From an optimization exercise on the open Yosys and OpenROAD flow, aimed at small area; shortcuts taken in it are not production practice.
RTL that was checked went through simulation tests only; none was proved equivalent to the original.
The series may have gaps, and a smaller design here may also do less where the tests do not look.
For run 4, only the layout was checked, not whether the RTL still works.
In runs 7 to 9 the design's own scripts or RTL, not TritonCTS, make the clock network.
No driver is modelled on the clock port, so clock power and skew are understated where the tree is cut down; a real chip needs a root buffer or a tree.

===== design.v =====
module onewire_master_Tx_Rx( 
    input       clk, 
    input       rst, 
    input [1:0] cmd,      
    input       start,    
    output reg  busy,     
    output reg  done,     
    output reg  presence, 
    input  wire dq_in,    
    output wire dq_oe,    
    output reg  data_out  
); 
    parameter IDLE            = 3'd0; 
    parameter RESET_LOW       = 3'd1; 
    parameter PRESENCE_DETECT = 3'd2; 
    parameter WRITE_SLOT      = 3'd3; 
    parameter READ_SLOT       = 3'd4; 
    parameter DONE            = 3'd5; 
    localparam integer t_resetL  = 480;  
    localparam integer t_resetH  = 480; 
    localparam integer t_write1L = 1;      
    localparam integer t_write0L = 60;     
    localparam integer t_slot    = 70;     
    localparam integer t_rdSamp  = 15;     
    reg dq_out_en; 
    assign dq_oe = dq_out_en; 
    reg [2:0] current_state, next_state; 
    reg [31:0] timer; 
    always @(posedge clk or posedge rst) begin 
        if(rst) 
            current_state <= IDLE; 
        else 
            current_state <= next_state; 
    end 
    always @(*) begin 
        next_state = current_state; 
        case(current_state) 
            IDLE: begin 
                if(start) begin 
                    case(cmd) 
                        2'b00: next_state = RESET_LOW; 
                        2'b01: next_state = WRITE_SLOT; 
                        2'b10: next_state = WRITE_SLOT; 
                        2'b11: next_state = READ_SLOT; 
                    endcase 
                end  
            end 
            RESET_LOW: 
                if(timer >= t_resetL) 
                    next_state = PRESENCE_DETECT; 
            PRESENCE_DETECT: 
                if(timer >= t_resetH) 
                    next_state = DONE; 
            WRITE_SLOT: 
                if(timer >= t_slot) 
                    next_state = DONE; 
            READ_SLOT: 
                if(timer >= t_slot) 
                    next_state = DONE; 
            DONE: 
                next_state = IDLE; 
            default: 
                next_state = IDLE; 
        endcase 
    end 
    always @(posedge clk or posedge rst) begin 
        if(rst) begin 
            presence <= 0; 
            data_out <= 0; 
        end else begin 
            case(current_state) 
                RESET_LOW: 
                    presence <= 0;   
                PRESENCE_DETECT: 
                    if(!dq_in) presence <= 1;  
                READ_SLOT: 
                    if(timer == t_rdSamp) data_out <= dq_in;  
            endcase 
        end 
    end 
    always @(*) begin 
        dq_out_en = 0; 
        busy      = 0; 
        done      = 0; 
        case(current_state) 
            RESET_LOW: begin 
                dq_out_en = 1;  
                busy      = 1; 
            end 
            PRESENCE_DETECT: 
                busy = 1; 
            WRITE_SLOT: begin 
                busy = 1; 
                if(cmd==2'b01) dq_out_en = (timer < t_write1L);  
                else if(cmd==2'b10) dq_out_en = (timer < t_write0L);  
            end 
            READ_SLOT: begin 
                busy      = 1; 
                dq_out_en = (timer < t_write1L);  
            end 
            DONE: 
                done = 1; 
        endcase 
    end 
    always @(posedge clk or posedge rst) begin 
        if (rst)  
            timer <= 0; 
        else if(current_state != next_state) 
            timer <= 0; 
        else if(current_state != IDLE) 
            timer <= timer + 1; 
    end 
endmodule
module onewire_controller (
    input        clk,
    input        rst,
    input        start,         
    input        led_on,        
    input [55:0] rom_code,      
    output reg   busy,
    output reg   done,
    output reg   error,         
    input  wire  dq_in,         
    output wire  dq_oe          
);
    reg [1:0] cmd;
    reg       cmd_start;
    wire      cmd_busy, cmd_done;
    wire      presence;
    wire      data_out;
    onewire_master_Tx_Rx bit_fsm (
        .clk(clk),
        .rst(rst),
        .cmd(cmd),
        .start(cmd_start),
        .busy(cmd_busy),
        .done(cmd_done),
        .presence(presence),
        .dq_in(dq_in),
        .dq_oe(dq_oe),
        .data_out(data_out)
    );
       parameter IDLE          = 4'd0;
       parameter RESET_PULSE   = 4'd1;
       parameter CHECK_PRES    = 4'd2;
       parameter SEND_MATCHROM = 4'd3;
       parameter SEND_ROM      = 4'd4;
       parameter SEND_CRC      = 4'd5;
       parameter WAIT_SLAVE    = 4'd6;
       parameter SEND_COMMAND  = 4'd7;
       parameter FINISH        = 4'd8;
       parameter ERROR_STATE   = 4'd9;
    reg [3:0] current_state, next_state;
    localparam [7:0]  MATCH_ROM = 8'h55;
    reg [5:0] bit_cnt;
    reg [55:0] rom_shift;
    reg [7:0] crc;             
    wire issue_ok = !cmd_busy && !cmd_start;
    always @(posedge clk or posedge rst) begin
        if (rst) current_state <= IDLE;
        else     current_state <= next_state;
    end
    always @(*) begin
        next_state = current_state;
        case (current_state)
            IDLE: if (start) next_state = RESET_PULSE;
            RESET_PULSE: if (cmd_done) next_state = CHECK_PRES;
            CHECK_PRES: begin
                if (!presence) next_state = ERROR_STATE;
                else           next_state = SEND_MATCHROM;
            end
            SEND_MATCHROM: if (bit_cnt==8 && cmd_done) next_state = SEND_ROM;
            SEND_ROM: if (bit_cnt==56 && cmd_done) next_state = SEND_CRC;
            SEND_CRC: if (bit_cnt==8 && cmd_done) next_state = WAIT_SLAVE;
            WAIT_SLAVE: next_state = SEND_COMMAND;  
            SEND_COMMAND: if (bit_cnt==8 && cmd_done) next_state = FINISH;
            FINISH: next_state = IDLE;
            ERROR_STATE: next_state = IDLE;
            default: next_state = IDLE;
        endcase
    end
    always @(posedge clk or posedge rst) begin
        if (rst) begin
            busy   <= 0;
            done   <= 0;
            error  <= 0;
            cmd    <= 0;
            cmd_start <= 0;
            bit_cnt   <= 0;
            rom_shift <= 0;
            crc       <= 0;
        end else begin
            cmd_start <= 0;
            done <= 0;
            case (current_state)
                IDLE: begin
                    busy <= 0;
                    error <= 0;
                    if (start) begin
                        busy      <= 1;
                        cmd       <= 2'b00;   
                        cmd_start <= 1;
                        bit_cnt   <= 0;
                        rom_shift <= rom_code;
                        crc       <= 0;
                    end
                end
                RESET_PULSE: begin
                    busy <= 1;
                end
                CHECK_PRES: begin
                    if (!presence) error <= 1;
                end
                SEND_MATCHROM: begin
                    if (issue_ok && bit_cnt < 8) begin
                        cmd <= (MATCH_ROM[bit_cnt[2:0]]) ? 2'b01 : 2'b10;
                        cmd_start <= 1;
                        bit_cnt <= bit_cnt + 1;
                    end
                    if (bit_cnt==8 && cmd_done) bit_cnt <= 0;
                end
                SEND_ROM: begin
                    if (issue_ok && bit_cnt < 56) begin
                        cmd <= (rom_shift[0]) ? 2'b01 : 2'b10;
                        cmd_start <= 1;
                        rom_shift <= rom_shift >> 1;
                        crc <= (crc >> 1) ^ ((crc[0] ^ rom_shift[0]) ? 8'h8C : 8'h00);
                        bit_cnt <= bit_cnt + 1;
                    end
                    if (bit_cnt==56 && cmd_done) bit_cnt <= 0;
                end
                SEND_CRC: begin
                    if (issue_ok && bit_cnt < 8) begin
                        cmd <= (crc[bit_cnt[2:0]]) ? 2'b01 : 2'b10;
                        cmd_start <= 1;
                        bit_cnt <= bit_cnt + 1;
                    end
                    if (bit_cnt==8 && cmd_done) bit_cnt <= 0;
                end
                WAIT_SLAVE: begin
                    bit_cnt <= 0;
                end
                SEND_COMMAND: begin
                    if (issue_ok && bit_cnt < 8) begin
                        cmd <= (led_on)? 2'b01 : 2'b10;
                        cmd_start <= 1;
                        bit_cnt <= bit_cnt + 1;
                    end
                end
                FINISH: begin
                    busy <= 0;
                    done <= 1;
                end
                ERROR_STATE: begin
                    busy <= 0;
                    error <= 1;
                end
            endcase
        end
    end
endmodule

===== run.sh =====
#!/bin/bash
# synth_recipe.tcl (not shown) runs the flow's synth.tcl, then flattens the netlist and writes it again
# the make line also repeats each setting of config.mk as NAME=value (left out here)
make -C /OpenROAD-flow-scripts/flow DESIGN_CONFIG=/design/flow/config.mk WORK_HOME=/design/flow/orfs CLKGATE_MAP_FILE= SYNTH_SCRIPT=/design/flow/synth_recipe.tcl finish

===== config.mk =====
export PLATFORM = sky130hd
export DESIGN_NAME = onewire_controller
export DESIGN_NICKNAME = onewire_controller
export VERILOG_FILES = /design/flow/design.v
export SDC_FILE = /design/flow/constraint.sdc
export NUM_CORES = 4
export LEC_CHECK = 0
export CAP_MARGIN = 20
export CORE_MARGIN = 2
export CORE_UTILIZATION = 40
export SLEW_MARGIN = 20

===== constraint.sdc =====
create_clock -name core_clock -period 10.0 [get_ports {clk}]
set_input_delay 2.0000 -clock core_clock [delete_from_list [all_inputs] [get_ports {clk}]]
set_output_delay 2.0000 -clock core_clock [all_outputs]
set_load 0.01 [all_outputs]

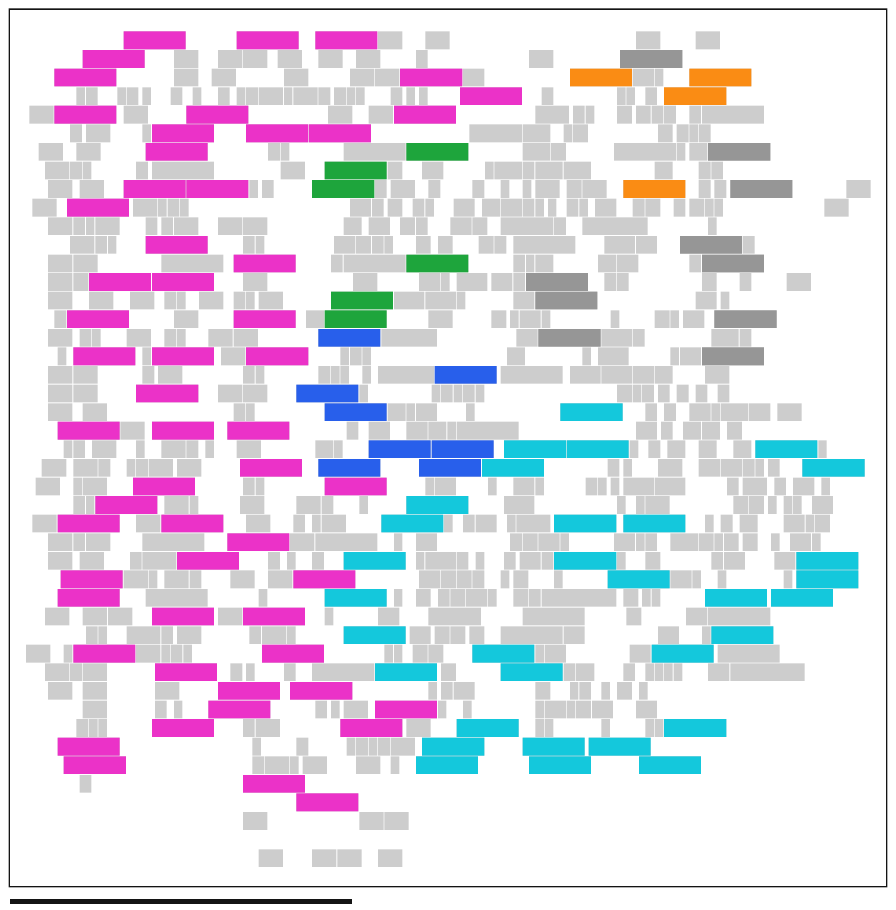
*Register map, names as in the netlist, run 1*
Bar = 50 um. Other sequential cells in the stronger gray, the rest of the logic in the fainter gray.
legend:
  `crc`:
    color: blue
    placed_flops: 8
    where: center
  `bit_cnt`:
    color: green
    placed_flops: 6
    where: top center
  `rom_shift`:
    color: magenta
    placed_flops: 56
  `bit_fsm.timer`:
    color: cyan
    placed_flops: 32
  `current_state`:
    color: orange
    placed_flops: 4
    where: upper right
post-layout util: 0.495
FF+latch area: 2900 um^2

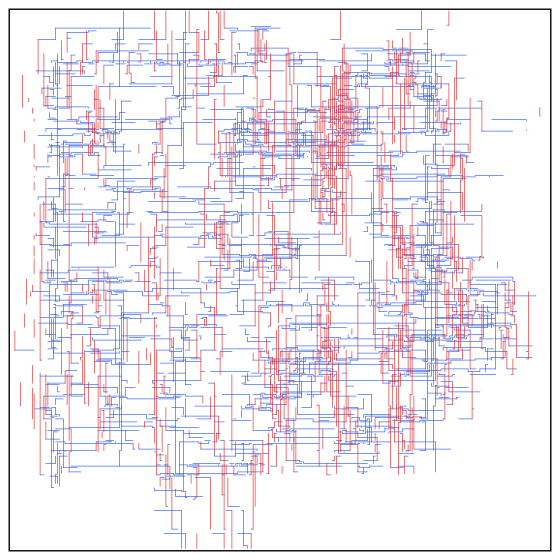
*Routed metal, one color a layer, run 1*
Only two layers are drawn.
legend:
  metal 2:
    color: red
    wire_length: 5780 um
  metal 1:
    color: blue
    wire_length: 5950 um
Total Wirelength: 12800 um
Overall Global Routing Usage: 0.167

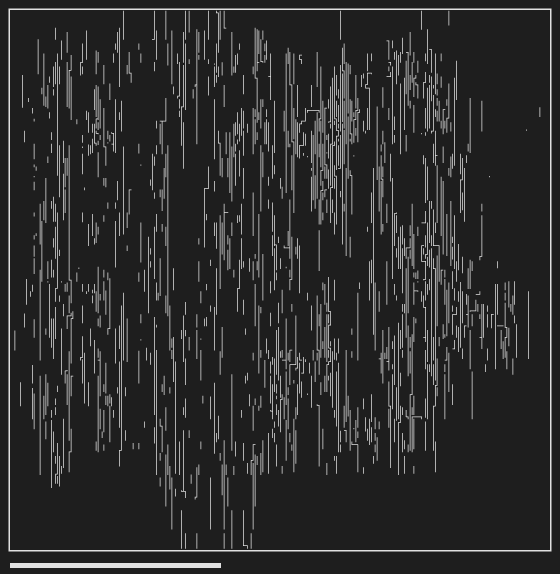
*Met2 routing, run 1*
Bar = 50 um.
share of all routed wire: 45%
wire length on this layer: 5780 um
main direction: vertical
longest straight run: 40.5 um
nets with wire on the layer: 609
vias post-DR: 4722
met2 usage: 0.253

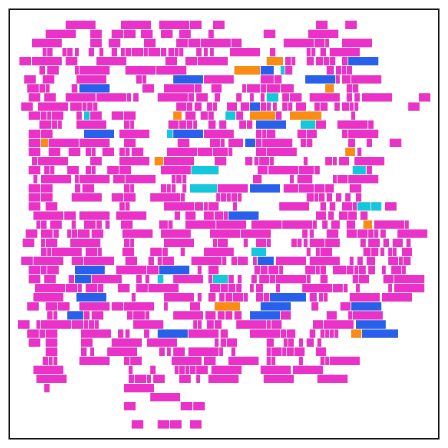
*Drive-strength map, run 1*
legend:
  _3 and _4 cells:
    color: orange
    cells: 12
    share: 1.7%
  _2 cells:
    color: cyan
    cells: 14
    share: 2.0%
    most_used: clkinv_2
  _6 and larger:
    color: blue
    cells: 25
    share: 3.6%
    most_used: clkbuf_16
  _0 and _1 cells:
    color: magenta
    cells: 650
    share: 93%
    most_used: dfrtp_1
Layout area overhead: 21.6%
bufs w/o clock: 67
final setup margin: 5.50 ns
final instance area: 7500 um^2

==> run summary, run 1 <==
FFs w/ async S/R, synth=1.00; xor and xnor fraction of the mapped netlist area=0.0440; Final Instance Count excl. Fillers=889; die height=128 um; Placer Congestion=about 0.82; deepest clock path buffer count=2; Hold Crit Endpoint=rom_shift[9]; FMAX=between 0.2 and 0.25 GHz; slowest stage delay, CP=0.53 ns; largest net degree at the start of global routing=129; port bufs=64; outcome=finished clean; yosys warns=2; required time of the critical path=~8.0 ns; worst hold path type=reg2reg; CTS root buf=clkbuf_16; Setup-failing EPs final=0; highest net fanout along the worst path=8; Mapped Avg Cell Area=around 9.5 um^2; Hold Crit Start=rom_shift[9]; max-slew violations=0; WP data arrival=2.50 ns; final period utilization=0.450; global-route wire length before repair=approximately 22000 um; actual slew at the worst max-slew pin=1.07 ns; fin crit period=4.50 ns; crit path launch type=flip-flop; fin nets=758; Slowest-stage cell, CP=clkdlybuf4s50_1; Clock Latency Late Sink=0.42 ns; Synth Instances=649; normalized max-slew margin=0.285; largest family of logic cells by synthesized area=simple AND/OR/NAND/NOR gates; die area=about 16000 um^2; Crit Path Category=reg2out; Iteration-0 DRC Markers=370; DIE WIDTH=128 um; share of the yosys chip area belonging to registers=0.470; vias per inst=approximately 5.3; Synth Area in Adders=0.0182; Worst R2R Path Depth=5; number of core rows=45; Min-Delay Path Depth=2; CP Cell Sequence=nor4_1 -> nand4_1 -> nor2_1 -> a31o_2 -> clkdlybuf4s50_1; wire per inst=14.4 um; Crit. End Element=output port; mux contribution to synthesized area=0.102; DRT Pass-1 Iters=5; R2R setup slack=7.21 ns; post-cts sizing count=0; Post-Syn Area=6170 um^2; setup_tns=0 ns; RSZ-0062 raised after global routing=false; Num CTS Buffers=17; Synth Area in Compound Gates=0.133; # DRC=0; CTS tree=built; R2R Path Start=current_state[0]; Post-Synth Simple-Gate Area=0.192; most area-hungry cell type in the Yosys netlist=dfrtp_1; post-synth top area share=0.470; layout cell share with drive strength beyond 1=0.0728; initial antenna violation count=0; CTS Sinks=116; syn_nets=719; grt ovf=0; max_cap viols=0; Synth area leaders=dfrtp_1 47%, mux2i_1 9.2%, nand2_1 5.4%, o21ai_1 5.3%, xnor2_1 3.4%; Core Box Area=15100 um^2; # IOs=65; CTS clk-pin slew, worst paths=0.06 ns; dominant synthesized flop cell=dfrtp_1; Hold Fails Final Rpt=0; Initial Util=0.407; placed insts=857; Filler cells=between 1000 and 1500; reg2reg end=bit_cnt[2]; H-tree level count=4; Setup Buffers After CTS=0; antenna-violating nets left=0; Synth cell types=between 60 and 70; post-cts hold buffer count=0; clk_skew=0.00755 ns; Ant. Diodes=0; Multi-input gate area=3040 um^2; dpl hpwl=roughly 8600 um; post-synthesis register bit count=~120; Post-synth EDFFs=0; vias in the first global route=between 4000 and 5000; worst slack, placed=5.75 ns
[run 1: synth_stat cells (3+ instances only)]
library cell,n
nor3_1,23
nand2_1,88
a22o_1,4
and3_1,9
nand4_1,7
mux2i_1,57
a21oi_1,12
xor2_1,7
xnor2_1,24
o21ai_1,65
nor3b_1,4
buf_1,5
nand3_1,14
o31ai_1,6
a31oi_1,4
ha_1,9
dfrtp_1,116
nand4bb_1,3
o21ai_0,11
nand2b_1,8
buf_2,6
clkbuf_1,34
nor4_1,11
inv_1,14
nor2b_1,4
nor2_1,54
[run 1: logic make-up (layout without fill, tap and decap cells)]
logic type                 after synthesis  after routing
and+or+nand+nor                        241            241
AOI/OAI and AO/OA                      130            130
DFF                                    116            116
buffers and inverters                   62            114
muxes                                   60             60
xor gates and xnor gates                31             31
adders and majority gates                9              9
[run 1: placed cells by master (no fill, tap or decap), types with 3 or more instances in the layout]
cell and instances:
a21oi_1 12, a22o_1 4, a31oi_1 3, and3_1 9
clkbuf_16 17, clkbuf_8 3, clkdlybuf4s50_1 64, clkinv_2 3
dfrtp_1 116, ha_1 9, inv_1 13, mux2i_1 57
nand2_1 88, nand2b_1 8, nand3_1 14, nand4_1 7
nand4bb_1 3, nor2_1 54, nor2b_1 4, nor3_1 23
nor3b_1 4, nor4_1 11, o21ai_0 11, o21ai_1 65
o31ai_1 6, xnor2_1 24, xor2_1 7
[run 1: state kept, by name (all words and copies together) (netlist names)]
| name | cells |
|---|---|
| rom_shift | 56 |
| bit_fsm.timer | 32 |
| crc | 8 |
| bit_cnt | 6 |
| current_state | 4 |
| bit_fsm.current_state | 3 |
| cmd | 2 |
| bit_fsm.presence | 1 |
| busy | 1 |
| cmd_start | 1 |
| done | 1 |
| error | 1 |
[run 1: through the flow]
stage / instance area (um^2) / hold WS [ns]
floorplan: 6170 / 0.455
global placement: 6900 / 0.465
detailed placement: 6900 / 0.475
CTS: 7500 / 0.488
global route: 7500 / 0.507
finish: 7500 / 0.481
[run 1: routing by layer]
layer / vias to the layer above / share of wire / GRT usage / wire, um
met5: - / 0 / 0 / 0
met1: 2224 / 0.46 / 0.220 / 5950
met2: 122 / 0.45 / 0.253 / 5780
met3: 10 / 0.075 / 0.0693 / 964
li1: 2366 / - / - / -
met4: 0 / 0.0091 / 0.0491 / 116
[run 1: layout make-up]
cell class / instances / area share
Clock buffer: 21 / 0.0627
Clock inverter: 11 / 0.0167
Inverter: 15 / 0.00784
Tap cell: 188 / 0.0314
Timing Repair Buffer: 67 / 0.0889
Sequential cell: 116 / 0.387
Multi-Input combinational cell: 471 / 0.406
[run 1: worst max-delay path by stage]
stage / from / to / slack, ns / cells after the start
global placement: start / cmd[1] / 5.78 / 6
CTS: bit_fsm.timer[18] / dq_oe / 5.51 / 5
detailed placement: start / cmd[0] / 5.75 / 6
global route: bit_fsm.timer[15] / dq_oe / 5.27 / 5
floorplan: rst / bit_cnt[0] / 4.93 / 1
finish: bit_fsm.timer[18] / dq_oe / 5.50 / 5
[run 1: critical path, delay by kind of cell, from the launching register on]
kind | cells | cell delay, ns
AND/OR/NAND/NOR | 3 | 0.92
buffers and inverters | 1 | 0.53
flip-flops | 1 | 0.46
AO/OA/AOI/OAI | 1 | 0.17
## Run 2: what changed since run 1
==> design.v (replaced) <==
module onewire_controller (
    input        clk,
    input        rst,
    input        start,
    input        led_on,
    input [55:0] rom_code,
    output reg   busy,
    output reg   done,
    output reg   error,
    input  wire  dq_in,
    output wire  dq_oe
);
    reg [6:0] t;
    reg [6:0] b;
    reg [7:0] crc;
    reg       pres;
    wire wrap = t[6] & t[3] & ~t[2];             
    wire rph  = b[6] & b[5];                      
    wire [63:0] tbl = {rom_code, 8'h55};
    wire dbit = b[6] ? (b[3] ? led_on : crc[0]) : tbl[b[5:0]];
    wire fb = (crc[0] ^ dbit) & (b[6:3] != 4'd0);
    reg [6:0] reload;
    always @(*) begin
        case (b)
            7'd118, 7'd119: reload = 7'd30;
            7'd126:         reload = 7'd69;
            7'd7, 7'd63:    reload = 7'd127;
            7'd71:          reload = 7'd126;
            default:        reload = 7'd0;
        endcase
    end
    wire end_ok  = (b == 7'd79) & wrap;
    wire b127    = (b == 7'd127);
    wire end_err = b127 & (t == 7'd71) & ~pres;
    always @(posedge clk) begin
        if (!busy) begin
            t <= 7'd72;
            b <= 7'd112;
        end else begin
            t <= wrap ? reload : t + 7'd1;
            b <= b + {6'd0, wrap};
        end
        if (wrap)    
            crc <= {fb, crc[7:5], crc[4:3] ^ {2{fb}}, crc[2:1]};
        pres <= (b[5:3] == 3'b111) & (pres | (~dq_in & (b[2:0] != 3'b111)));
    end
    always @(posedge clk or posedge rst) begin
        if (rst) begin
            busy  <= 1'b0;
            done  <= 1'b0;
            error <= 1'b0;
        end else begin
            busy  <= busy ? ~(end_ok | end_err) : start;
            done  <= busy & end_ok;
            error <= busy & b127 & ~pres & ((t == 7'd70) | (t == 7'd71));
        end
    end
    wire rst_pulse = rph & ~b[3] & (b[2:0] != 3'd0);
    wire slot_oe = ~rph & ((t == 7'd0) | (~dbit & ~t[6] & ~(t[5] & t[4] & t[3] & t[2])));
    assign dq_oe = busy & (rst_pulse | slot_oe);
endmodule
--- a/config.mk
+++ b/config.mk
@@ -5,6 +5,7 @@
 export SDC_FILE = /design/flow/constraint.sdc
 export NUM_CORES = 4
 export LEC_CHECK = 0
+export ABC_AREA = 1
 export CAP_MARGIN = 20
 export CORE_MARGIN = 2
 export CORE_UTILIZATION = 40
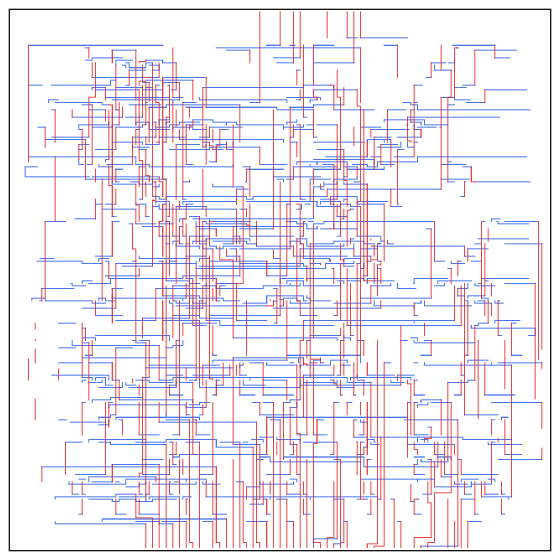
*Routed metal, one color a layer, run 2*
Only two layers are drawn.
legend:
  metal 2:
    color: red
    wire_length: 2510 um
  metal 1:
    color: blue
    wire_length: 2660 um
vias post-DR: 2176
Overall Global Routing Usage: 0.210

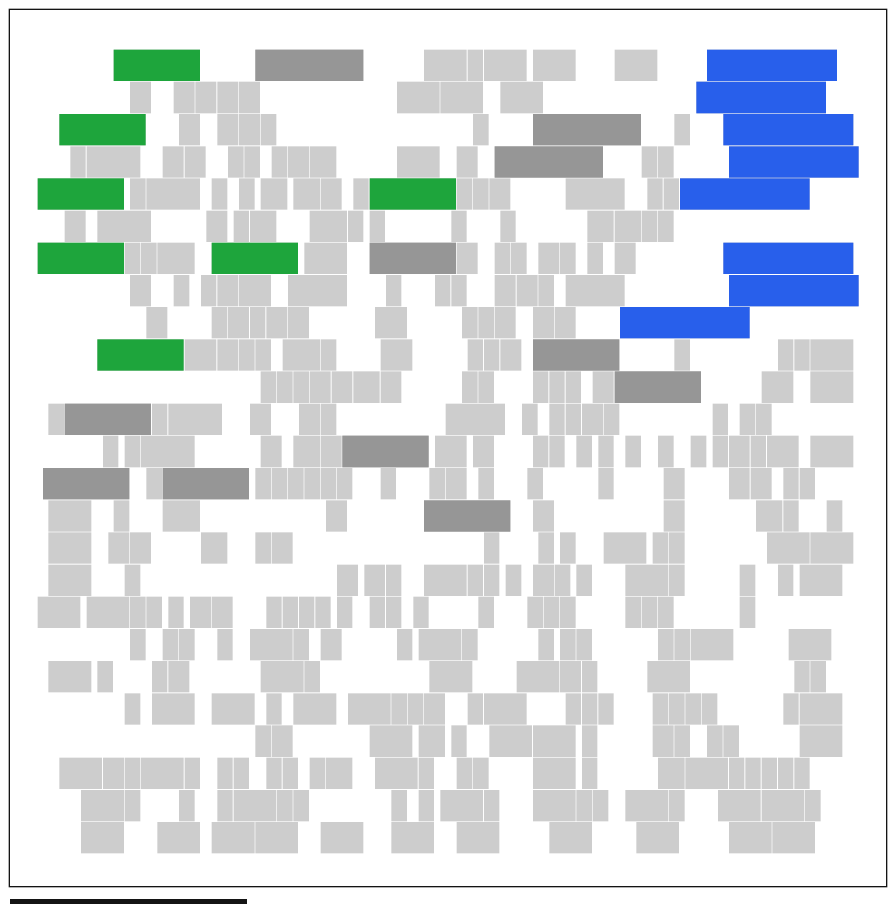
*Register map, names as in the netlist, run 2*
Bar = 20 um. Other sequential cells in the stronger gray, the rest of the logic in the fainter gray.
legend:
  `crc`:
    color: blue
    placed_flops: 8
    where: upper right
  `t`:
    color: green
    placed_flops: 7
    where: upper left
sequential cell area share: 0.229
post-layout util: 0.570

==> run 2 against run 1 <==
  * Still clean
  * Synthesized cell count is 50% lower
  * First-iteration DRC count is 75% lower
  * Clock skew is 0.00058 ns lower
  * Die area is 67% lower
  * Worst setup slack worse by 1.5 ns
  * Wire length is 58% lower
  * Critical endpoint unchanged
==> run summary, run 2 <==
Mapped Avg Cell Area=6.00 um^2 (-37%); Placer Congestion=0.877 (+7.2%); grt ovf=0 (unchanged); yosys warns=1 (-1); worst slack, placed=3.99 ns (-1.75 ns); Most flops, register=crc; CTS Sinks=26 (-78%); largest net degree at the start of global routing=34 (-74%); die area=5480 um^2 (-67%); Post-Syn Area=1960 um^2 (-68%); CP Cell Sequence=clkdlybuf4s50_1 -> nand2_1 -> nand2_1 -> nand2_1 -> nand2_1 -> nand2_1 -> nand2_1 -> nor2_1 -> nor2_1 -> nand2_1 -> nand2_1 -> nand2_1 -> nand3_1 -> nand2_1 -> nand2_1 -> a21oi_1 -> clkdlybuf4s50_1; Largest regs=crc: 8 flops, b: 7 flops, t: 7 flops; worst hold path type=reg2reg; max reg flops=8 (-86%); FFs w/ async S/R, synth=0.115 (-0.885); # DRC=0 (unchanged); slowest stage delay, CP=0.56 ns (+0.03 ns); WP data arrival=3.99 ns (+1.49 ns); outcome=finished clean; CTS root buf=clkbuf_8; post-synthesis register bit count=26 (-78%); fin crit period=5.99 ns (+1.49 ns); post-synth top area share=0.226 (-0.245); number of core rows=25 (-44%); Setup Buffers After CTS=0 (unchanged); Slowest-stage cell, CP=clkdlybuf4s50_1; RSZ-0062 raised after global routing=false; Core Box Area=4720 um^2 (-69%); post-cts hold buffer count=0 (unchanged); CTS clk-pin slew, worst paths=0.08 ns (+0.02 ns); clk_skew=0.00697 ns (-0.000582 ns); normalized max-slew margin=0.470 (+0.185); Iteration-0 DRC Markers=91 (-75%); global-route wire length before repair=8970 um (-59%); Synth Area in Compound Gates=0.110 (-0.0229); initial antenna violation count=0 (unchanged); fin nets=451 (-41%); setup_tns=0 ns (unchanged); Crit. End Element=output port; H-tree level count=1 (-3); R2R setup slack=7.37 ns (+0.16 ns); vias per inst=4.82 (-9.2%); Crit Path Category=in2out; Synth cell types=31 (-52%); die height=74.0 um (-42%); CP startpoint=rom_code[7]; vias in the first global route=2006 (-56%); DRT Pass-1 Iters=4 (-1); Synth top cells by count=118 x nand2_1, 37 x inv_1, 31 x nor2_1; actual slew at the worst max-slew pin=0.794 ns (-0.279 ns)
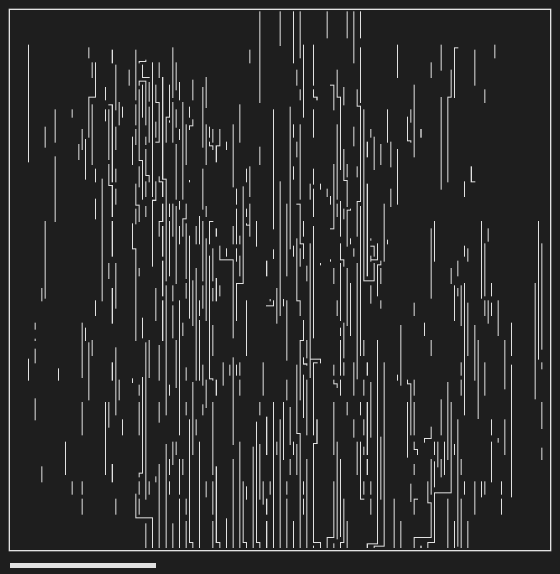
*Met2 routing, run 2*
Bar = 20 um.
main direction: vertical
wire length on this layer: 2510 um
longest straight run: 27.9 um
share of all routed wire: 46%
met2 usage: 0.358
Total Wirelength: 5400 um

run 2: final timing paths:
kind | to | depth (start not counted)
setup / recovery | dq_oe | 17
hold / removal | crc[1] | 0
setup reg to reg | crc[3] | 13
hold reg to reg | crc[1] | 0
max in group asynchronous | done | 2
min in group asynchronous | error | 2
run 2: kinds of logic (layout without fill, tap and decap cells):
family / after synthesis / in the layout
AO/OA/AOI/OAI: 39 / 39
XOR/XNOR: 2 / 2
flip-flops: 26 / 26
adder cells (fa/ha/maj): 5 / 5
buffers and inverters: 59 / 116
AND/OR/NAND/NOR: 196 / 196
run 2: layer usage:
layer	GRT usage	vias up	share of wire
met2	0.358	34	0.46
met3	0.0325	5	0.035
met5	0	-	0
met1	0.280	987	0.49
li1	-	1150	-
met4	0.0505	0	0.0078
run 2: worst max-delay path, delay by kind of cell:
family / cells / cell delay (ns)
buffers and inverters: 2 / 0.96
and+or+nand+nor: 14 / 0.90
AOI/OAI and AO/OA: 1 / 0.12
run 2: area by class of cell:
class	count	area, um^2
flip-flops and latches	26	616
repair buffers	66	656
well taps	67	83.8
inverters	46	173
clock buffers	4	55.1
multi-input cells	242	1110
fillers	468	2030
run 2: stage by stage:
stage                     cell area (um^2)  hold slack (ns)
after global placement                2640            0.404
after global routing                  2690            0.444
after floorplan                       1960            0.400
final                                 2690            0.423
after detailed placement              2640            0.406
after CTS                             2690            0.425
### Drive-strength map, run 2

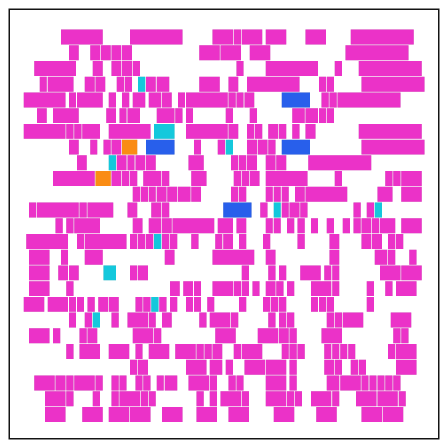

## Run 3: what changed since run 2
==> flow/run.sh (new file) <==
#!/bin/bash
# Standard ORFS layout, with the ports buffered by the smallest buffer (buf_1)
# instead of the default clkdlybuf4s50_1.
set -euo pipefail
bash standard.sh 'BUFFER_PORTS_ARGS=-buffer_cell sky130_fd_sc_hd__buf_1' finish > make_finish.log 2>&1
==> standard.sh (new file) <==
#!/bin/bash
# synth_recipe.tcl (not shown) runs the flow's synth.tcl, then flattens the netlist and writes it again
# the make line also repeats each setting of config.mk as NAME=value (left out here)
make -C /OpenROAD-flow-scripts/flow DESIGN_CONFIG=/design/flow/config.mk WORK_HOME=/design/flow/orfs CLKGATE_MAP_FILE= SYNTH_SCRIPT=/design/flow/synth_recipe.tcl "${@:-finish}"
removed: run.sh
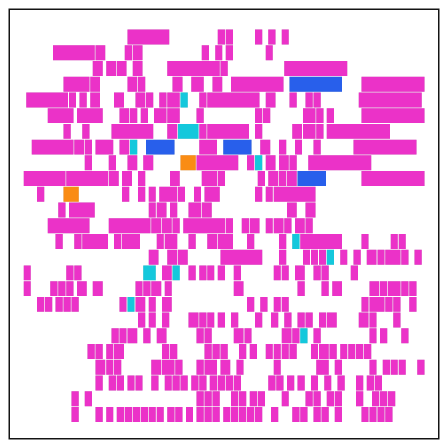
*Drive-strength map, run 3*
final setup margin: 4.74 ns
final instance area: 2300 um^2
bufs w/o clock: 66
Layout area overhead: 17.5%

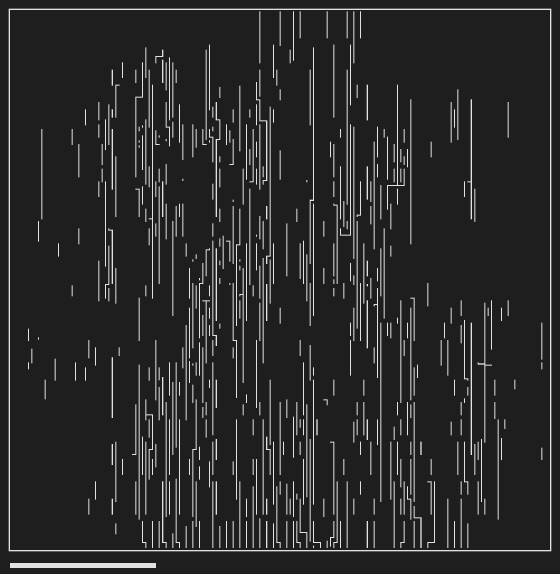
*Met2 routing, run 3*
Bar = 20 um.
share of all routed wire: 45%
main direction: vertical
nets with wire on the layer: 334
wire length on this layer: 2260 um
longest straight run: 29.2 um
met2 usage: 0.322
Total Wirelength: 4970 um
vias post-DR: 2164

==> run 3 against run 2 <==
  * Area after synthesis stayed put
  * Highest routed layer unchanged
  * Critical path type unchanged
  * Critical path depth stayed put
  * Wire length is 7.9% lower
==> run summary, run 3 <==
Most flops, register=crc; DRT Pass-1 Iters=4 (unchanged); CTS clk-pin slew, worst paths=0.08 ns (about the same); max reg flops=8 (unchanged); post-layout util=0.488 (-0.0824); RSZ-0062 raised after global routing=false; setup_tns=0 ns (unchanged); # DRC=0 (unchanged); post-synth top area share=0.226 (unchanged); Post-Syn Area=1960 um^2 (unchanged); Synth cell types=31 (unchanged); worst hold path type=reg2reg; outcome=finished clean; die height=74.0 um (unchanged); post-synthesis register bit count=26 (unchanged); vias per inst=4.80 (-0.55%); die area=5480 um^2 (unchanged); Mapped Avg Cell Area=6.00 um^2 (unchanged); Placer Congestion=0.837 (-4.7%); Crit Path Category=in2out; Synth top cells by count=118 x nand2_1, 37 x inv_1, 31 x nor2_1; initial antenna violation count=0 (unchanged); Largest regs=crc: 8 flops, b: 7 flops, t: 7 flops; yosys warns=1 (unchanged); grt ovf=0 (unchanged); actual slew at the worst max-slew pin=0.747 ns (-0.0473 ns); Core Box Area=4720 um^2 (unchanged); largest net degree at the start of global routing=34 (unchanged); Iteration-0 DRC Markers=135 (+48%); post-cts hold buffer count=0 (unchanged); Filler cells=522 (+12%); Overall Global Routing Usage=0.195 (-0.0157); fin nets=451 (unchanged); H-tree level count=1 (unchanged); CTS root buf=clkbuf_8; number of core rows=25 (unchanged)
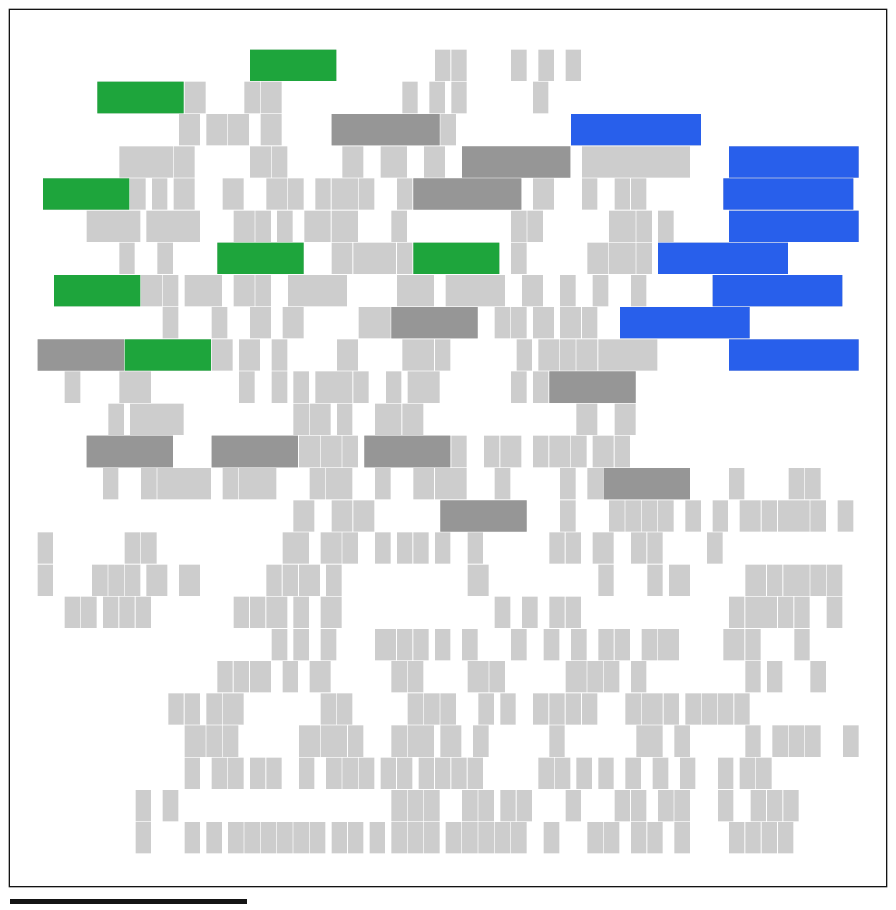
*Register map, names as in the netlist, run 3*
Bar = 20 um. Other sequential cells in the stronger gray, the rest of the logic in the fainter gray.
legend:
  `t`:
    color: green
    placed_flops: 7
  `crc`:
    color: blue
    placed_flops: 8
    where: upper right
not colored: 11
sequential cell area share: 0.267

## run 3: changes by cell type in the layout (fill, tap and decap cells not counted)
cell and delta:
buf_1 +64, clkbuf_8 -1, clkbuf_16 +1, clkdlybuf4s50_1 -64
## run 3: per-stage QoR
step | cell area [um^2] | hold WS (ns) | std cells | worst slack [ns]
after floorplan | 1960 | 0.400 | 327 | 5.00
after global placement | 2240 | 0.403 | 447 | 4.72
after detailed placement | 2240 | 0.407 | 447 | 4.71
after CTS | 2300 | 0.428 | 451 | 4.70
after global routing | 2300 | 0.445 | 451 | 4.49
final | 2300 | 0.427 | 451 | 4.74
## run 3: layer usage
metal / global-route usage / share of wire
met1: 0.262 / 0.49
met2: 0.322 / 0.45
met3: 0.0407 / 0.049
met4: 0.0444 / 0.0097
met5: 0 / 0
## run 3: worst paths after layout
check	from	to	slack, ns	depth (start not counted)
setup / recovery	rom_code[5]	dq_oe	4.74	17
setup reg to reg	b[1]	crc[3]	7.46	13
hold / removal	crc[2]	crc[1]	0.43	0
max in group asynchronous	rst	done	8.31	2
hold reg to reg	crc[2]	crc[1]	0.43	0
min in group asynchronous	rst	error	1.54	2
## run 3: area by class of cell
type	instances	area (um^2)	area share
flip-flops and latches	26	616	0.267
inverters	46	173	0.0749
repair buffers	66	255	0.111
well taps	67	83.8	0.0364
clock buffers	4	66.3	0.0288
multi-input cells	242	1110	0.482
## run 3: logic make-up after synthesis
family / share of synthesized area
adder cells (fa/ha/maj): 0.0319
AO/OA/AOI/OAI: 0.110
flip-flops: 0.314
buffers and inverters: 0.120
XOR/XNOR: 0.00893
AND/OR/NAND/NOR: 0.415
## run 3: critical path: stages
cell and delay, ns:
buf_1 0.07, inv_1 0.05, nand2_1 0.04, nand3_1 0.09, nand2_1 0.07, nand2_1 0.08
nand2_1 0.05, nor2_1 0.09, nor2_1 0.04, nand2_1 0.06, nand2_1 0.06, nand2_1 0.09
nand3_1 0.07, nand2_1 0.06, nand2_1 0.04, a21oi_1 0.12, buf_1 0.17
### Routed metal, one color a layer, run 3

Only two layers are drawn.
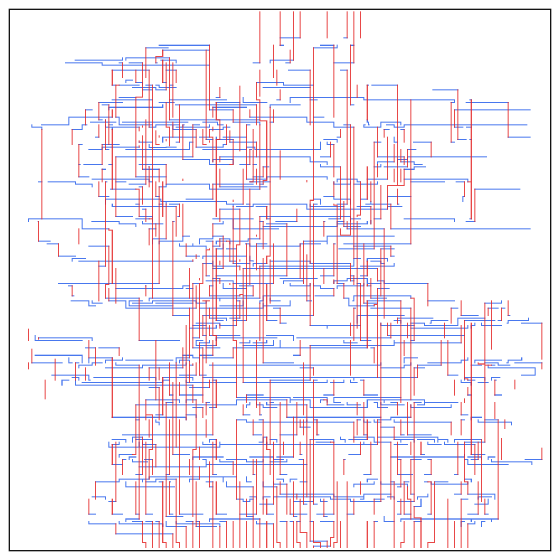

## Run 4: what changed since run 3
--- a/design.v
+++ b/design.v
@@ -5,8 +5,8 @@
     input        led_on,
     input [55:0] rom_code,
     output reg   busy,
-    output reg   done,
-    output reg   error,
+    output wire  done,
+    output wire  error,
     input  wire  dq_in,
     output wire  dq_oe
 );
@@ -32,29 +32,25 @@
     wire end_ok  = (b == 7'd79) & wrap;
     wire b127    = (b == 7'd127);
     wire end_err = b127 & (t == 7'd71) & ~pres;
+    wire [6:0] b_next = busy ? b + {6'd0, wrap} : 7'd112;
     always @(posedge clk) begin
-        if (!busy) begin
-            t <= 7'd72;
-            b <= 7'd112;
-        end else begin
-            t <= wrap ? reload : t + 7'd1;
-            b <= b + {6'd0, wrap};
-        end
+        t <= busy ? (wrap ? reload : t + 7'd1) : 7'd72;
+        {b[6:5], b[3:0]} <= {b_next[6:5], b_next[3:0]};
         if (wrap)    
             crc <= {fb, crc[7:5], crc[4:3] ^ {2{fb}}, crc[2:1]};
         pres <= (b[5:3] == 3'b111) & (pres | (~dq_in & (b[2:0] != 3'b111)));
     end
     always @(posedge clk or posedge rst) begin
         if (rst) begin
-            busy  <= 1'b0;
-            done  <= 1'b0;
-            error <= 1'b0;
+            busy <= 1'b0;
+            b[4] <= 1'b0;
         end else begin
-            busy  <= busy ? ~(end_ok | end_err) : start;
-            done  <= busy & end_ok;
-            error <= busy & b127 & ~pres & ((t == 7'd70) | (t == 7'd71));
+            busy <= busy ? ~(end_ok | end_err) : start;
+            b[4] <= b_next[4];
         end
     end
+    assign done  = b[6] & ~b[5] & b[4];
+    assign error = b127 & ~pres & (t[3] | (t[1] & t[0]));
     wire rst_pulse = rph & ~b[3] & (b[2:0] != 3'd0);
     wire slot_oe = ~rph & ((t == 7'd0) | (~dbit & ~t[6] & ~(t[5] & t[4] & t[3] & t[2])));
     assign dq_oe = busy & (rst_pulse | slot_oe);
==> flow/run.sh (replaced) <==
#!/bin/bash
# Standard ORFS layout with an own combinational mapping in synthesis
# (flow/synth.tcl) and the ports buffered by buf_1.
set -euo pipefail
HERE=$(cd "$(dirname "${BASH_SOURCE[0]}")" && pwd)
export FLOW_SYNTH_TCL=$PWD/synth_recipe.tcl
bash standard.sh "SYNTH_SCRIPT=$HERE/synth.tcl" 'BUFFER_PORTS_ARGS=-buffer_cell sky130_fd_sc_hd__buf_1' 'CTS_ARGS=-sink_clustering_enable -repair_clock_nets -dont_use_dummy_load -buf_list sky130_fd_sc_hd__clkbuf_4 -root_buf sky130_fd_sc_hd__clkbuf_4 -sink_clustering_size 30' finish > make_finish.log 2>&1
==> flow/abc.script (new file) <==
strash; dch -f; amap; strash; dch -f; amap
==> flow/mux4map.v (new file) <==
module \$_MUX4_ (A, B, C, D, S, T, Y);
input A, B, C, D, S, T; output Y;
sky130_fd_sc_hd__mux4_2 _TECHMAP_REPLACE_ (.A0(A), .A1(B), .A2(C), .A3(D), .S0(S), .S1(T), .X(Y));
endmodule
==> flow/synth.tcl (new file) <==
# The standard synthesis (synth_recipe.tcl), with two changes to the
# combinational mapping: 4:1 multiplexers are mapped to mux4 cells before ABC,
# and ABC runs an area-oriented script (abc.script beside this file).
set ::own_dir [file dirname [file normalize [info script]]]
proc abc {args} {
  yosys muxcover -mux4=200 -nopartial -nodecode
  yosys techmap -map $::own_dir/mux4map.v
  set i [lsearch -exact $args -script]
  if { $i >= 0 } { set args [lreplace $args [expr {$i + 1}] [expr {$i + 1}] $::own_dir/abc.script] }
  yosys abc {*}$args
}
source $::env(FLOW_SYNTH_TCL)
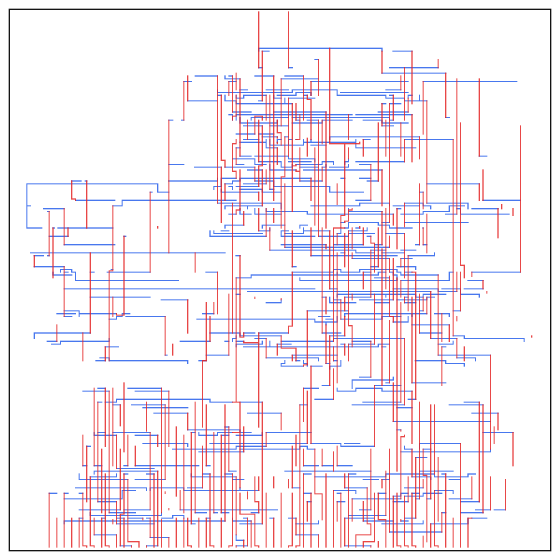
*Routed metal, one color a layer, run 4*
Only two layers are drawn.
legend:
  metal 1:
    color: blue
    wire_length: 1750 um
  metal 2:
    color: red
    wire_length: 2010 um
vias post-DR: 1493
Total Wirelength: 3990 um
Overall Global Routing Usage: 0.212
wire per inst: 14.9 um

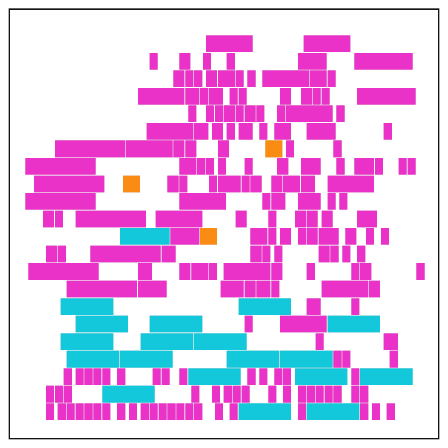
*Drive-strength map, run 4*
legend:
  _0 and _1 cells:
    color: magenta
    cells: 198
    share: 90%
    most_used: buf_1
  _3 and _4 cells:
    color: orange
    cells: 3
    share: 1.4%
    most_used: clkbuf_4
  _2 cells:
    color: cyan
    cells: 19
    share: 8.6%
    most_used: mux4_2
Layout area overhead: 20.8%
bufs w/o clock: 64
final setup margin: 3.60 ns
final instance area: 1880 um^2

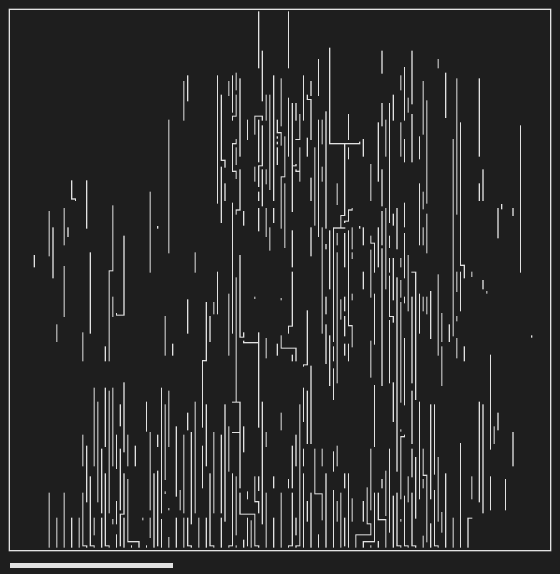
*Met2 routing, run 4*
Bar = 20 um.
main direction: vertical
share of all routed wire: 50%
wire length on this layer: 2010 um
met2 usage: 0.359

==> run 4 against run 3 <==
  * Still clean
  * First-iteration DRC count rose by 18%
  * Final area decreased by 18%
  * Via count down 31%
  * Synthesized cell count down 53%
  * Wire length shrank 20%
  * Largest cell class unchanged
==> run summary, run 4 <==
required time of the critical path=8.00 ns; final period utilization=0.640; Placer Congestion=0.925 (+11%); commonest non-fill, non-tap cell in the layout=buf_1; layout cell share with drive strength beyond 1=0.100; Clock Latency Late Sink=0.31 ns; slowest stage delay, CP=0.49 ns (+0.32 ns); Most flops, register=crc; Setup Buffers After CTS=0; dominant synthesized flop cell=dfxtp_1; Core Box Area=3720 um^2 (-21%); CTS Sinks=24; # IOs=65; Filler cells=370 (-29%); most frequent cells in the layout=64 x buf_1, 21 x nor2_1, 18 x clkinv_1, 18 x mux4_2, 13 x dfxtp_1; Post-Syn Area=1560 um^2 (-21%); # DRC=0 (unchanged); Num CTS Buffers=3; Slowest-stage cell, CP=mux4_2; CP startpoint=rom_code[36]; Synth top cells by count=21 x nor2_1, 18 x clkinv_1, 18 x mux4_2; largest net degree at the start of global routing=20 (-41%); die area=4410 um^2 (-19%); actual slew at the worst max-slew pin=0.769 ns (+0.0228 ns); top-count cell post-synth=nor2_1; post-layout util=0.507 (+0.0188); placed standard-cell area=1860 um^2 (-17%); initial antenna violation count=0 (unchanged); number of core rows=22 (-12%); WP data arrival=4.40 ns; DIE WIDTH=around 66 um; DRT Pass-1 Iters=4 (unchanged); clk_skew=0.00707 ns; outcome=finished clean; CP Cell Sequence=buf_1 -> mux4_2 -> mux4_2 -> mux4_2 -> a21oi_1 -> a21oi_1 -> o32a_1 -> nor2_1 -> buf_1; Min-Delay Path Depth=0 (unchanged); Crit. End Element=output port; Ant. Diodes=0; reg2reg end=crc[3]; post-synthesis register bit count=24 (-7.7%); Hold Crit Endpoint=crc[1]; Largest regs=crc: 8 flops, b: 7 flops, t: 7 flops; Synth Instances=around 150; fin crit period=6.40 ns; post-cts hold buffer count=0 (unchanged); worst slack, placed=3.59 ns (-1.11 ns); setup_tns=0 ns (unchanged); grt ovf=0 (unchanged); post-cts sizing count=0; Iteration-0 DRC Markers=159 (+18%); Hold Crit Start=crc[2]; dpl hpwl=3180 um; Crit path top cell by count=mux4_2; Hold Fails Final Rpt=0; R2R setup slack=6.79 ns (-0.67 ns); max-slew violations=0; port bufs=64; Synth area leaders=mux4_2 26%, dfxtp_1 18%, edfxtp_1 15%, nor2_1 5.1%, clkinv_1 4.3%; Worst R2R Path Depth=8 (-5); Synth cell types=27 (-13%); yosys warns=1 (unchanged); CTS tree=built; R2R Path Start=b[0]; max_cap viols=0; Mapped Avg Cell Area=10.2 um^2 (+70%); fin nets=287 (-36%); normalized max-slew margin=0.486; RSZ-0062 raised after global routing=false; vias per inst=5.57 (+16%); crit path launch type=input pin; H-tree level count=1 (unchanged); CTS clk-pin slew, worst paths=0.12 ns (+0.04 ns); most area-hungry cell type in the Yosys netlist=mux4_2; Initial Util=0.420; highest net fanout along the worst path=3; Setup-failing EPs final=0; vias in the first global route=1594; CTS root buf=clkbuf_4; Crit Path Category=in2out; post-synth top area share=0.260 (+0.0343); FMAX=0.156 GHz; die height=66.4 um (-10%); syn_nets=about 220; worst hold path type=reg2reg; antenna-violating nets left=0; Post-synth EDFFs=8; max reg flops=8 (unchanged); share of the yosys chip area belonging to registers=0.366; deepest clock path buffer count=2; global-route wire length before repair=about 7000 um; FFs w/ async S/R, synth=0.0833
## run 4: cell count changes after synthesis, moves of 8 or more
cell      change
nand2_1     -106
inv_2         -8
buf_2         -8
nand3_1      -22
clkinv_1     +17
nor2_1       -10
inv_1        -37
mux4_2       +18
## run 4: worst max path at each step
stage	to	cells after the start
4_1_cts	dq_oe	9
2_1_floorplan	dq_oe	7
5_1_grt	dq_oe	9
3_5_place_dp	dq_oe	9
6_report	dq_oe	9
3_3_place_gp	dq_oe	9
## run 4: final cells by class
type | instances | area [um^2] | share of cell area
well taps | 48 | 60.1 | 0.0319
clock buffers | 3 | 22.5 | 0.0120
multi-input cells | 111 | 921 | 0.489
inverters | 18 | 67.6 | 0.0359
flip-flops and latches | 24 | 572 | 0.304
repair buffers | 64 | 240 | 0.128
## run 4: worst max-delay path, delay by kind of cell
family / cells / cell delay [ns]
AO/OA/AOI/OAI: 3 / 0.62
multiplexers: 3 / 1.41
AND/OR/NAND/NOR: 1 / 0.11
buffers and inverters: 2 / 0.26
## run 4: metrics by stage
| step | std cells | hold slack (ns) |
|---|---|---|
| final | 268 | 0.438 |
| after CTS | 268 | 0.442 |
| after global placement | 265 | 0.404 |
| after detailed placement | 265 | 0.411 |
| after floorplan | 153 | 0.400 |
| after global routing | 268 | 0.445 |
## run 4: logic make-up after synthesis
group,Yosys count,synth area share
mux,18,0.260
compound gates,32,0.135
simple gates,57,0.164
fa+ha+maj,4,0.0321
buf+inv,18,0.0433
flops,24,0.366
## run 4: layer usage
layer	GRT usage	share of wire	vias to the layer above	routed length, um
li1	-	-	735	-
met1	0.261	0.44	709	1750
met2	0.359	0.50	38	2010
met3	0.0511	0.041	11	165
met4	0.0765	0.018	0	70
met5	0	0	-	0
## Run 5: what changed since run 4
==> design.v (replaced) <==
module onewire_controller (
    input        clk,
    input        rst,
    input        start,
    input        led_on,
    input [55:0] rom_code,
    output reg   busy,
    output wire  done,
    output wire  error,
    input  wire  dq_in,
    output wire  dq_oe
);
    reg [6:0] t;
    reg [6:0] b;
    reg [7:0] crc;
    reg       pres;
    wire wrap   = t[6] & t[3] & ~t[2];                
    wire rph    = b[6] & b[5];                         
    wire window = rph & b[4] & (b[3] | b[2] | (b[1] & b[0]));    
    wire pulse  = rph & ~window;                       
    wire ext    = b[2] & b[1] & b[0] & ((b[5] & b[4] & b[3]) | ~(b[5] | b[4] | b[3]));
    wire [63:0] tbl = {rom_code, 8'h55};
    wire dbit = b[6] ? (b[3] ? led_on : crc[0]) : tbl[b[5:0]];
    wire fb   = (crc[0] ^ dbit) & (b[6] | b[5] | b[4] | b[3]);
    wire [6:0] reload = {ext, ext | rph, ext, ext, ext | rph, ext & ~rph, ext & ~b[6]};
    wire b0      = ~(b[6] | b[5] | b[4] | b[3] | b[2] | b[1] | b[0]);
    wire end_ok  = b[6] & ~b[5] & b[3] & b[2] & b[1] & b[0] & wrap;    
    wire late    = b0 & t[6] & t[5] & t[1];                            
    wire end_err = late & ~t[0] & ~pres;
    wire [6:0] b_next = busy ? b + {6'd0, wrap} : 7'd102;
    always @(posedge clk) begin
        t <= busy ? (wrap ? reload : t + 7'd1) : 7'd35;
        {b[6], b[4:0]} <= {b_next[6], b_next[4:0]};
        if (wrap)    
            crc <= {fb, crc[7:5], crc[4:3] ^ {2{fb}}, crc[2:1]};
        pres <= ~busy | (~pulse & (pres | (~dq_in & window)));
    end
    always @(posedge clk or posedge rst) begin
        if (rst) begin
            busy <= 1'b0;
            b[5] <= 1'b1;
        end else begin
            busy <= busy ? ~(end_ok | end_err) : start;
            b[5] <= b_next[5];
        end
    end
    assign done  = b[6] & ~b[5] & b[4];        
    assign error = late & ~pres;
    wire slot_oe = ~rph & ((t == 7'd0) | (~dbit & ~t[6] & ~(t[5] & t[4] & t[3] & t[2])));
    assign dq_oe = busy & ((pulse & ~pres) | slot_oe);
endmodule
==> flow/run.sh (replaced) <==
#!/bin/bash
# Standard ORFS layout with an own combinational mapping in synthesis
# (flow/synth.tcl) and the ports buffered by buf_1.
set -euo pipefail
HERE=$(cd "$(dirname "${BASH_SOURCE[0]}")" && pwd)
export FLOW_SYNTH_TCL=$PWD/synth_recipe.tcl
bash standard.sh "SYNTH_SCRIPT=$HERE/synth.tcl" 'BUFFER_PORTS_ARGS=-buffer_cell sky130_fd_sc_hd__buf_1' 'CTS_ARGS=-sink_clustering_enable -repair_clock_nets -dont_use_dummy_load -buf_list sky130_fd_sc_hd__clkbuf_8 -root_buf sky130_fd_sc_hd__clkbuf_8' finish > make_finish.log 2>&1
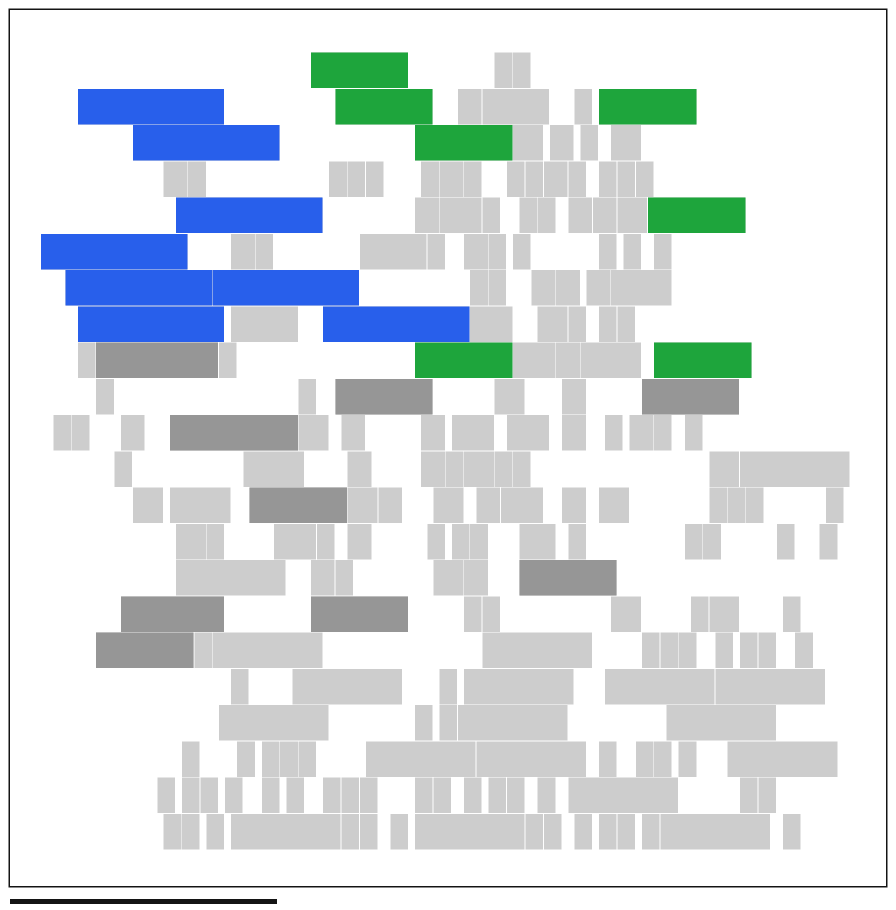
*Register map, names as in the netlist, run 5*
Bar = 20 um. Other sequential cells in the stronger gray, the rest of the logic in the fainter gray.
legend:
  `t`:
    color: green
    placed_flops: 7
    where: top center
  `crc`:
    color: blue
    placed_flops: 8
not colored: 9
FF+latch area: 573 um^2
sequential cell area share: 0.307

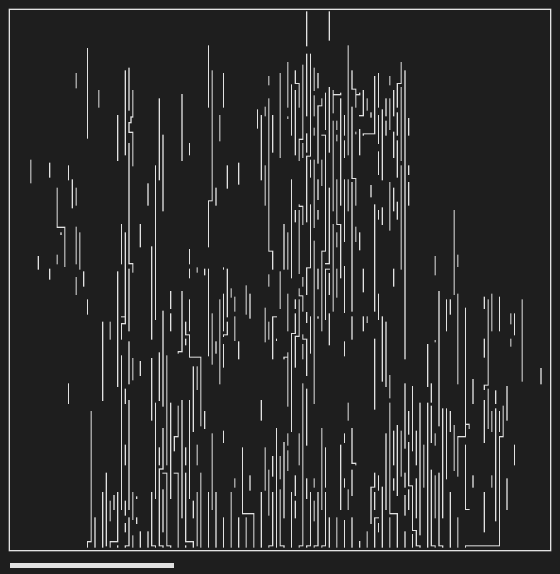
*Met2 routing, run 5*
Bar = 20 um.
nets with wire on the layer: 255
main direction: vertical
wire length on this layer: 2010 um
vias post-DR: 1484
Total Wirelength: 3840 um

==> run 5 against run 4 <==
  * Largest cell class unchanged
  * Still clean
  * Critical endpoint unchanged
  * Hold slack is essentially flat
  * First-iteration DRC count fell by 64%
==> run summary, run 5 <==
post-cts hold buffer count=0 (unchanged); Crit. End Element=output port; Ant. Diodes=0 (unchanged); Setup-failing EPs final=0 (unchanged); share of the yosys chip area belonging to registers=0.375 (+0.00923); Synth Instances=148 (-3.3%); wire per inst=14.6 um (-2.1%); Initial Util=0.416 (-0.00326); post-synthesis register bit count=24 (unchanged); fin nets=282 (-1.7%); Crit path depth=12 (+3); Slowest-stage cell, CP=mux4_2; normalized max-slew margin=0.499 (+0.0128); CTS root buf=clkbuf_8; Setup Buffers After CTS=0 (unchanged); WP data arrival=4.34 ns (-0.06 ns); metal3 WL=194 um (+18%); die area=4320 um^2 (-2.1%); WP buf/inv=2 (unchanged); Largest regs=crc: 8 flops, b: 7 flops, t: 7 flops; most frequent cells in the layout=64 x buf_1, 21 x clkinv_1, 18 x nor2_1, 18 x mux4_2, 13 x dfxtp_1; FFs w/ async S/R, synth=0.0833 (unchanged); most area-hungry cell type in the Yosys netlist=mux4_2; Post-synth EDFFs=8 (unchanged); highest net fanout along the worst path=3 (unchanged); Crit path top cell by count=mux4_2; RSZ-0062 raised after global routing=false; CP Cell Sequence=buf_1 -> mux4_2 -> mux4_2 -> mux4_2 -> nand2_1 -> o21ai_0 -> nor2_1 -> a31oi_1 -> nor3_1 -> a21oi_1 -> nor2_1 -> buf_1; FMAX=0.158 GHz (+1.0%); syn_nets=213 (-2.3%); Mapped Avg Cell Area=10.3 um^2 (+1.1%); post-synth top area share=0.266 (+0.00598); max reg flops=8 (unchanged); global-route wire length before repair=6690 um (-6.4%); port bufs=64 (unchanged); Most flops, register=crc; Hold Crit Start=crc[7]; reg2reg end=crc[3]; met2 routed WL=2010 um (unchanged); top sig layer=met4; clk_skew=0.0131 ns (+0.00598 ns); Clock Latency Late Sink=0.27 ns (-0.04 ns); max_cap viols=0 (unchanged); Hold Fails Final Rpt=0 (unchanged); die height=65.7 um (-1.1%); grt ovf=0 (unchanged); largest net degree at the start of global routing=19 (-5.0%); Critical Path Sink=dq_oe; dpl hpwl=3100 um (-2.5%); Placer Congestion=0.832 (-10%); metal1 wirelength=1600 um (-8.3%); Overall Global Routing Usage=0.200 (-0.0117); outcome=finished clean; # DRC=0 (unchanged); R2R setup slack=6.44 ns (-0.35 ns); dominant synthesized flop cell=dfxtp_1; Synth area leaders=mux4_2 27%, dfxtp_1 18%, edfxtp_1 16%, clkinv_1 5.2%, nor2_1 4.4%; Synth cell types=26 (-3.7%); setup_tns=0 ns (unchanged); CTS Sinks=24 (unchanged); CP top delay family=multiplexers; H-tree level count=1 (unchanged); CTS tree=built; final period utilization=0.634 (-0.00637); Num CTS Buffers=3 (unchanged); CP startpoint=rom_code[35]; R2R Path Start=b[0]; Crit Path Category=in2out; DIE WIDTH=65.7 um (-1.1%); vias per inst=5.64 (+1.3%); deepest clock path buffer count=2 (unchanged); # IOs=65 (unchanged); antenna-violating nets left=0 (unchanged); worst hold path type=reg2reg; Layout area overhead=22.5%; vias in the first global route=1492 (-6.4%); DRT Pass-1 Iters=4 (unchanged); crit path launch type=input pin; Worst R2R Path Depth=7 (-1); number of core rows=22 (unchanged); commonest non-fill, non-tap cell in the layout=buf_1; CTS clk-pin slew, worst paths=0.09 ns (-0.03 ns); layout cell share with drive strength beyond 1=0.107 (+0.00698); Iteration-0 DRC Markers=57 (-64%); Core Box Area=3660 um^2 (-1.5%); max-slew violations=0 (unchanged); actual slew at the worst max-slew pin=0.750 ns (-0.0191 ns); top-count cell post-synth=clkinv_1; slowest stage delay, CP=0.47 ns (-0.02 ns); initial antenna violation count=0 (unchanged); Synth top cells by count=21 x clkinv_1, 18 x mux4_2, 18 x nor2_1; yosys warns=1 (unchanged); Post-Syn Area=1520 um^2 (-2.2%); fin crit period=6.34 ns (-0.0637 ns); required time of the critical path=8.00 ns (about the same); post-cts sizing count=0 (unchanged)
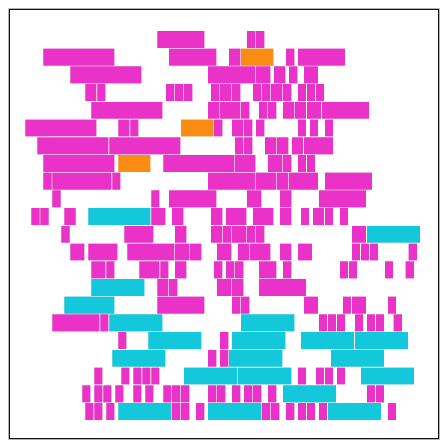
*Drive-strength map, run 5*
legend:
  _0 and _1 cells:
    color: magenta
    cells: 192
    share: 89%
    most_used: buf_1
  _6 and larger:
    color: orange
    cells: 3
    share: 1.4%
    most_used: clkbuf_8
  _2 cells:
    color: cyan
    cells: 20
    share: 9.3%
    most_used: mux4_2
final setup margin: 3.66 ns
final instance area: 1870 um^2

[run 5: cells by family after synthesis]
| family | synth area share |
|---|---|
| simple gates | 0.140 |
| compound gates | 0.129 |
| mux | 0.266 |
| fa+ha+maj | 0.0328 |
| buf+inv | 0.0517 |
| flops | 0.375 |
| xor+xnor | 0.00575 |
[run 5: area by class of cell]
type	count	area [um^2]
Sequential cell	24	573
Inverter	21	78.8
Clock buffer	3	41.3
Timing Repair Buffer	64	240
Fill cell	359	1790
Tap cell	48	60.1
Multi-Input combinational cell	103	873
[run 5: routing by layer]
layer / vias to the layer above / GRT usage
met5: - / 0
met4: 0 / 0.0547
met3: 4 / 0.0342
met2: 41 / 0.352
met1: 728 / 0.252
li1: 711 / -
[run 5: how the worst min path moves through the flow]
stage | cells after the start | slack, ns | end
finish | 0 | 0.44 | crc[6]
global route | 0 | 0.45 | crc[1]
CTS | 0 | 0.44 | crc[6]
detailed placement | 0 | 0.41 | crc[5]
global placement | 0 | 0.41 | crc[4]
floorplan | 0 | 0.40 | crc[0]
[run 5: through the flow]
stage                     hold slack (ns)  setup WS (ns)  area (um^2)  utilization  cells
final                               0.438           3.66         1870        0.510    263
after global routing                0.447           3.48         1870        0.510    263
after CTS                           0.441           3.67         1870        0.510    263
after detailed placement            0.406           3.67         1820        0.498    260
after global placement              0.405           3.71         1820        0.498    260
after floorplan                     0.400           3.98         1520            -    148
## Run 6: what changed since run 5
==> flow/run.sh (replaced) <==
#!/bin/bash
# Standard ORFS layout (standard.sh) with these changes:
#  - synthesis: flow/synth.tcl maps 4:1 multiplexers to mux4 cells and runs an
#    area-oriented ABC script; no adder extraction (ADDER_MAP_FILE empty), so ABC
#    maps the counters' incrementers itself;
#  - ports are buffered by buf_1 instead of clkdlybuf4s50_1;
#  - the clock tree is built from clkbuf_8 only, without dummy loads.
set -euo pipefail
HERE=$(cd "$(dirname "${BASH_SOURCE[0]}")" && pwd)
export FLOW_SYNTH_TCL=$PWD/synth_recipe.tcl
bash standard.sh \
  "SYNTH_SCRIPT=$HERE/synth.tcl" \
  'ADDER_MAP_FILE=' \
  'BUFFER_PORTS_ARGS=-buffer_cell sky130_fd_sc_hd__buf_1' \
  'CTS_ARGS=-sink_clustering_enable -repair_clock_nets -dont_use_dummy_load -buf_list sky130_fd_sc_hd__clkbuf_8 -root_buf sky130_fd_sc_hd__clkbuf_8' \
  finish > make_finish.log 2>&1
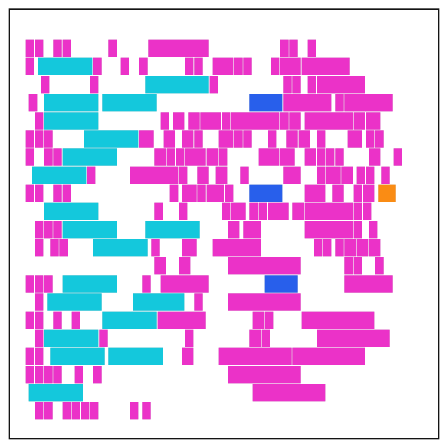
*Drive-strength map, run 6*
legend:
  _3 and _4 cells:
    color: orange
    cells: 1
    share: 0.48%
    most_used: buf_4
  _2 cells:
    color: cyan
    cells: 20
    share: 9.6%
    most_used: mux4_2
  _6 and larger:
    color: blue
    cells: 3
    share: 1.4%
    most_used: clkbuf_8
  _0 and _1 cells:
    color: magenta
    cells: 185
    share: 89%
    most_used: buf_1
final setup margin: 3.39 ns
Layout area overhead: 24.0%
final instance area: 1800 um^2
bufs w/o clock: 65

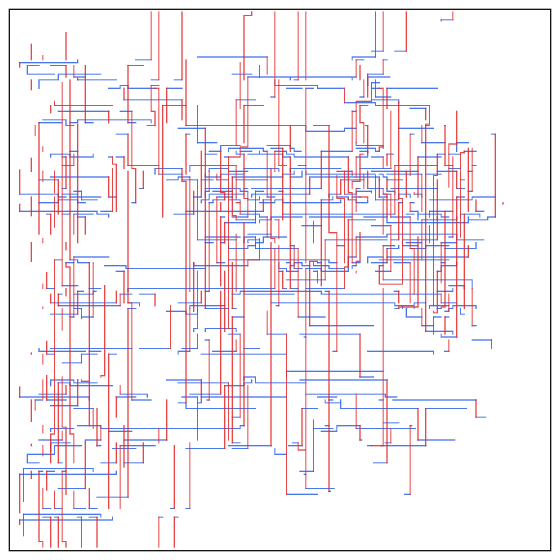
*Routed metal, one color a layer, run 6*
Only two layers are drawn.
legend:
  metal 1:
    color: blue
    wire_length: 1400 um
  metal 2:
    color: red
    wire_length: 1740 um
Overall Global Routing Usage: 0.175
vias post-DR: 1376
wire per inst: 13.4 um
Total Wirelength: 3410 um

==> run 6 against run 5 <==
  * Still clean
  * Fmax down 4.1%
  * Clock-buffer cell count unchanged
  * Sequential cell count unchanged
  * Clock skew down 0.0035 ns
  * Hold slack worse by 0.0067 ns
  * Critical path depth down 1
  * Die area down 4.5%
  * First-iteration DRC count up 88%
  * Utilization up 1.7 points
  * Critical path type unchanged
  * Critical endpoint unchanged
  * Highest routed layer unchanged
==> run summary, run 6 <==
outcome=finished clean; highest net fanout along the worst path=3 (unchanged); vias per inst=5.40 (-4.4%); antenna-violating nets left=0 (unchanged); Iteration-0 DRC Markers=107 (+88%); CTS root buf=clkbuf_8; Placer Congestion=0.899 (+8.0%); die area=4130 um^2 (-4.5%); Mapped Avg Cell Area=10.3 um^2 (about the same); Crit. End Element=output port; CP Cell Sequence=buf_1 -> mux4_2 -> mux4_2 -> mux4_2 -> a21oi_1 -> clkinv_1 -> o21a_1 -> nor4_1 -> a21oi_1 -> nor2_1 -> buf_1; DRT Pass-1 Iters=4 (unchanged); Crit path top cell by count=mux4_2; final period utilization=0.661 (+0.0271); reg2reg end=crc[3]; Synth area leaders=mux4_2 28%, dfxtp_1 19%, edfxtp_1 17%, nor2_1 6.5%, clkinv_1 5.9%; post-synthesis register bit count=24 (unchanged); worst hold path type=reg2reg; commonest non-fill, non-tap cell in the layout=buf_1; Setup-failing EPs final=0 (unchanged); Num CTS Buffers=3 (unchanged); CTS tree=built; Crit Path Category=in2out; CP top delay family=multiplexers; FFs w/ async S/R, synth=0.0833 (unchanged); post-cts sizing count=0 (unchanged); Worst R2R Path Depth=7 (unchanged); fin nets=272 (-3.5%); WP buf/inv=3 (+1); largest net degree at the start of global routing=20 (+1); normalized max-slew margin=0.546 (+0.0468); Post-Syn Area=1450 um^2 (-4.8%); deepest clock path buffer count=2 (unchanged); dominant synthesized flop cell=dfxtp_1; vias in the first global route=1360 (-8.8%); Synth Instances=141 (-4.7%); crit path launch type=input pin; Filler cells=344 (-4.2%); layout cell share with drive strength beyond 1=0.115 (+0.00786); CTS clk-pin slew, worst paths=0.08 ns (about the same); yosys warns=1 (unchanged); most area-hungry cell type in the Yosys netlist=mux4_2; dpl hpwl=2790 um (-10%); Largest regs=crc: 8 flops, b: 7 flops, t: 7 flops; top-count cell post-synth=nor2_1; RSZ-0062 raised after global routing=false; Slowest-stage cell, CP=mux4_2; Synth top cells by count=25 x nor2_1, 23 x clkinv_1, 18 x mux4_2; global-route wire length before repair=5760 um (-14%); required time of the critical path=8.00 ns (about the same); fin crit period=6.61 ns (+0.271 ns); actual slew at the worst max-slew pin=0.680 ns (-0.0702 ns); CP startpoint=rom_code[55]; Initial Util=0.425 (+0.00864); # IOs=65 (unchanged); max-slew violations=0 (unchanged); grt ovf=0 (unchanged); # DRC=0 (unchanged); syn_nets=202 (-5.2%); setup_tns=0 ns (unchanged); share of the yosys chip area belonging to registers=0.394 (+0.0188); Clock Latency Late Sink=0.26 ns (about the same); R2R setup slack=6.51 ns (+0.07 ns); clk_skew=0.00959 ns (-0.00347 ns); max reg flops=8 (unchanged); DIE WIDTH=64.2 um (-2.3%); Post-synth EDFFs=8 (unchanged); post-cts hold buffer count=0 (unchanged); placed insts=252 (-3.1%); Critical Path Sink=dq_oe; port bufs=64 (unchanged); Most flops, register=crc; number of core rows=21 (-4.5%); max_cap viols=0 (unchanged); WP data arrival=4.61 ns (+0.27 ns); slowest stage delay, CP=0.48 ns (about the same); die height=64.2 um (-2.3%); Core Box Area=3420 um^2 (-6.7%); most frequent cells in the layout=64 x buf_1, 25 x nor2_1, 23 x clkinv_1; Synth cell types=24 (-7.7%); FF+latch area=573 um^2 (unchanged); Setup Buffers After CTS=0 (unchanged); CTS Sinks=24 (unchanged); Crit path depth=11 (-1); FMAX=0.151 GHz (-4.1%)
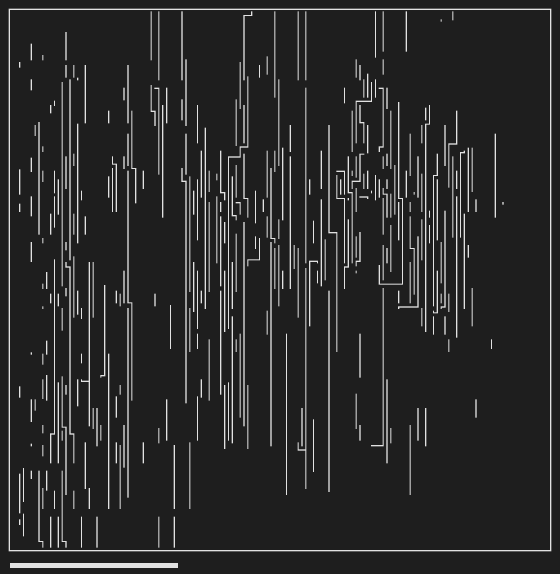
*Met2 routing, run 6*
Bar = 20 um.
met2 usage: 0.311

-- run 6: how the worst min path moves through the flow --
stage	endpoint	start	cells past startpoint	slack, ns
final	crc[6]	crc[7]	0	0.43
after CTS	crc[6]	crc[7]	0	0.44
after floorplan	crc[0]	crc[1]	0	0.40
after global placement	crc[6]	crc[7]	0	0.40
after detailed placement	crc[5]	crc[6]	0	0.41
after global routing	crc[4]	crc[5]	0	0.46
-- run 6: area by class of cell --
class / instances / area share
Multi-Input combinational cell: 94 / 0.441
Tap cell: 46 / 0.0320
Sequential cell: 24 / 0.318
Clock buffer: 3 / 0.0229
Inverter: 23 / 0.0480
Timing Repair Buffer: 65 / 0.138
-- run 6: cell families after synthesis --
family          after synthesis  share of synthesized area
compound gates               33                      0.140
buf+inv                      23                     0.0595
flops                        24                      0.394
mux                          18                      0.279
simple gates                 43                      0.128
-- run 6: routing by layer --
metal | GRT usage | up-vias | routed length, um
met5 | 0 | - | 0
li1 | - | 669 | -
met2 | 0.311 | 64 | 1740
met1 | 0.218 | 637 | 1400
met3 | 0.0194 | 6 | 217
met4 | 0.0691 | 0 | 44
-- run 6: per-stage QoR --
stage / instance area [um^2] / util / hold WS [ns] / setup slack, ns
2_1_floorplan: 1450 / - / 0.400 / 3.74
3_3_place_gp: 1760 / 0.514 / 0.402 / 3.44
3_5_place_dp: 1760 / 0.514 / 0.413 / 3.39
4_1_cts: 1800 / 0.526 / 0.438 / 3.38
5_1_grt: 1800 / 0.527 / 0.455 / 3.14
6_report: 1800 / 0.527 / 0.431 / 3.39
## Run 7: what changed since run 6
--- a/design.v
+++ b/design.v
@@ -4,7 +4,7 @@
     input        start,
     input        led_on,
     input [55:0] rom_code,
-    output reg   busy,
+    output wire  busy,
     output wire  done,
     output wire  error,
     input  wire  dq_in,
@@ -14,6 +14,7 @@
     reg [6:0] b;
     reg [7:0] crc;
     reg       pres;
+    reg       run;      
     wire wrap   = t[6] & t[3] & ~t[2];                
     wire rph    = b[6] & b[5];                         
     wire window = rph & b[4] & (b[3] | b[2] | (b[1] & b[0]));    
@@ -23,9 +24,7 @@
     wire dbit = b[6] ? (b[3] ? led_on : crc[0]) : tbl[b[5:0]];
     wire fb   = (crc[0] ^ dbit) & (b[6] | b[5] | b[4] | b[3]);
     wire [6:0] reload = {ext, ext | rph, ext, ext, ext | rph, ext & ~rph, ext & ~b[6]};
-    wire b0      = ~(b[6] | b[5] | b[4] | b[3] | b[2] | b[1] | b[0]);
-    wire end_ok  = b[6] & ~b[5] & b[3] & b[2] & b[1] & b[0] & wrap;    
-    wire late    = b0 & t[6] & t[5] & t[1];                            
+    wire late    = ~b[6] & ~b[5] & ~b[3] & t[6] & t[5] & t[1];
     wire end_err = late & ~t[0] & ~pres;
     wire [6:0] b_next = busy ? b + {6'd0, wrap} : 7'd102;
     always @(posedge clk) begin
@@ -37,14 +36,15 @@
     end
     always @(posedge clk or posedge rst) begin
         if (rst) begin
-            busy <= 1'b0;
+            run  <= 1'b0;
             b[5] <= 1'b1;
         end else begin
-            busy <= busy ? ~(end_ok | end_err) : start;
+            run  <= busy ? ~end_err : start;
             b[5] <= b_next[5];
         end
     end
     assign done  = b[6] & ~b[5] & b[4];        
+    assign busy  = run & ~done;
     assign error = late & ~pres;
     wire slot_oe = ~rph & ((t == 7'd0) | (~dbit & ~t[6] & ~(t[5] & t[4] & t[3] & t[2])));
     assign dq_oe = busy & ((pulse & ~pres) | slot_oe);
==> flow/run.sh (replaced) <==
#!/bin/bash
# Standard ORFS layout (standard.sh) with these changes:
#  - synthesis: flow/synth.tcl maps 4:1 multiplexers to mux4 cells and runs an
#    area-oriented ABC script; no adder extraction (ADDER_MAP_FILE empty), so ABC
#    maps the counters' incrementers itself;
#  - ports are buffered by buf_1 instead of clkdlybuf4s50_1;
#  - CTS uses clkbuf_16 without dummy loads, and flow/post_cts.tcl then leaves
#    one clkbuf_16 driving all register clock pins.
set -euo pipefail
HERE=$(cd "$(dirname "${BASH_SOURCE[0]}")" && pwd)
export FLOW_SYNTH_TCL=$PWD/synth_recipe.tcl
bash standard.sh \
  "SYNTH_SCRIPT=$HERE/synth.tcl" \
  'ADDER_MAP_FILE=' \
  'BUFFER_PORTS_ARGS=-buffer_cell sky130_fd_sc_hd__buf_1' \
  'CTS_ARGS=-sink_clustering_enable -repair_clock_nets -dont_use_dummy_load -buf_list sky130_fd_sc_hd__clkbuf_16 -root_buf sky130_fd_sc_hd__clkbuf_16' \
  "POST_CTS_TCL=$HERE/post_cts.tcl" \
  finish > make_finish.log 2>&1
==> flow/post_cts.tcl (new file) <==
# Run after CTS (POST_CTS_TCL): collapse the clock tree that CTS built into its
# root buffer, so one buffer drives every register clock pin, and move that buffer
# to the middle of its sinks.
set block [ord::get_db_block]
set clk_net [$block findNet clk]
set root ""
foreach it [$clk_net getITerms] {
  if { [$it isInputSignal] } { set root [$it getInst] }
}
if { $root ne "" } {
  set root_out [[$root findITerm X] getNet]
  set again 1
  while { $again } {
    set again 0
    foreach it [$root_out getITerms] {
      set inst [$it getInst]
      if { $inst eq $root } { continue }
      if { [string match sky130_fd_sc_hd__clkbuf_* [[$inst getMaster] getName]] } {
        set out [[$inst findITerm X] getNet]
        foreach s [$out getITerms] {
          if { [$s getInst] ne $inst } { $s disconnect; $s connect $root_out }
        }
        odb::dbInst_destroy $inst
        odb::dbNet_destroy $out
        set again 1
        break
      }
    }
  }
  set sx 0; set sy 0; set ns 0
  foreach it [$root_out getITerms] {
    set inst [$it getInst]
    if { $inst eq $root } { continue }
    set loc [$inst getLocation]
    incr sx [lindex $loc 0]; incr sy [lindex $loc 1]; incr ns
  }
  if { $ns > 0 } {
    $root setPlacementStatus PLACED
    $root setLocation [expr {$sx / $ns}] [expr {$sy / $ns}]
    detailed_placement
    check_placement -verbose
  }
  puts "post_cts: $ns sinks on [$root_out getName], driven by [$root getName] ([[$root getMaster] getName])"
  estimate_parasitics -placement
}
==> run 7 against run 6 <==
  * First-iteration DRC count increased by 84%
  * Die area shrank 1.1%
  * Critical path type unchanged
==> run summary, run 7 <==
Largest regs=crc: 8 flops, b: 7 flops, t: 7 flops; commonest non-fill, non-tap cell in the layout=buf_1; Clock Latency Late Sink=0.16 ns (-0.10 ns); Slowest-stage cell, CP=mux4_2; Layout area overhead=23.6%; die area=4080 um^2 (-1.1%); actual slew at the worst max-slew pin=0.941 ns (+0.261 ns); syn_nets=196 (-3.0%); global-route wire length before repair=5870 um (+1.9%); WP buf/inv=2 (-1); CP top delay family=multiplexers; max_cap viols=0 (unchanged); CTS clk-pin slew, worst paths=0.10 ns (+0.02 ns); Mapped Avg Cell Area=10.6 um^2 (+3.2%); Initial Util=0.423 (-0.00187); yosys warns=1 (unchanged); DIE WIDTH=63.9 um (-0.57%); Core Box Area=3390 um^2 (-0.77%); Synth Instances=135 (-4.3%); layout cell share with drive strength beyond 1=0.109 (-0.00592); DRT Pass-1 Iters=5 (+1); Ant. Diodes=0; vias in the first global route=1382 (+1.6%); max-slew violations=0 (unchanged); initial antenna violation count=0; Most flops, register=crc; Hold Fails Final Rpt=0; most frequent cells in the layout=64 x buf_1, 20 x clkinv_1, 20 x nor2_1; antenna-violating nets left=0 (unchanged); highest net fanout along the worst path=3 (unchanged); placed insts=247 (-2.0%); setup_tns=0 ns (unchanged); # IOs=65 (unchanged); max reg flops=8 (unchanged); Final Instance Count excl. Fillers=248; # DRC=0 (unchanged); Crit. End Element=output port; share of the yosys chip area belonging to registers=0.399 (+0.00481); clk_skew=0.00507 ns (-0.00452 ns); Placer Congestion=0.815 (-9.3%); Filler cells=325 (-5.5%); crit path launch type=input pin; number of core rows=21 (unchanged); fin nets=265 (-2.6%); fin crit period=6.42 ns (-0.186 ns); normalized max-slew margin=0.372 (-0.174); post-synth top area share=0.283; final setup margin=3.58 ns (+0.186 ns); port bufs=64 (unchanged); Iteration-0 DRC Markers=197 (+84%); grt ovf=0 (unchanged); Post-synth EDFFs=8 (unchanged); outcome=finished clean; worst hold path type=reg2reg; FMAX=0.156 GHz (+2.9%); final period utilization=0.642 (-0.0186); largest net degree at the start of global routing=25 (+25%); FFs w/ async S/R, synth=0.0833 (unchanged); required time of the critical path=8.00 ns (about the same); Crit path top cell by count=mux4_2; dpl hpwl=2850 um (+2.2%); Synth top cells by count=20 x clkinv_1, 20 x nor2_1, 18 x mux4_2; RSZ-0062 raised after global routing=false; Synth area leaders=mux4_2 28%, dfxtp_1 20%, edfxtp_1 17%, clkinv_1 5.2%, nor2_1 5.2%; dominant synthesized flop cell=dfxtp_1; Post-Syn Area=1430 um^2 (-1.2%); most area-hungry cell type in the Yosys netlist=mux4_2; Crit Path Category=in2out; CTS Sinks=24 (unchanged); Setup-failing EPs final=0 (unchanged); Synth cell types=26 (+8.3%); vias per inst=5.71 (+5.9%); die height=63.9 um (-0.57%); WP data arrival=4.42 ns (-0.19 ns); worst slack, placed=3.56 ns (+0.169 ns); slowest stage delay, CP=0.48 ns (about the same); CP Cell Sequence=buf_1 -> mux4_2 -> mux4_2 -> mux4_2 -> nand2_1 -> o21ai_0 -> a41oi_1 -> a41oi_1 -> nor3_1 -> a21oi_1 -> nor2_1 -> buf_1; post-synthesis register bit count=24 (unchanged)
## run 7: cell types whose count changed in the layout (fill, tap and decap cells not counted), sizes merged, moves of 2 or more
cell,change
nor3,-2
nor2,-5
clkinv,-3
clkbuf,-2
nand2,+3
a21oi,-2
## run 7: path summary, 6_finish.rpt
path / from / to / slack [ns] / cells after the start
min in group asynchronous: rst / run / 1.63 / 2
worst min register to register: crc[6] / crc[5] / 0.43 / 0
max in group asynchronous: rst / b[5] / 8.18 / 2
worst max-delay path: rom_code[35] / dq_oe / 3.58 / 12
worst max register to register: b[0] / crc[3] / 6.50 / 7
worst min-delay path: crc[6] / crc[5] / 0.43 / 0
## run 7: metal layers
metal | GRT usage | wire length (um) | up-vias | share of wire
met5 | 0 | 0 | - | 0
met4 | 0.0516 | 59 | 0 | 0.017
met3 | 0.0176 | 319 | 6 | 0.091
met2 | 0.361 | 1780 | 88 | 0.51
met1 | 0.255 | 1350 | 666 | 0.38
li1 | - | - | 657 | -
## run 7: area by class of cell
| class | instances | area (um^2) | area share |
|---|---|---|---|
| clock buffers | 1 | 25.0 | 0.0141 |
| inverters | 20 | 75.1 | 0.0424 |
| multi-input cells | 91 | 787 | 0.444 |
| flip-flops and latches | 24 | 572 | 0.323 |
| well taps | 46 | 57.6 | 0.0325 |
| repair buffers | 66 | 255 | 0.144 |
## run 7: worst register-to-register path: stages (launching register included)
cell     delay [ns]
dfxtp_1        0.95
mux4_2         0.61
mux4_2         0.48
mux4_2         0.47
nand2_1        0.07
o21ai_0        0.14
a21oi_1        0.41
a21oi_1        0.12
## run 7: metrics by stage
stage / utilization / hold WS, ns / area (um^2)
2_1_floorplan: - / 0.400 / 1430
3_3_place_gp: 0.515 / 0.402 / 1750
6_report: 0.523 / 0.429 / 1770
3_5_place_dp: 0.515 / 0.407 / 1750
5_1_grt: 0.523 / 0.440 / 1770
## run 7: cell families after synthesis
family                 after synthesis  share of synthesized area
and+or+nand+nor                     40                      0.120
DFF                                 24                      0.399
AOI/OAI and AO/OA                   33                      0.146
muxes                               18                      0.283
buffers and inverters               20                     0.0524
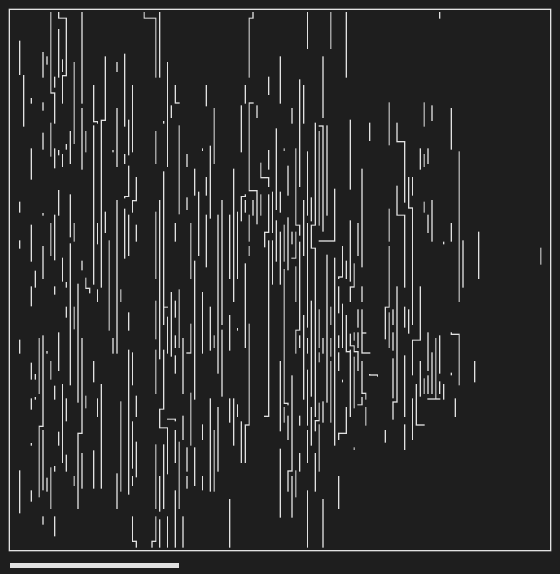
*Met2 routing, run 7*
Bar = 20 um.
met2 usage: 0.361
Total Wirelength: 3510 um

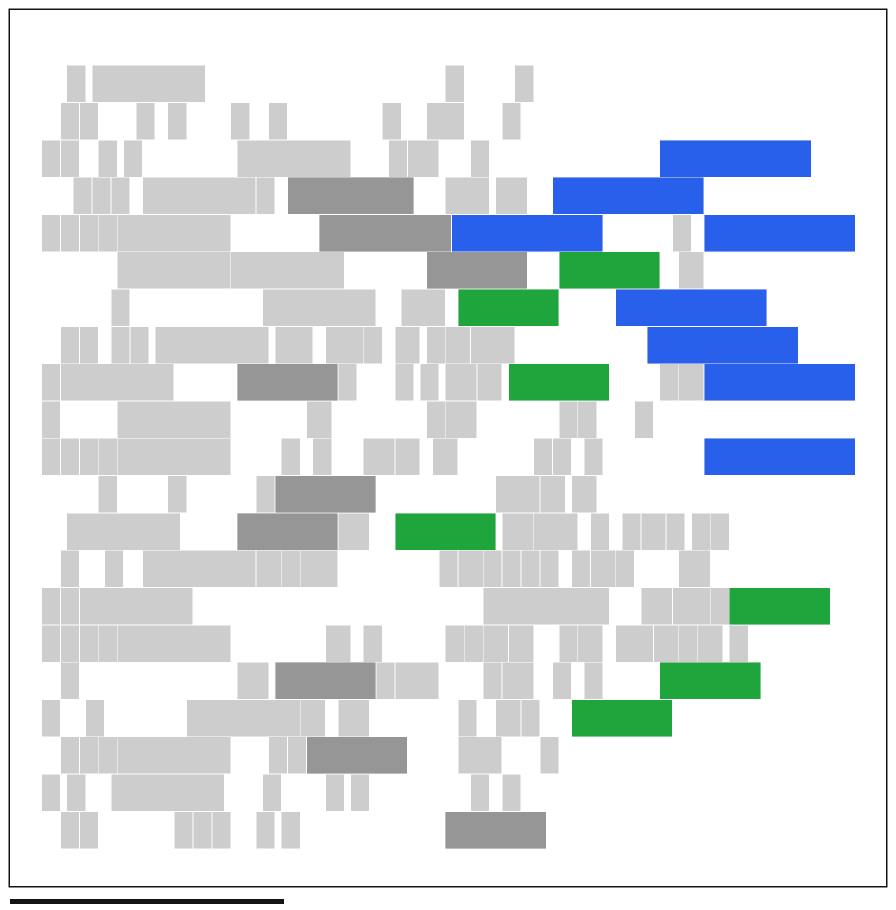
*Register map, names as in the netlist, run 7*
Bar = 20 um. Other sequential cells in the stronger gray, the rest of the logic in the fainter gray.
legend:
  `t`:
    color: green
    placed_flops: 7
  `crc`:
    color: blue
    placed_flops: 8
not colored: 9
sequential cell area share: 0.323
FF+latch area: 572 um^2
post-layout util: 0.523

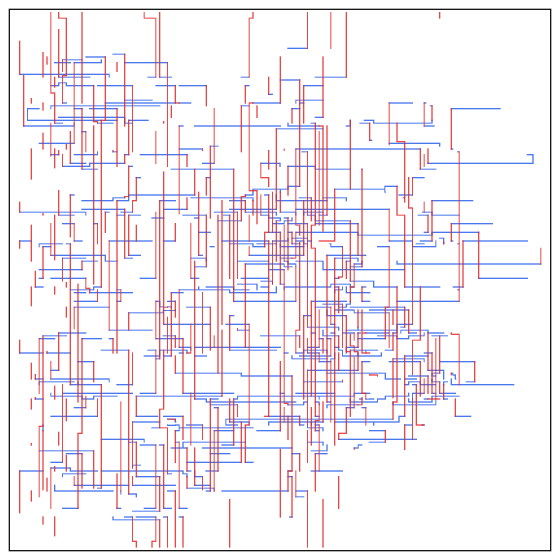
*Routed metal, one color a layer, run 7*
Only two layers are drawn.
legend:
  metal 1:
    color: blue
    wire_length: 1350 um
  metal 2:
    color: red
    wire_length: 1780 um
Overall Global Routing Usage: 0.199
wire per inst: 14.1 um
vias post-DR: 1417

## Run 8: what changed since run 7
--- a/config.mk
+++ b/config.mk
@@ -9,4 +9,5 @@
 export CAP_MARGIN = 20
 export CORE_MARGIN = 2
 export CORE_UTILIZATION = 40
+export GPL_TIMING_DRIVEN = 0
 export SLEW_MARGIN = 20
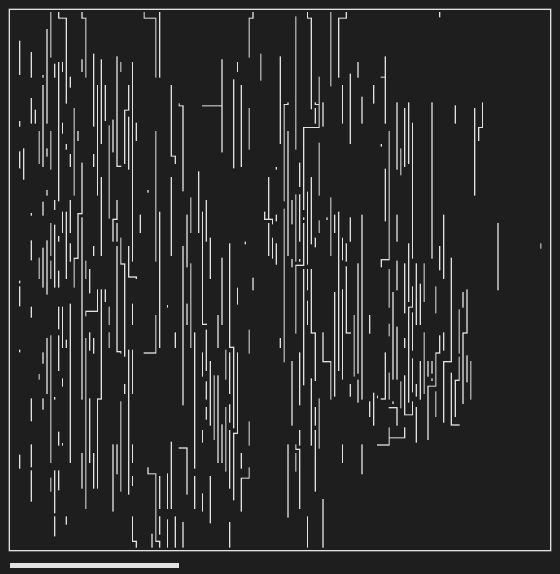
*Met2 routing, run 8*
Bar = 20 um.
nets with wire on the layer: 239
longest straight run: 23.5 um
share of all routed wire: 53%
main direction: vertical
wire length on this layer: 1770 um
met2 usage: 0.345
Total Wirelength: 3360 um
vias post-DR: 1363

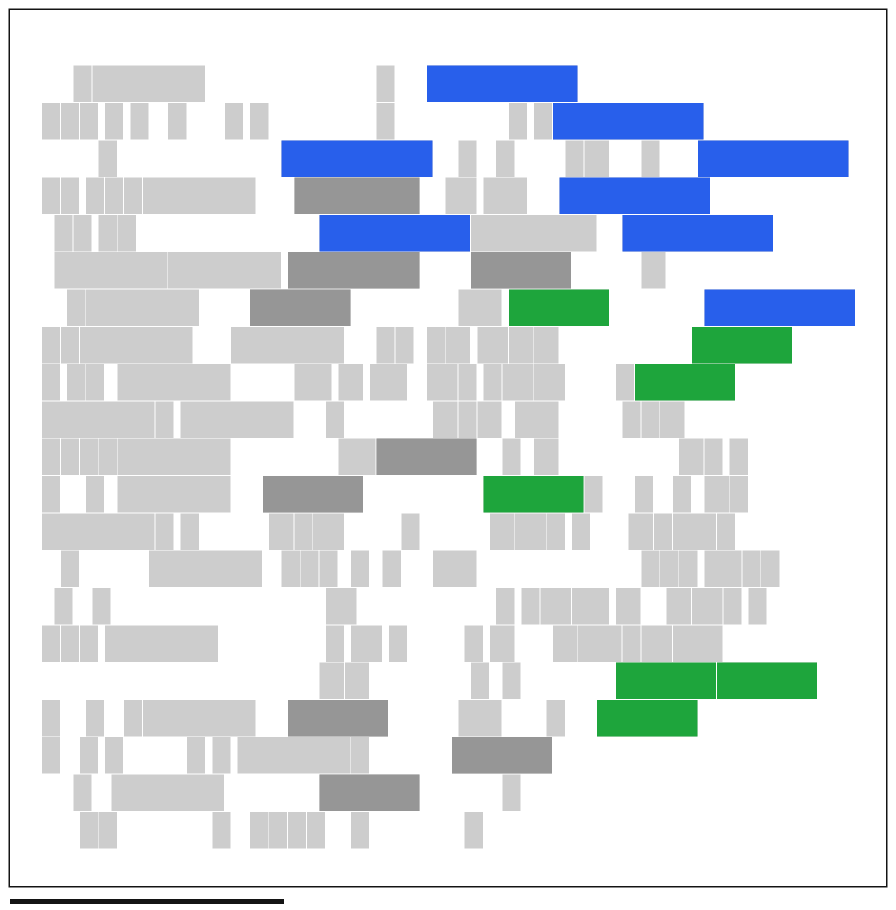
*Register map, names as in the netlist, run 8*
Bar = 20 um. Other sequential cells in the stronger gray, the rest of the logic in the fainter gray.
legend:
  `crc`:
    color: blue
    placed_flops: 8
  `t`:
    color: green
    placed_flops: 7
not colored: 9
post-layout util: 0.522
sequential cell area share: 0.323

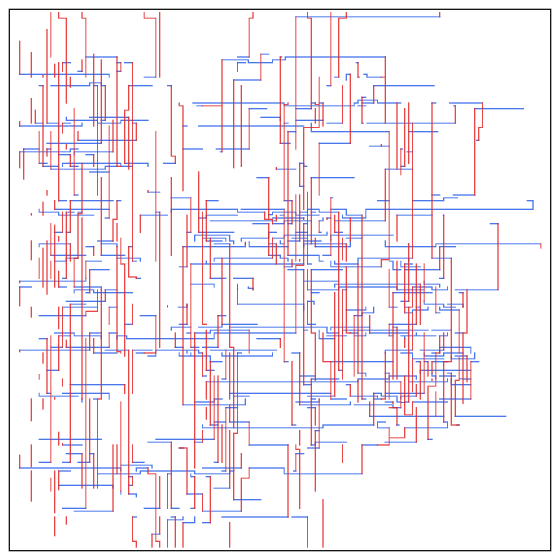
*Routed metal, one color a layer, run 8*
Only two layers are drawn.
wire per inst: 13.6 um
Overall Global Routing Usage: 0.190

==> run 8 against run 7 <==
  * Still clean
  * Hold slack worse by 0.0036 ns
  * Cell count down 0.40%
  * Global-route usage down 0.93 points
  * Utilization down 0.074 points
  * Critical endpoint unchanged
==> run summary, run 8 <==
number of core rows=21 (unchanged); Synth area leaders=mux4_2 28%, dfxtp_1 20%, edfxtp_1 17%, clkinv_1 5.2%, nor2_1 5.2%; highest net fanout along the worst path=3 (unchanged); Iteration-0 DRC Markers=152 (-23%); CTS Sinks=24 (unchanged); Hold Fails Final Rpt=0 (unchanged); largest net degree at the start of global routing=25 (unchanged); Slowest-stage cell, CP=mux4_2; Post-synth EDFFs=8 (unchanged); post-synth top area share=0.283 (unchanged); die height=63.9 um (unchanged); worst slack, placed=3.53 ns (-0.0295 ns); outcome=finished clean; clk_skew=0.00254 ns (-0.00253 ns); Setup-failing EPs final=0 (unchanged); # IOs=65 (unchanged); required time of the critical path=8.00 ns (about the same); crit path launch type=input pin; max_cap viols=0 (unchanged); setup_tns=0 ns (unchanged); Layout area overhead=23.4%; CP top delay family=multiplexers; share of the yosys chip area belonging to registers=0.399 (unchanged); max-slew violations=0 (unchanged); Initial Util=0.423 (unchanged); Mapped Avg Cell Area=10.6 um^2 (unchanged); Placer Congestion=0.807 (-0.99%); port bufs=64 (unchanged); CTS clk-pin slew, worst paths=0.09 ns (about the same); Hold Crit Endpoint=crc[4]; actual slew at the worst max-slew pin=0.950 ns (+0.00944 ns); placed insts=246 (-0.40%); commonest non-fill, non-tap cell in the layout=buf_1; initial antenna violation count=0 (unchanged); Worst R2R Path Depth=7 (unchanged); worst hold path type=reg2reg; Crit Path Category=in2out; RSZ-0062 raised after global routing=false; final setup margin=3.49 ns (-0.0860 ns); R2R Path Start=b[0]; Hold Crit Start=crc[5]; normalized max-slew margin=0.365 (-0.00631)
## run 8: cell counts after synthesis
No cell type changed its count.
## run 8: layer usage
metal	part of all wire	GRT usage
met3	0.076	0.0176
met4	0.0039	0.0190
met5	0	0
met2	0.53	0.345
met1	0.39	0.254
## run 8: cell type report
class                           count  area (um^2)
Clock buffer                        1         25.0
Fill cell                         329         1620
Inverter                           20         75.1
Multi-Input combinational cell     91          792
Sequential cell                    24          572
Tap cell                           46         57.6
Timing Repair Buffer               65          248
## run 8: worst max-delay path by stage
stage | start | to | cells after the start
after floorplan | rom_code[55] | dq_oe | 10
final | rom_code[35] | dq_oe | 12
after detailed placement | rom_code[35] | dq_oe | 12
after global placement | rom_code[39] | dq_oe | 12
after global routing | rom_code[22] | dq_oe | 12
## run 8: through the flow
stage          area, um^2  hold slack [ns]
2_1_floorplan        1430            0.400
3_3_place_gp         1730            0.403
3_5_place_dp         1740            0.406
5_1_grt              1770            0.455
6_report             1770            0.426
## run 8: kinds of logic after synthesis
| kind of cell | count (synthesis) | synth area share |
|---|---|---|
| and+or+nand+nor | 40 | 0.120 |
| DFF | 24 | 0.399 |
| AOI/OAI and AO/OA | 33 | 0.146 |
| muxes | 18 | 0.283 |
| buffers and inverters | 20 | 0.0524 |
## Run 9: what changed since run 8
--- a/config.mk
+++ b/config.mk
@@ -6,8 +6,8 @@
 export NUM_CORES = 4
 export LEC_CHECK = 0
 export ABC_AREA = 1
-export CAP_MARGIN = 20
+export CAP_MARGIN = 0
 export CORE_MARGIN = 2
 export CORE_UTILIZATION = 40
 export GPL_TIMING_DRIVEN = 0
-export SLEW_MARGIN = 20
+export SLEW_MARGIN = 0
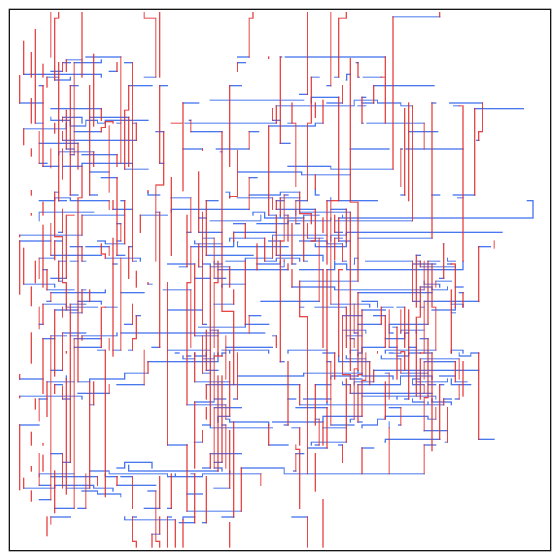
*Routed metal, one color a layer, run 9*
Only two layers are drawn.
Overall Global Routing Usage: 0.188
wire per inst: 13.6 um
vias post-DR: 1377
Total Wirelength: 3350 um

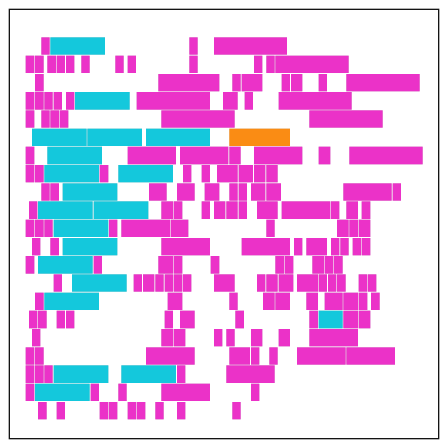
*Drive-strength map, run 9*
legend:
  _6 and larger:
    color: orange
    cells: 1
    share: 0.50%
    most_used: clkbuf_16
  _0 and _1 cells:
    color: magenta
    cells: 179
    share: 90%
    most_used: buf_1
  _2 cells:
    color: cyan
    cells: 20
    share: 10%
    most_used: mux4_2
Layout area overhead: 22.9%
final setup margin: 3.55 ns
bufs w/o clock: 64

==> run 9 against run 8 <==
  * Worst setup slack better by 0.062 ns
  * Die area stayed put
  * Cell count is 0.40% lower
  * Synthesized cell count stayed put
  * Critical path type unchanged
  * Final area is 0.42% lower
  * Register-to-register slack worse by 0.07 ns
  * First-iteration DRC count is 47% lower
  * Still clean on timing, DRC and antenna
  * Critical endpoint unchanged
  * Area after synthesis stayed put
  * Non-clock buffer count is 1 lower
==> run summary, run 9 <==
Initial Util=0.423 (unchanged); max_cap viols=0 (unchanged); dominant synthesized flop cell=dfxtp_1; die height=63.9 um (unchanged); global-route wire length before repair=roughly 5600 um; Hold Crit Start=crc[5]; worst hold path type=reg2reg; dpl hpwl=2790 um; Iteration-0 DRC Markers=80 (-47%); Synth Area in Compound Gates=0.146 (unchanged); DIE WIDTH=63.9 um; setup_tns=0 ns (unchanged); CTS clk-pin slew, worst paths=0.09 ns (about the same); max reg flops=8; Clock Latency Late Sink=0.15 ns; vias in the first global route=1347; number of core rows=21 (unchanged); post-synth top area share=0.283 (unchanged); CP startpoint=rom_code[39]; port bufs=64 (unchanged); Synth cell types=26; crit path launch type=input pin; # IOs=65 (unchanged); Most flops, register=crc; fin crit period=between 6 and 7 ns; R2R Path Start=t[3]; CP Cell Sequence=buf_1 -> mux4_2 -> mux4_2 -> mux4_2 -> nand2_1 -> o21ai_0 -> a41oi_1 -> a41oi_1 -> nor3_1 -> a21oi_1 -> nor2_1 -> buf_1; Post-synth EDFFs=8 (unchanged); yosys warns=1; slowest stage delay, CP=0.48 ns; final period utilization=0.645; outcome=finished clean; Post-Syn Area=~1400 um^2; vias per inst=5.60; xor and xnor fraction of the mapped netlist area=0 (unchanged); Setup-failing EPs final=0 (unchanged); Hold Fails Final Rpt=0 (unchanged); Synth Area in Adders=0 (unchanged); WP data arrival=4.45 ns; Synth top cells by count=20 x clkinv_1, 20 x nor2_1, 18 x mux4_2; Synth area leaders=mux4_2 28%, dfxtp_1 20%, edfxtp_1 17%, clkinv_1 5.2%, nor2_1 5.2%; highest net fanout along the worst path=3 (unchanged); Crit Path Category=in2out; Ant. Diodes=0; Slowest-stage cell, CP=mux4_2; Synth Instances=approximately 140; RSZ-0062 raised after global routing=false; Largest regs=crc: 8 flops, b: 7 flops, t: 7 flops; most frequent cells in the layout=64 x buf_1, 20 x clkinv_1, 20 x nor2_1; normalized max-slew margin=0.312 (-0.0531); # DRC=0; syn_nets=196; initial antenna violation count=0 (unchanged); mux contribution to synthesized area=0.283 (unchanged); largest net degree at the start of global routing=25 (unchanged); Crit. End Element=output port; placed insts=245 (-0.41%); share of the yosys chip area belonging to registers=0.399 (unchanged); Post-Synth Simple-Gate Area=0.120 (unchanged); fin nets=263; FFs w/ async S/R, synth=0.0833; Crit path top cell by count=mux4_2; actual slew at the worst max-slew pin=1.03 ns (+0.0754 ns); worst slack, placed=3.54 ns (+0.0105 ns); FMAX=roughly 0.16 GHz; post-synthesis register bit count=24; most area-hungry cell type in the Yosys netlist=mux4_2; max-slew violations=0 (unchanged); commonest non-fill, non-tap cell in the layout=buf_1; CTS Sinks=24 (unchanged); antenna-violating nets left=0; Mapped Avg Cell Area=10.6 um^2 (unchanged); required time of the critical path=8.00 ns (about the same); clk_skew=0.00307 ns (+0.000534 ns); Placer Congestion=0.807 (unchanged); die area=roughly 4000 um^2; largest family of logic cells by synthesized area=multiplexers
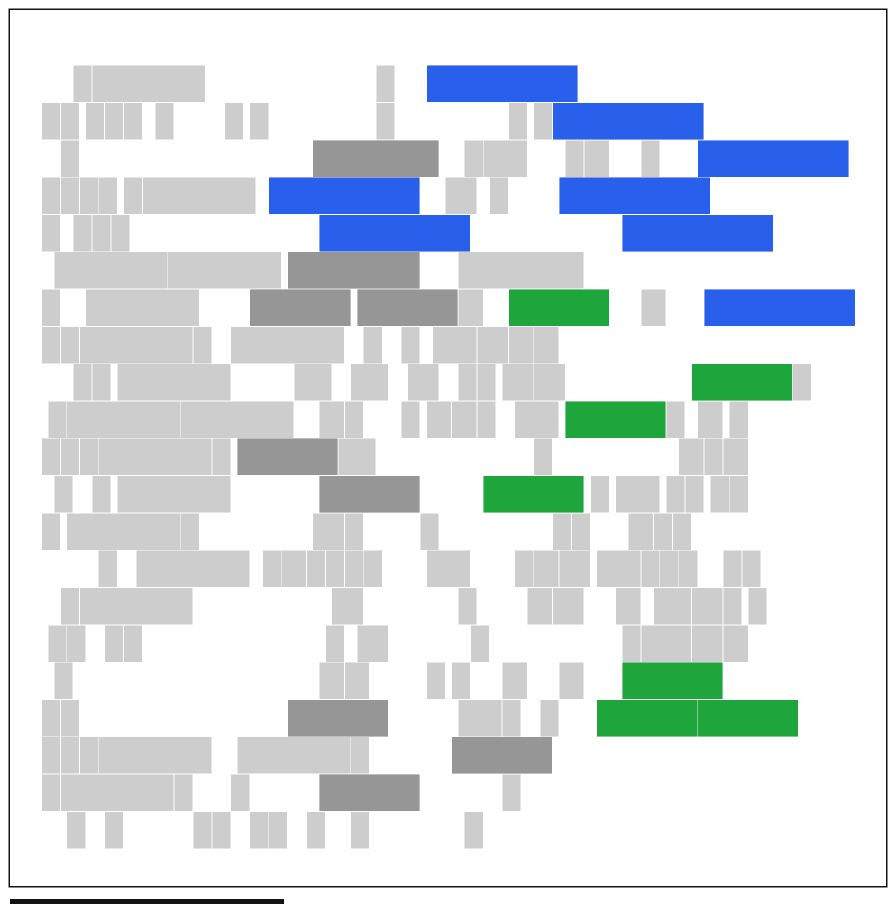
*Register map, names as in the netlist, run 9*
Bar = 20 um. Other sequential cells in the stronger gray, the rest of the logic in the fainter gray.
legend:
  `t`:
    color: green
    placed_flops: 7
  `crc`:
    color: blue
    placed_flops: 8
post-layout util: 0.520
sequential cell area share: 0.325

-- run 9: cell counts after synthesis --
Identical to the previous run, type by type.
-- run 9: cell families after synthesis --
family,after synthesis
AO/OA/AOI/OAI,33
buffers and inverters,20
flip-flops,24
multiplexers,18
AND/OR/NAND/NOR,40
-- run 9: cell type report --
cell class,count,area [um^2]
Timing Repair Buffer,64,240
Multi-Input combinational cell,91,792
Tap cell,46,57.6
Fill cell,316,1630
Inverter,20,75.1
Sequential cell,24,572
Clock buffer,1,25.0
-- run 9: worst paths after layout --
path	endpoint	slack (ns)	depth (start not counted)
min	crc[4]	0.43	0
max	dq_oe	3.55	12
min in group asynchronous	run	1.64	2
max reg2reg	t[2]	6.43	12
max in group asynchronous	b[5]	8.17	2
min reg2reg	crc[4]	0.43	0
-- run 9: metal layers --
layer  up-vias  global-route usage  share of wire
li1        654                   -              -
met3         2              0.0229          0.056
met5         -                   0              0
met4         0              0.0272         0.0036
met2        58               0.342           0.54
met1       663               0.243           0.40
-- run 9: worst max-delay path, delay by kind of cell --
kind,cells,cell delay (ns)
multiplexers,3,1.40
buffers and inverters,2,0.24
AND/OR/NAND/NOR,3,0.31
AO/OA/AOI/OAI,4,0.51
-- run 9: through the flow --
step,area [um^2],hold slack [ns]
3_3_place_gp,1730,0.403
5_1_grt,1760,0.455
3_5_place_dp,1740,0.406
2_1_floorplan,1430,0.400
6_report,1760,0.425

[port drivers added, routing unchanged]
The results above use ideal ports. As a check the final layouts listed here were re-extracted and re-timed, cells and wires unchanged. Step 1 assumes that a clkbuf_16 drives the clock port and a buf_2 every other input. Step 2 also shifts input and output timing later by t, the mid clock arrival at the registers, as if the neighbouring blocks saw the same clock. a / b / c = ideal ports / drivers / drivers and shift; a / b = the first two.
| run | t, ns | setup slack, ns | worst hold slack (ns) | worst setup path after step 2 | worst data-port slew with drivers (ns) |
|---|---|---|---|---|---|
| run 1 | 0.454 | 5.501 / 5.460 / 5.914 | 0.481 / 0.481 / 0.481 | register to output | 0.06 |
| run 2 | 0.296 | 4.012 / 3.987 / 3.987 | 0.423 / 0.423 / 0.423 | input to output | 0.05 |
| run 3 | 0.295 | 4.736 / 4.714 / 4.714 | 0.427 / 0.427 / 0.427 | input to output | 0.04 |
| run 4 | 0.331 | 3.599 / 3.575 / 3.575 | 0.438 / 0.438 / 0.438 | input to output | 0.04 |
| run 5 | 0.279 | 3.663 / 3.639 / 3.639 | 0.438 / 0.438 / 0.438 | input to output | 0.05 |
| run 6 | 0.280 | 3.392 / 3.372 / 3.372 | 0.431 / 0.431 / 0.431 | input to output | 0.04 |
| run 7 | 0.189 | 3.578 / 3.559 / 3.559 | 0.429 / 0.429 / 0.429 | input to output | 0.04 |
| run 8 | 0.177 | 3.492 / 3.469 / 3.469 | 0.426 / 0.426 / 0.426 | input to output | 0.04 |
| run 9 | 0.178 | 3.554 / 3.533 / 3.533 | 0.425 / 0.425 / 0.425 | input to output | 0.03 |
After both steps setup and hold are still met in every run listed. The setup slack of run 2, which loses most, moves by -0.025 ns with the drivers and by -0.025 ns with both steps.
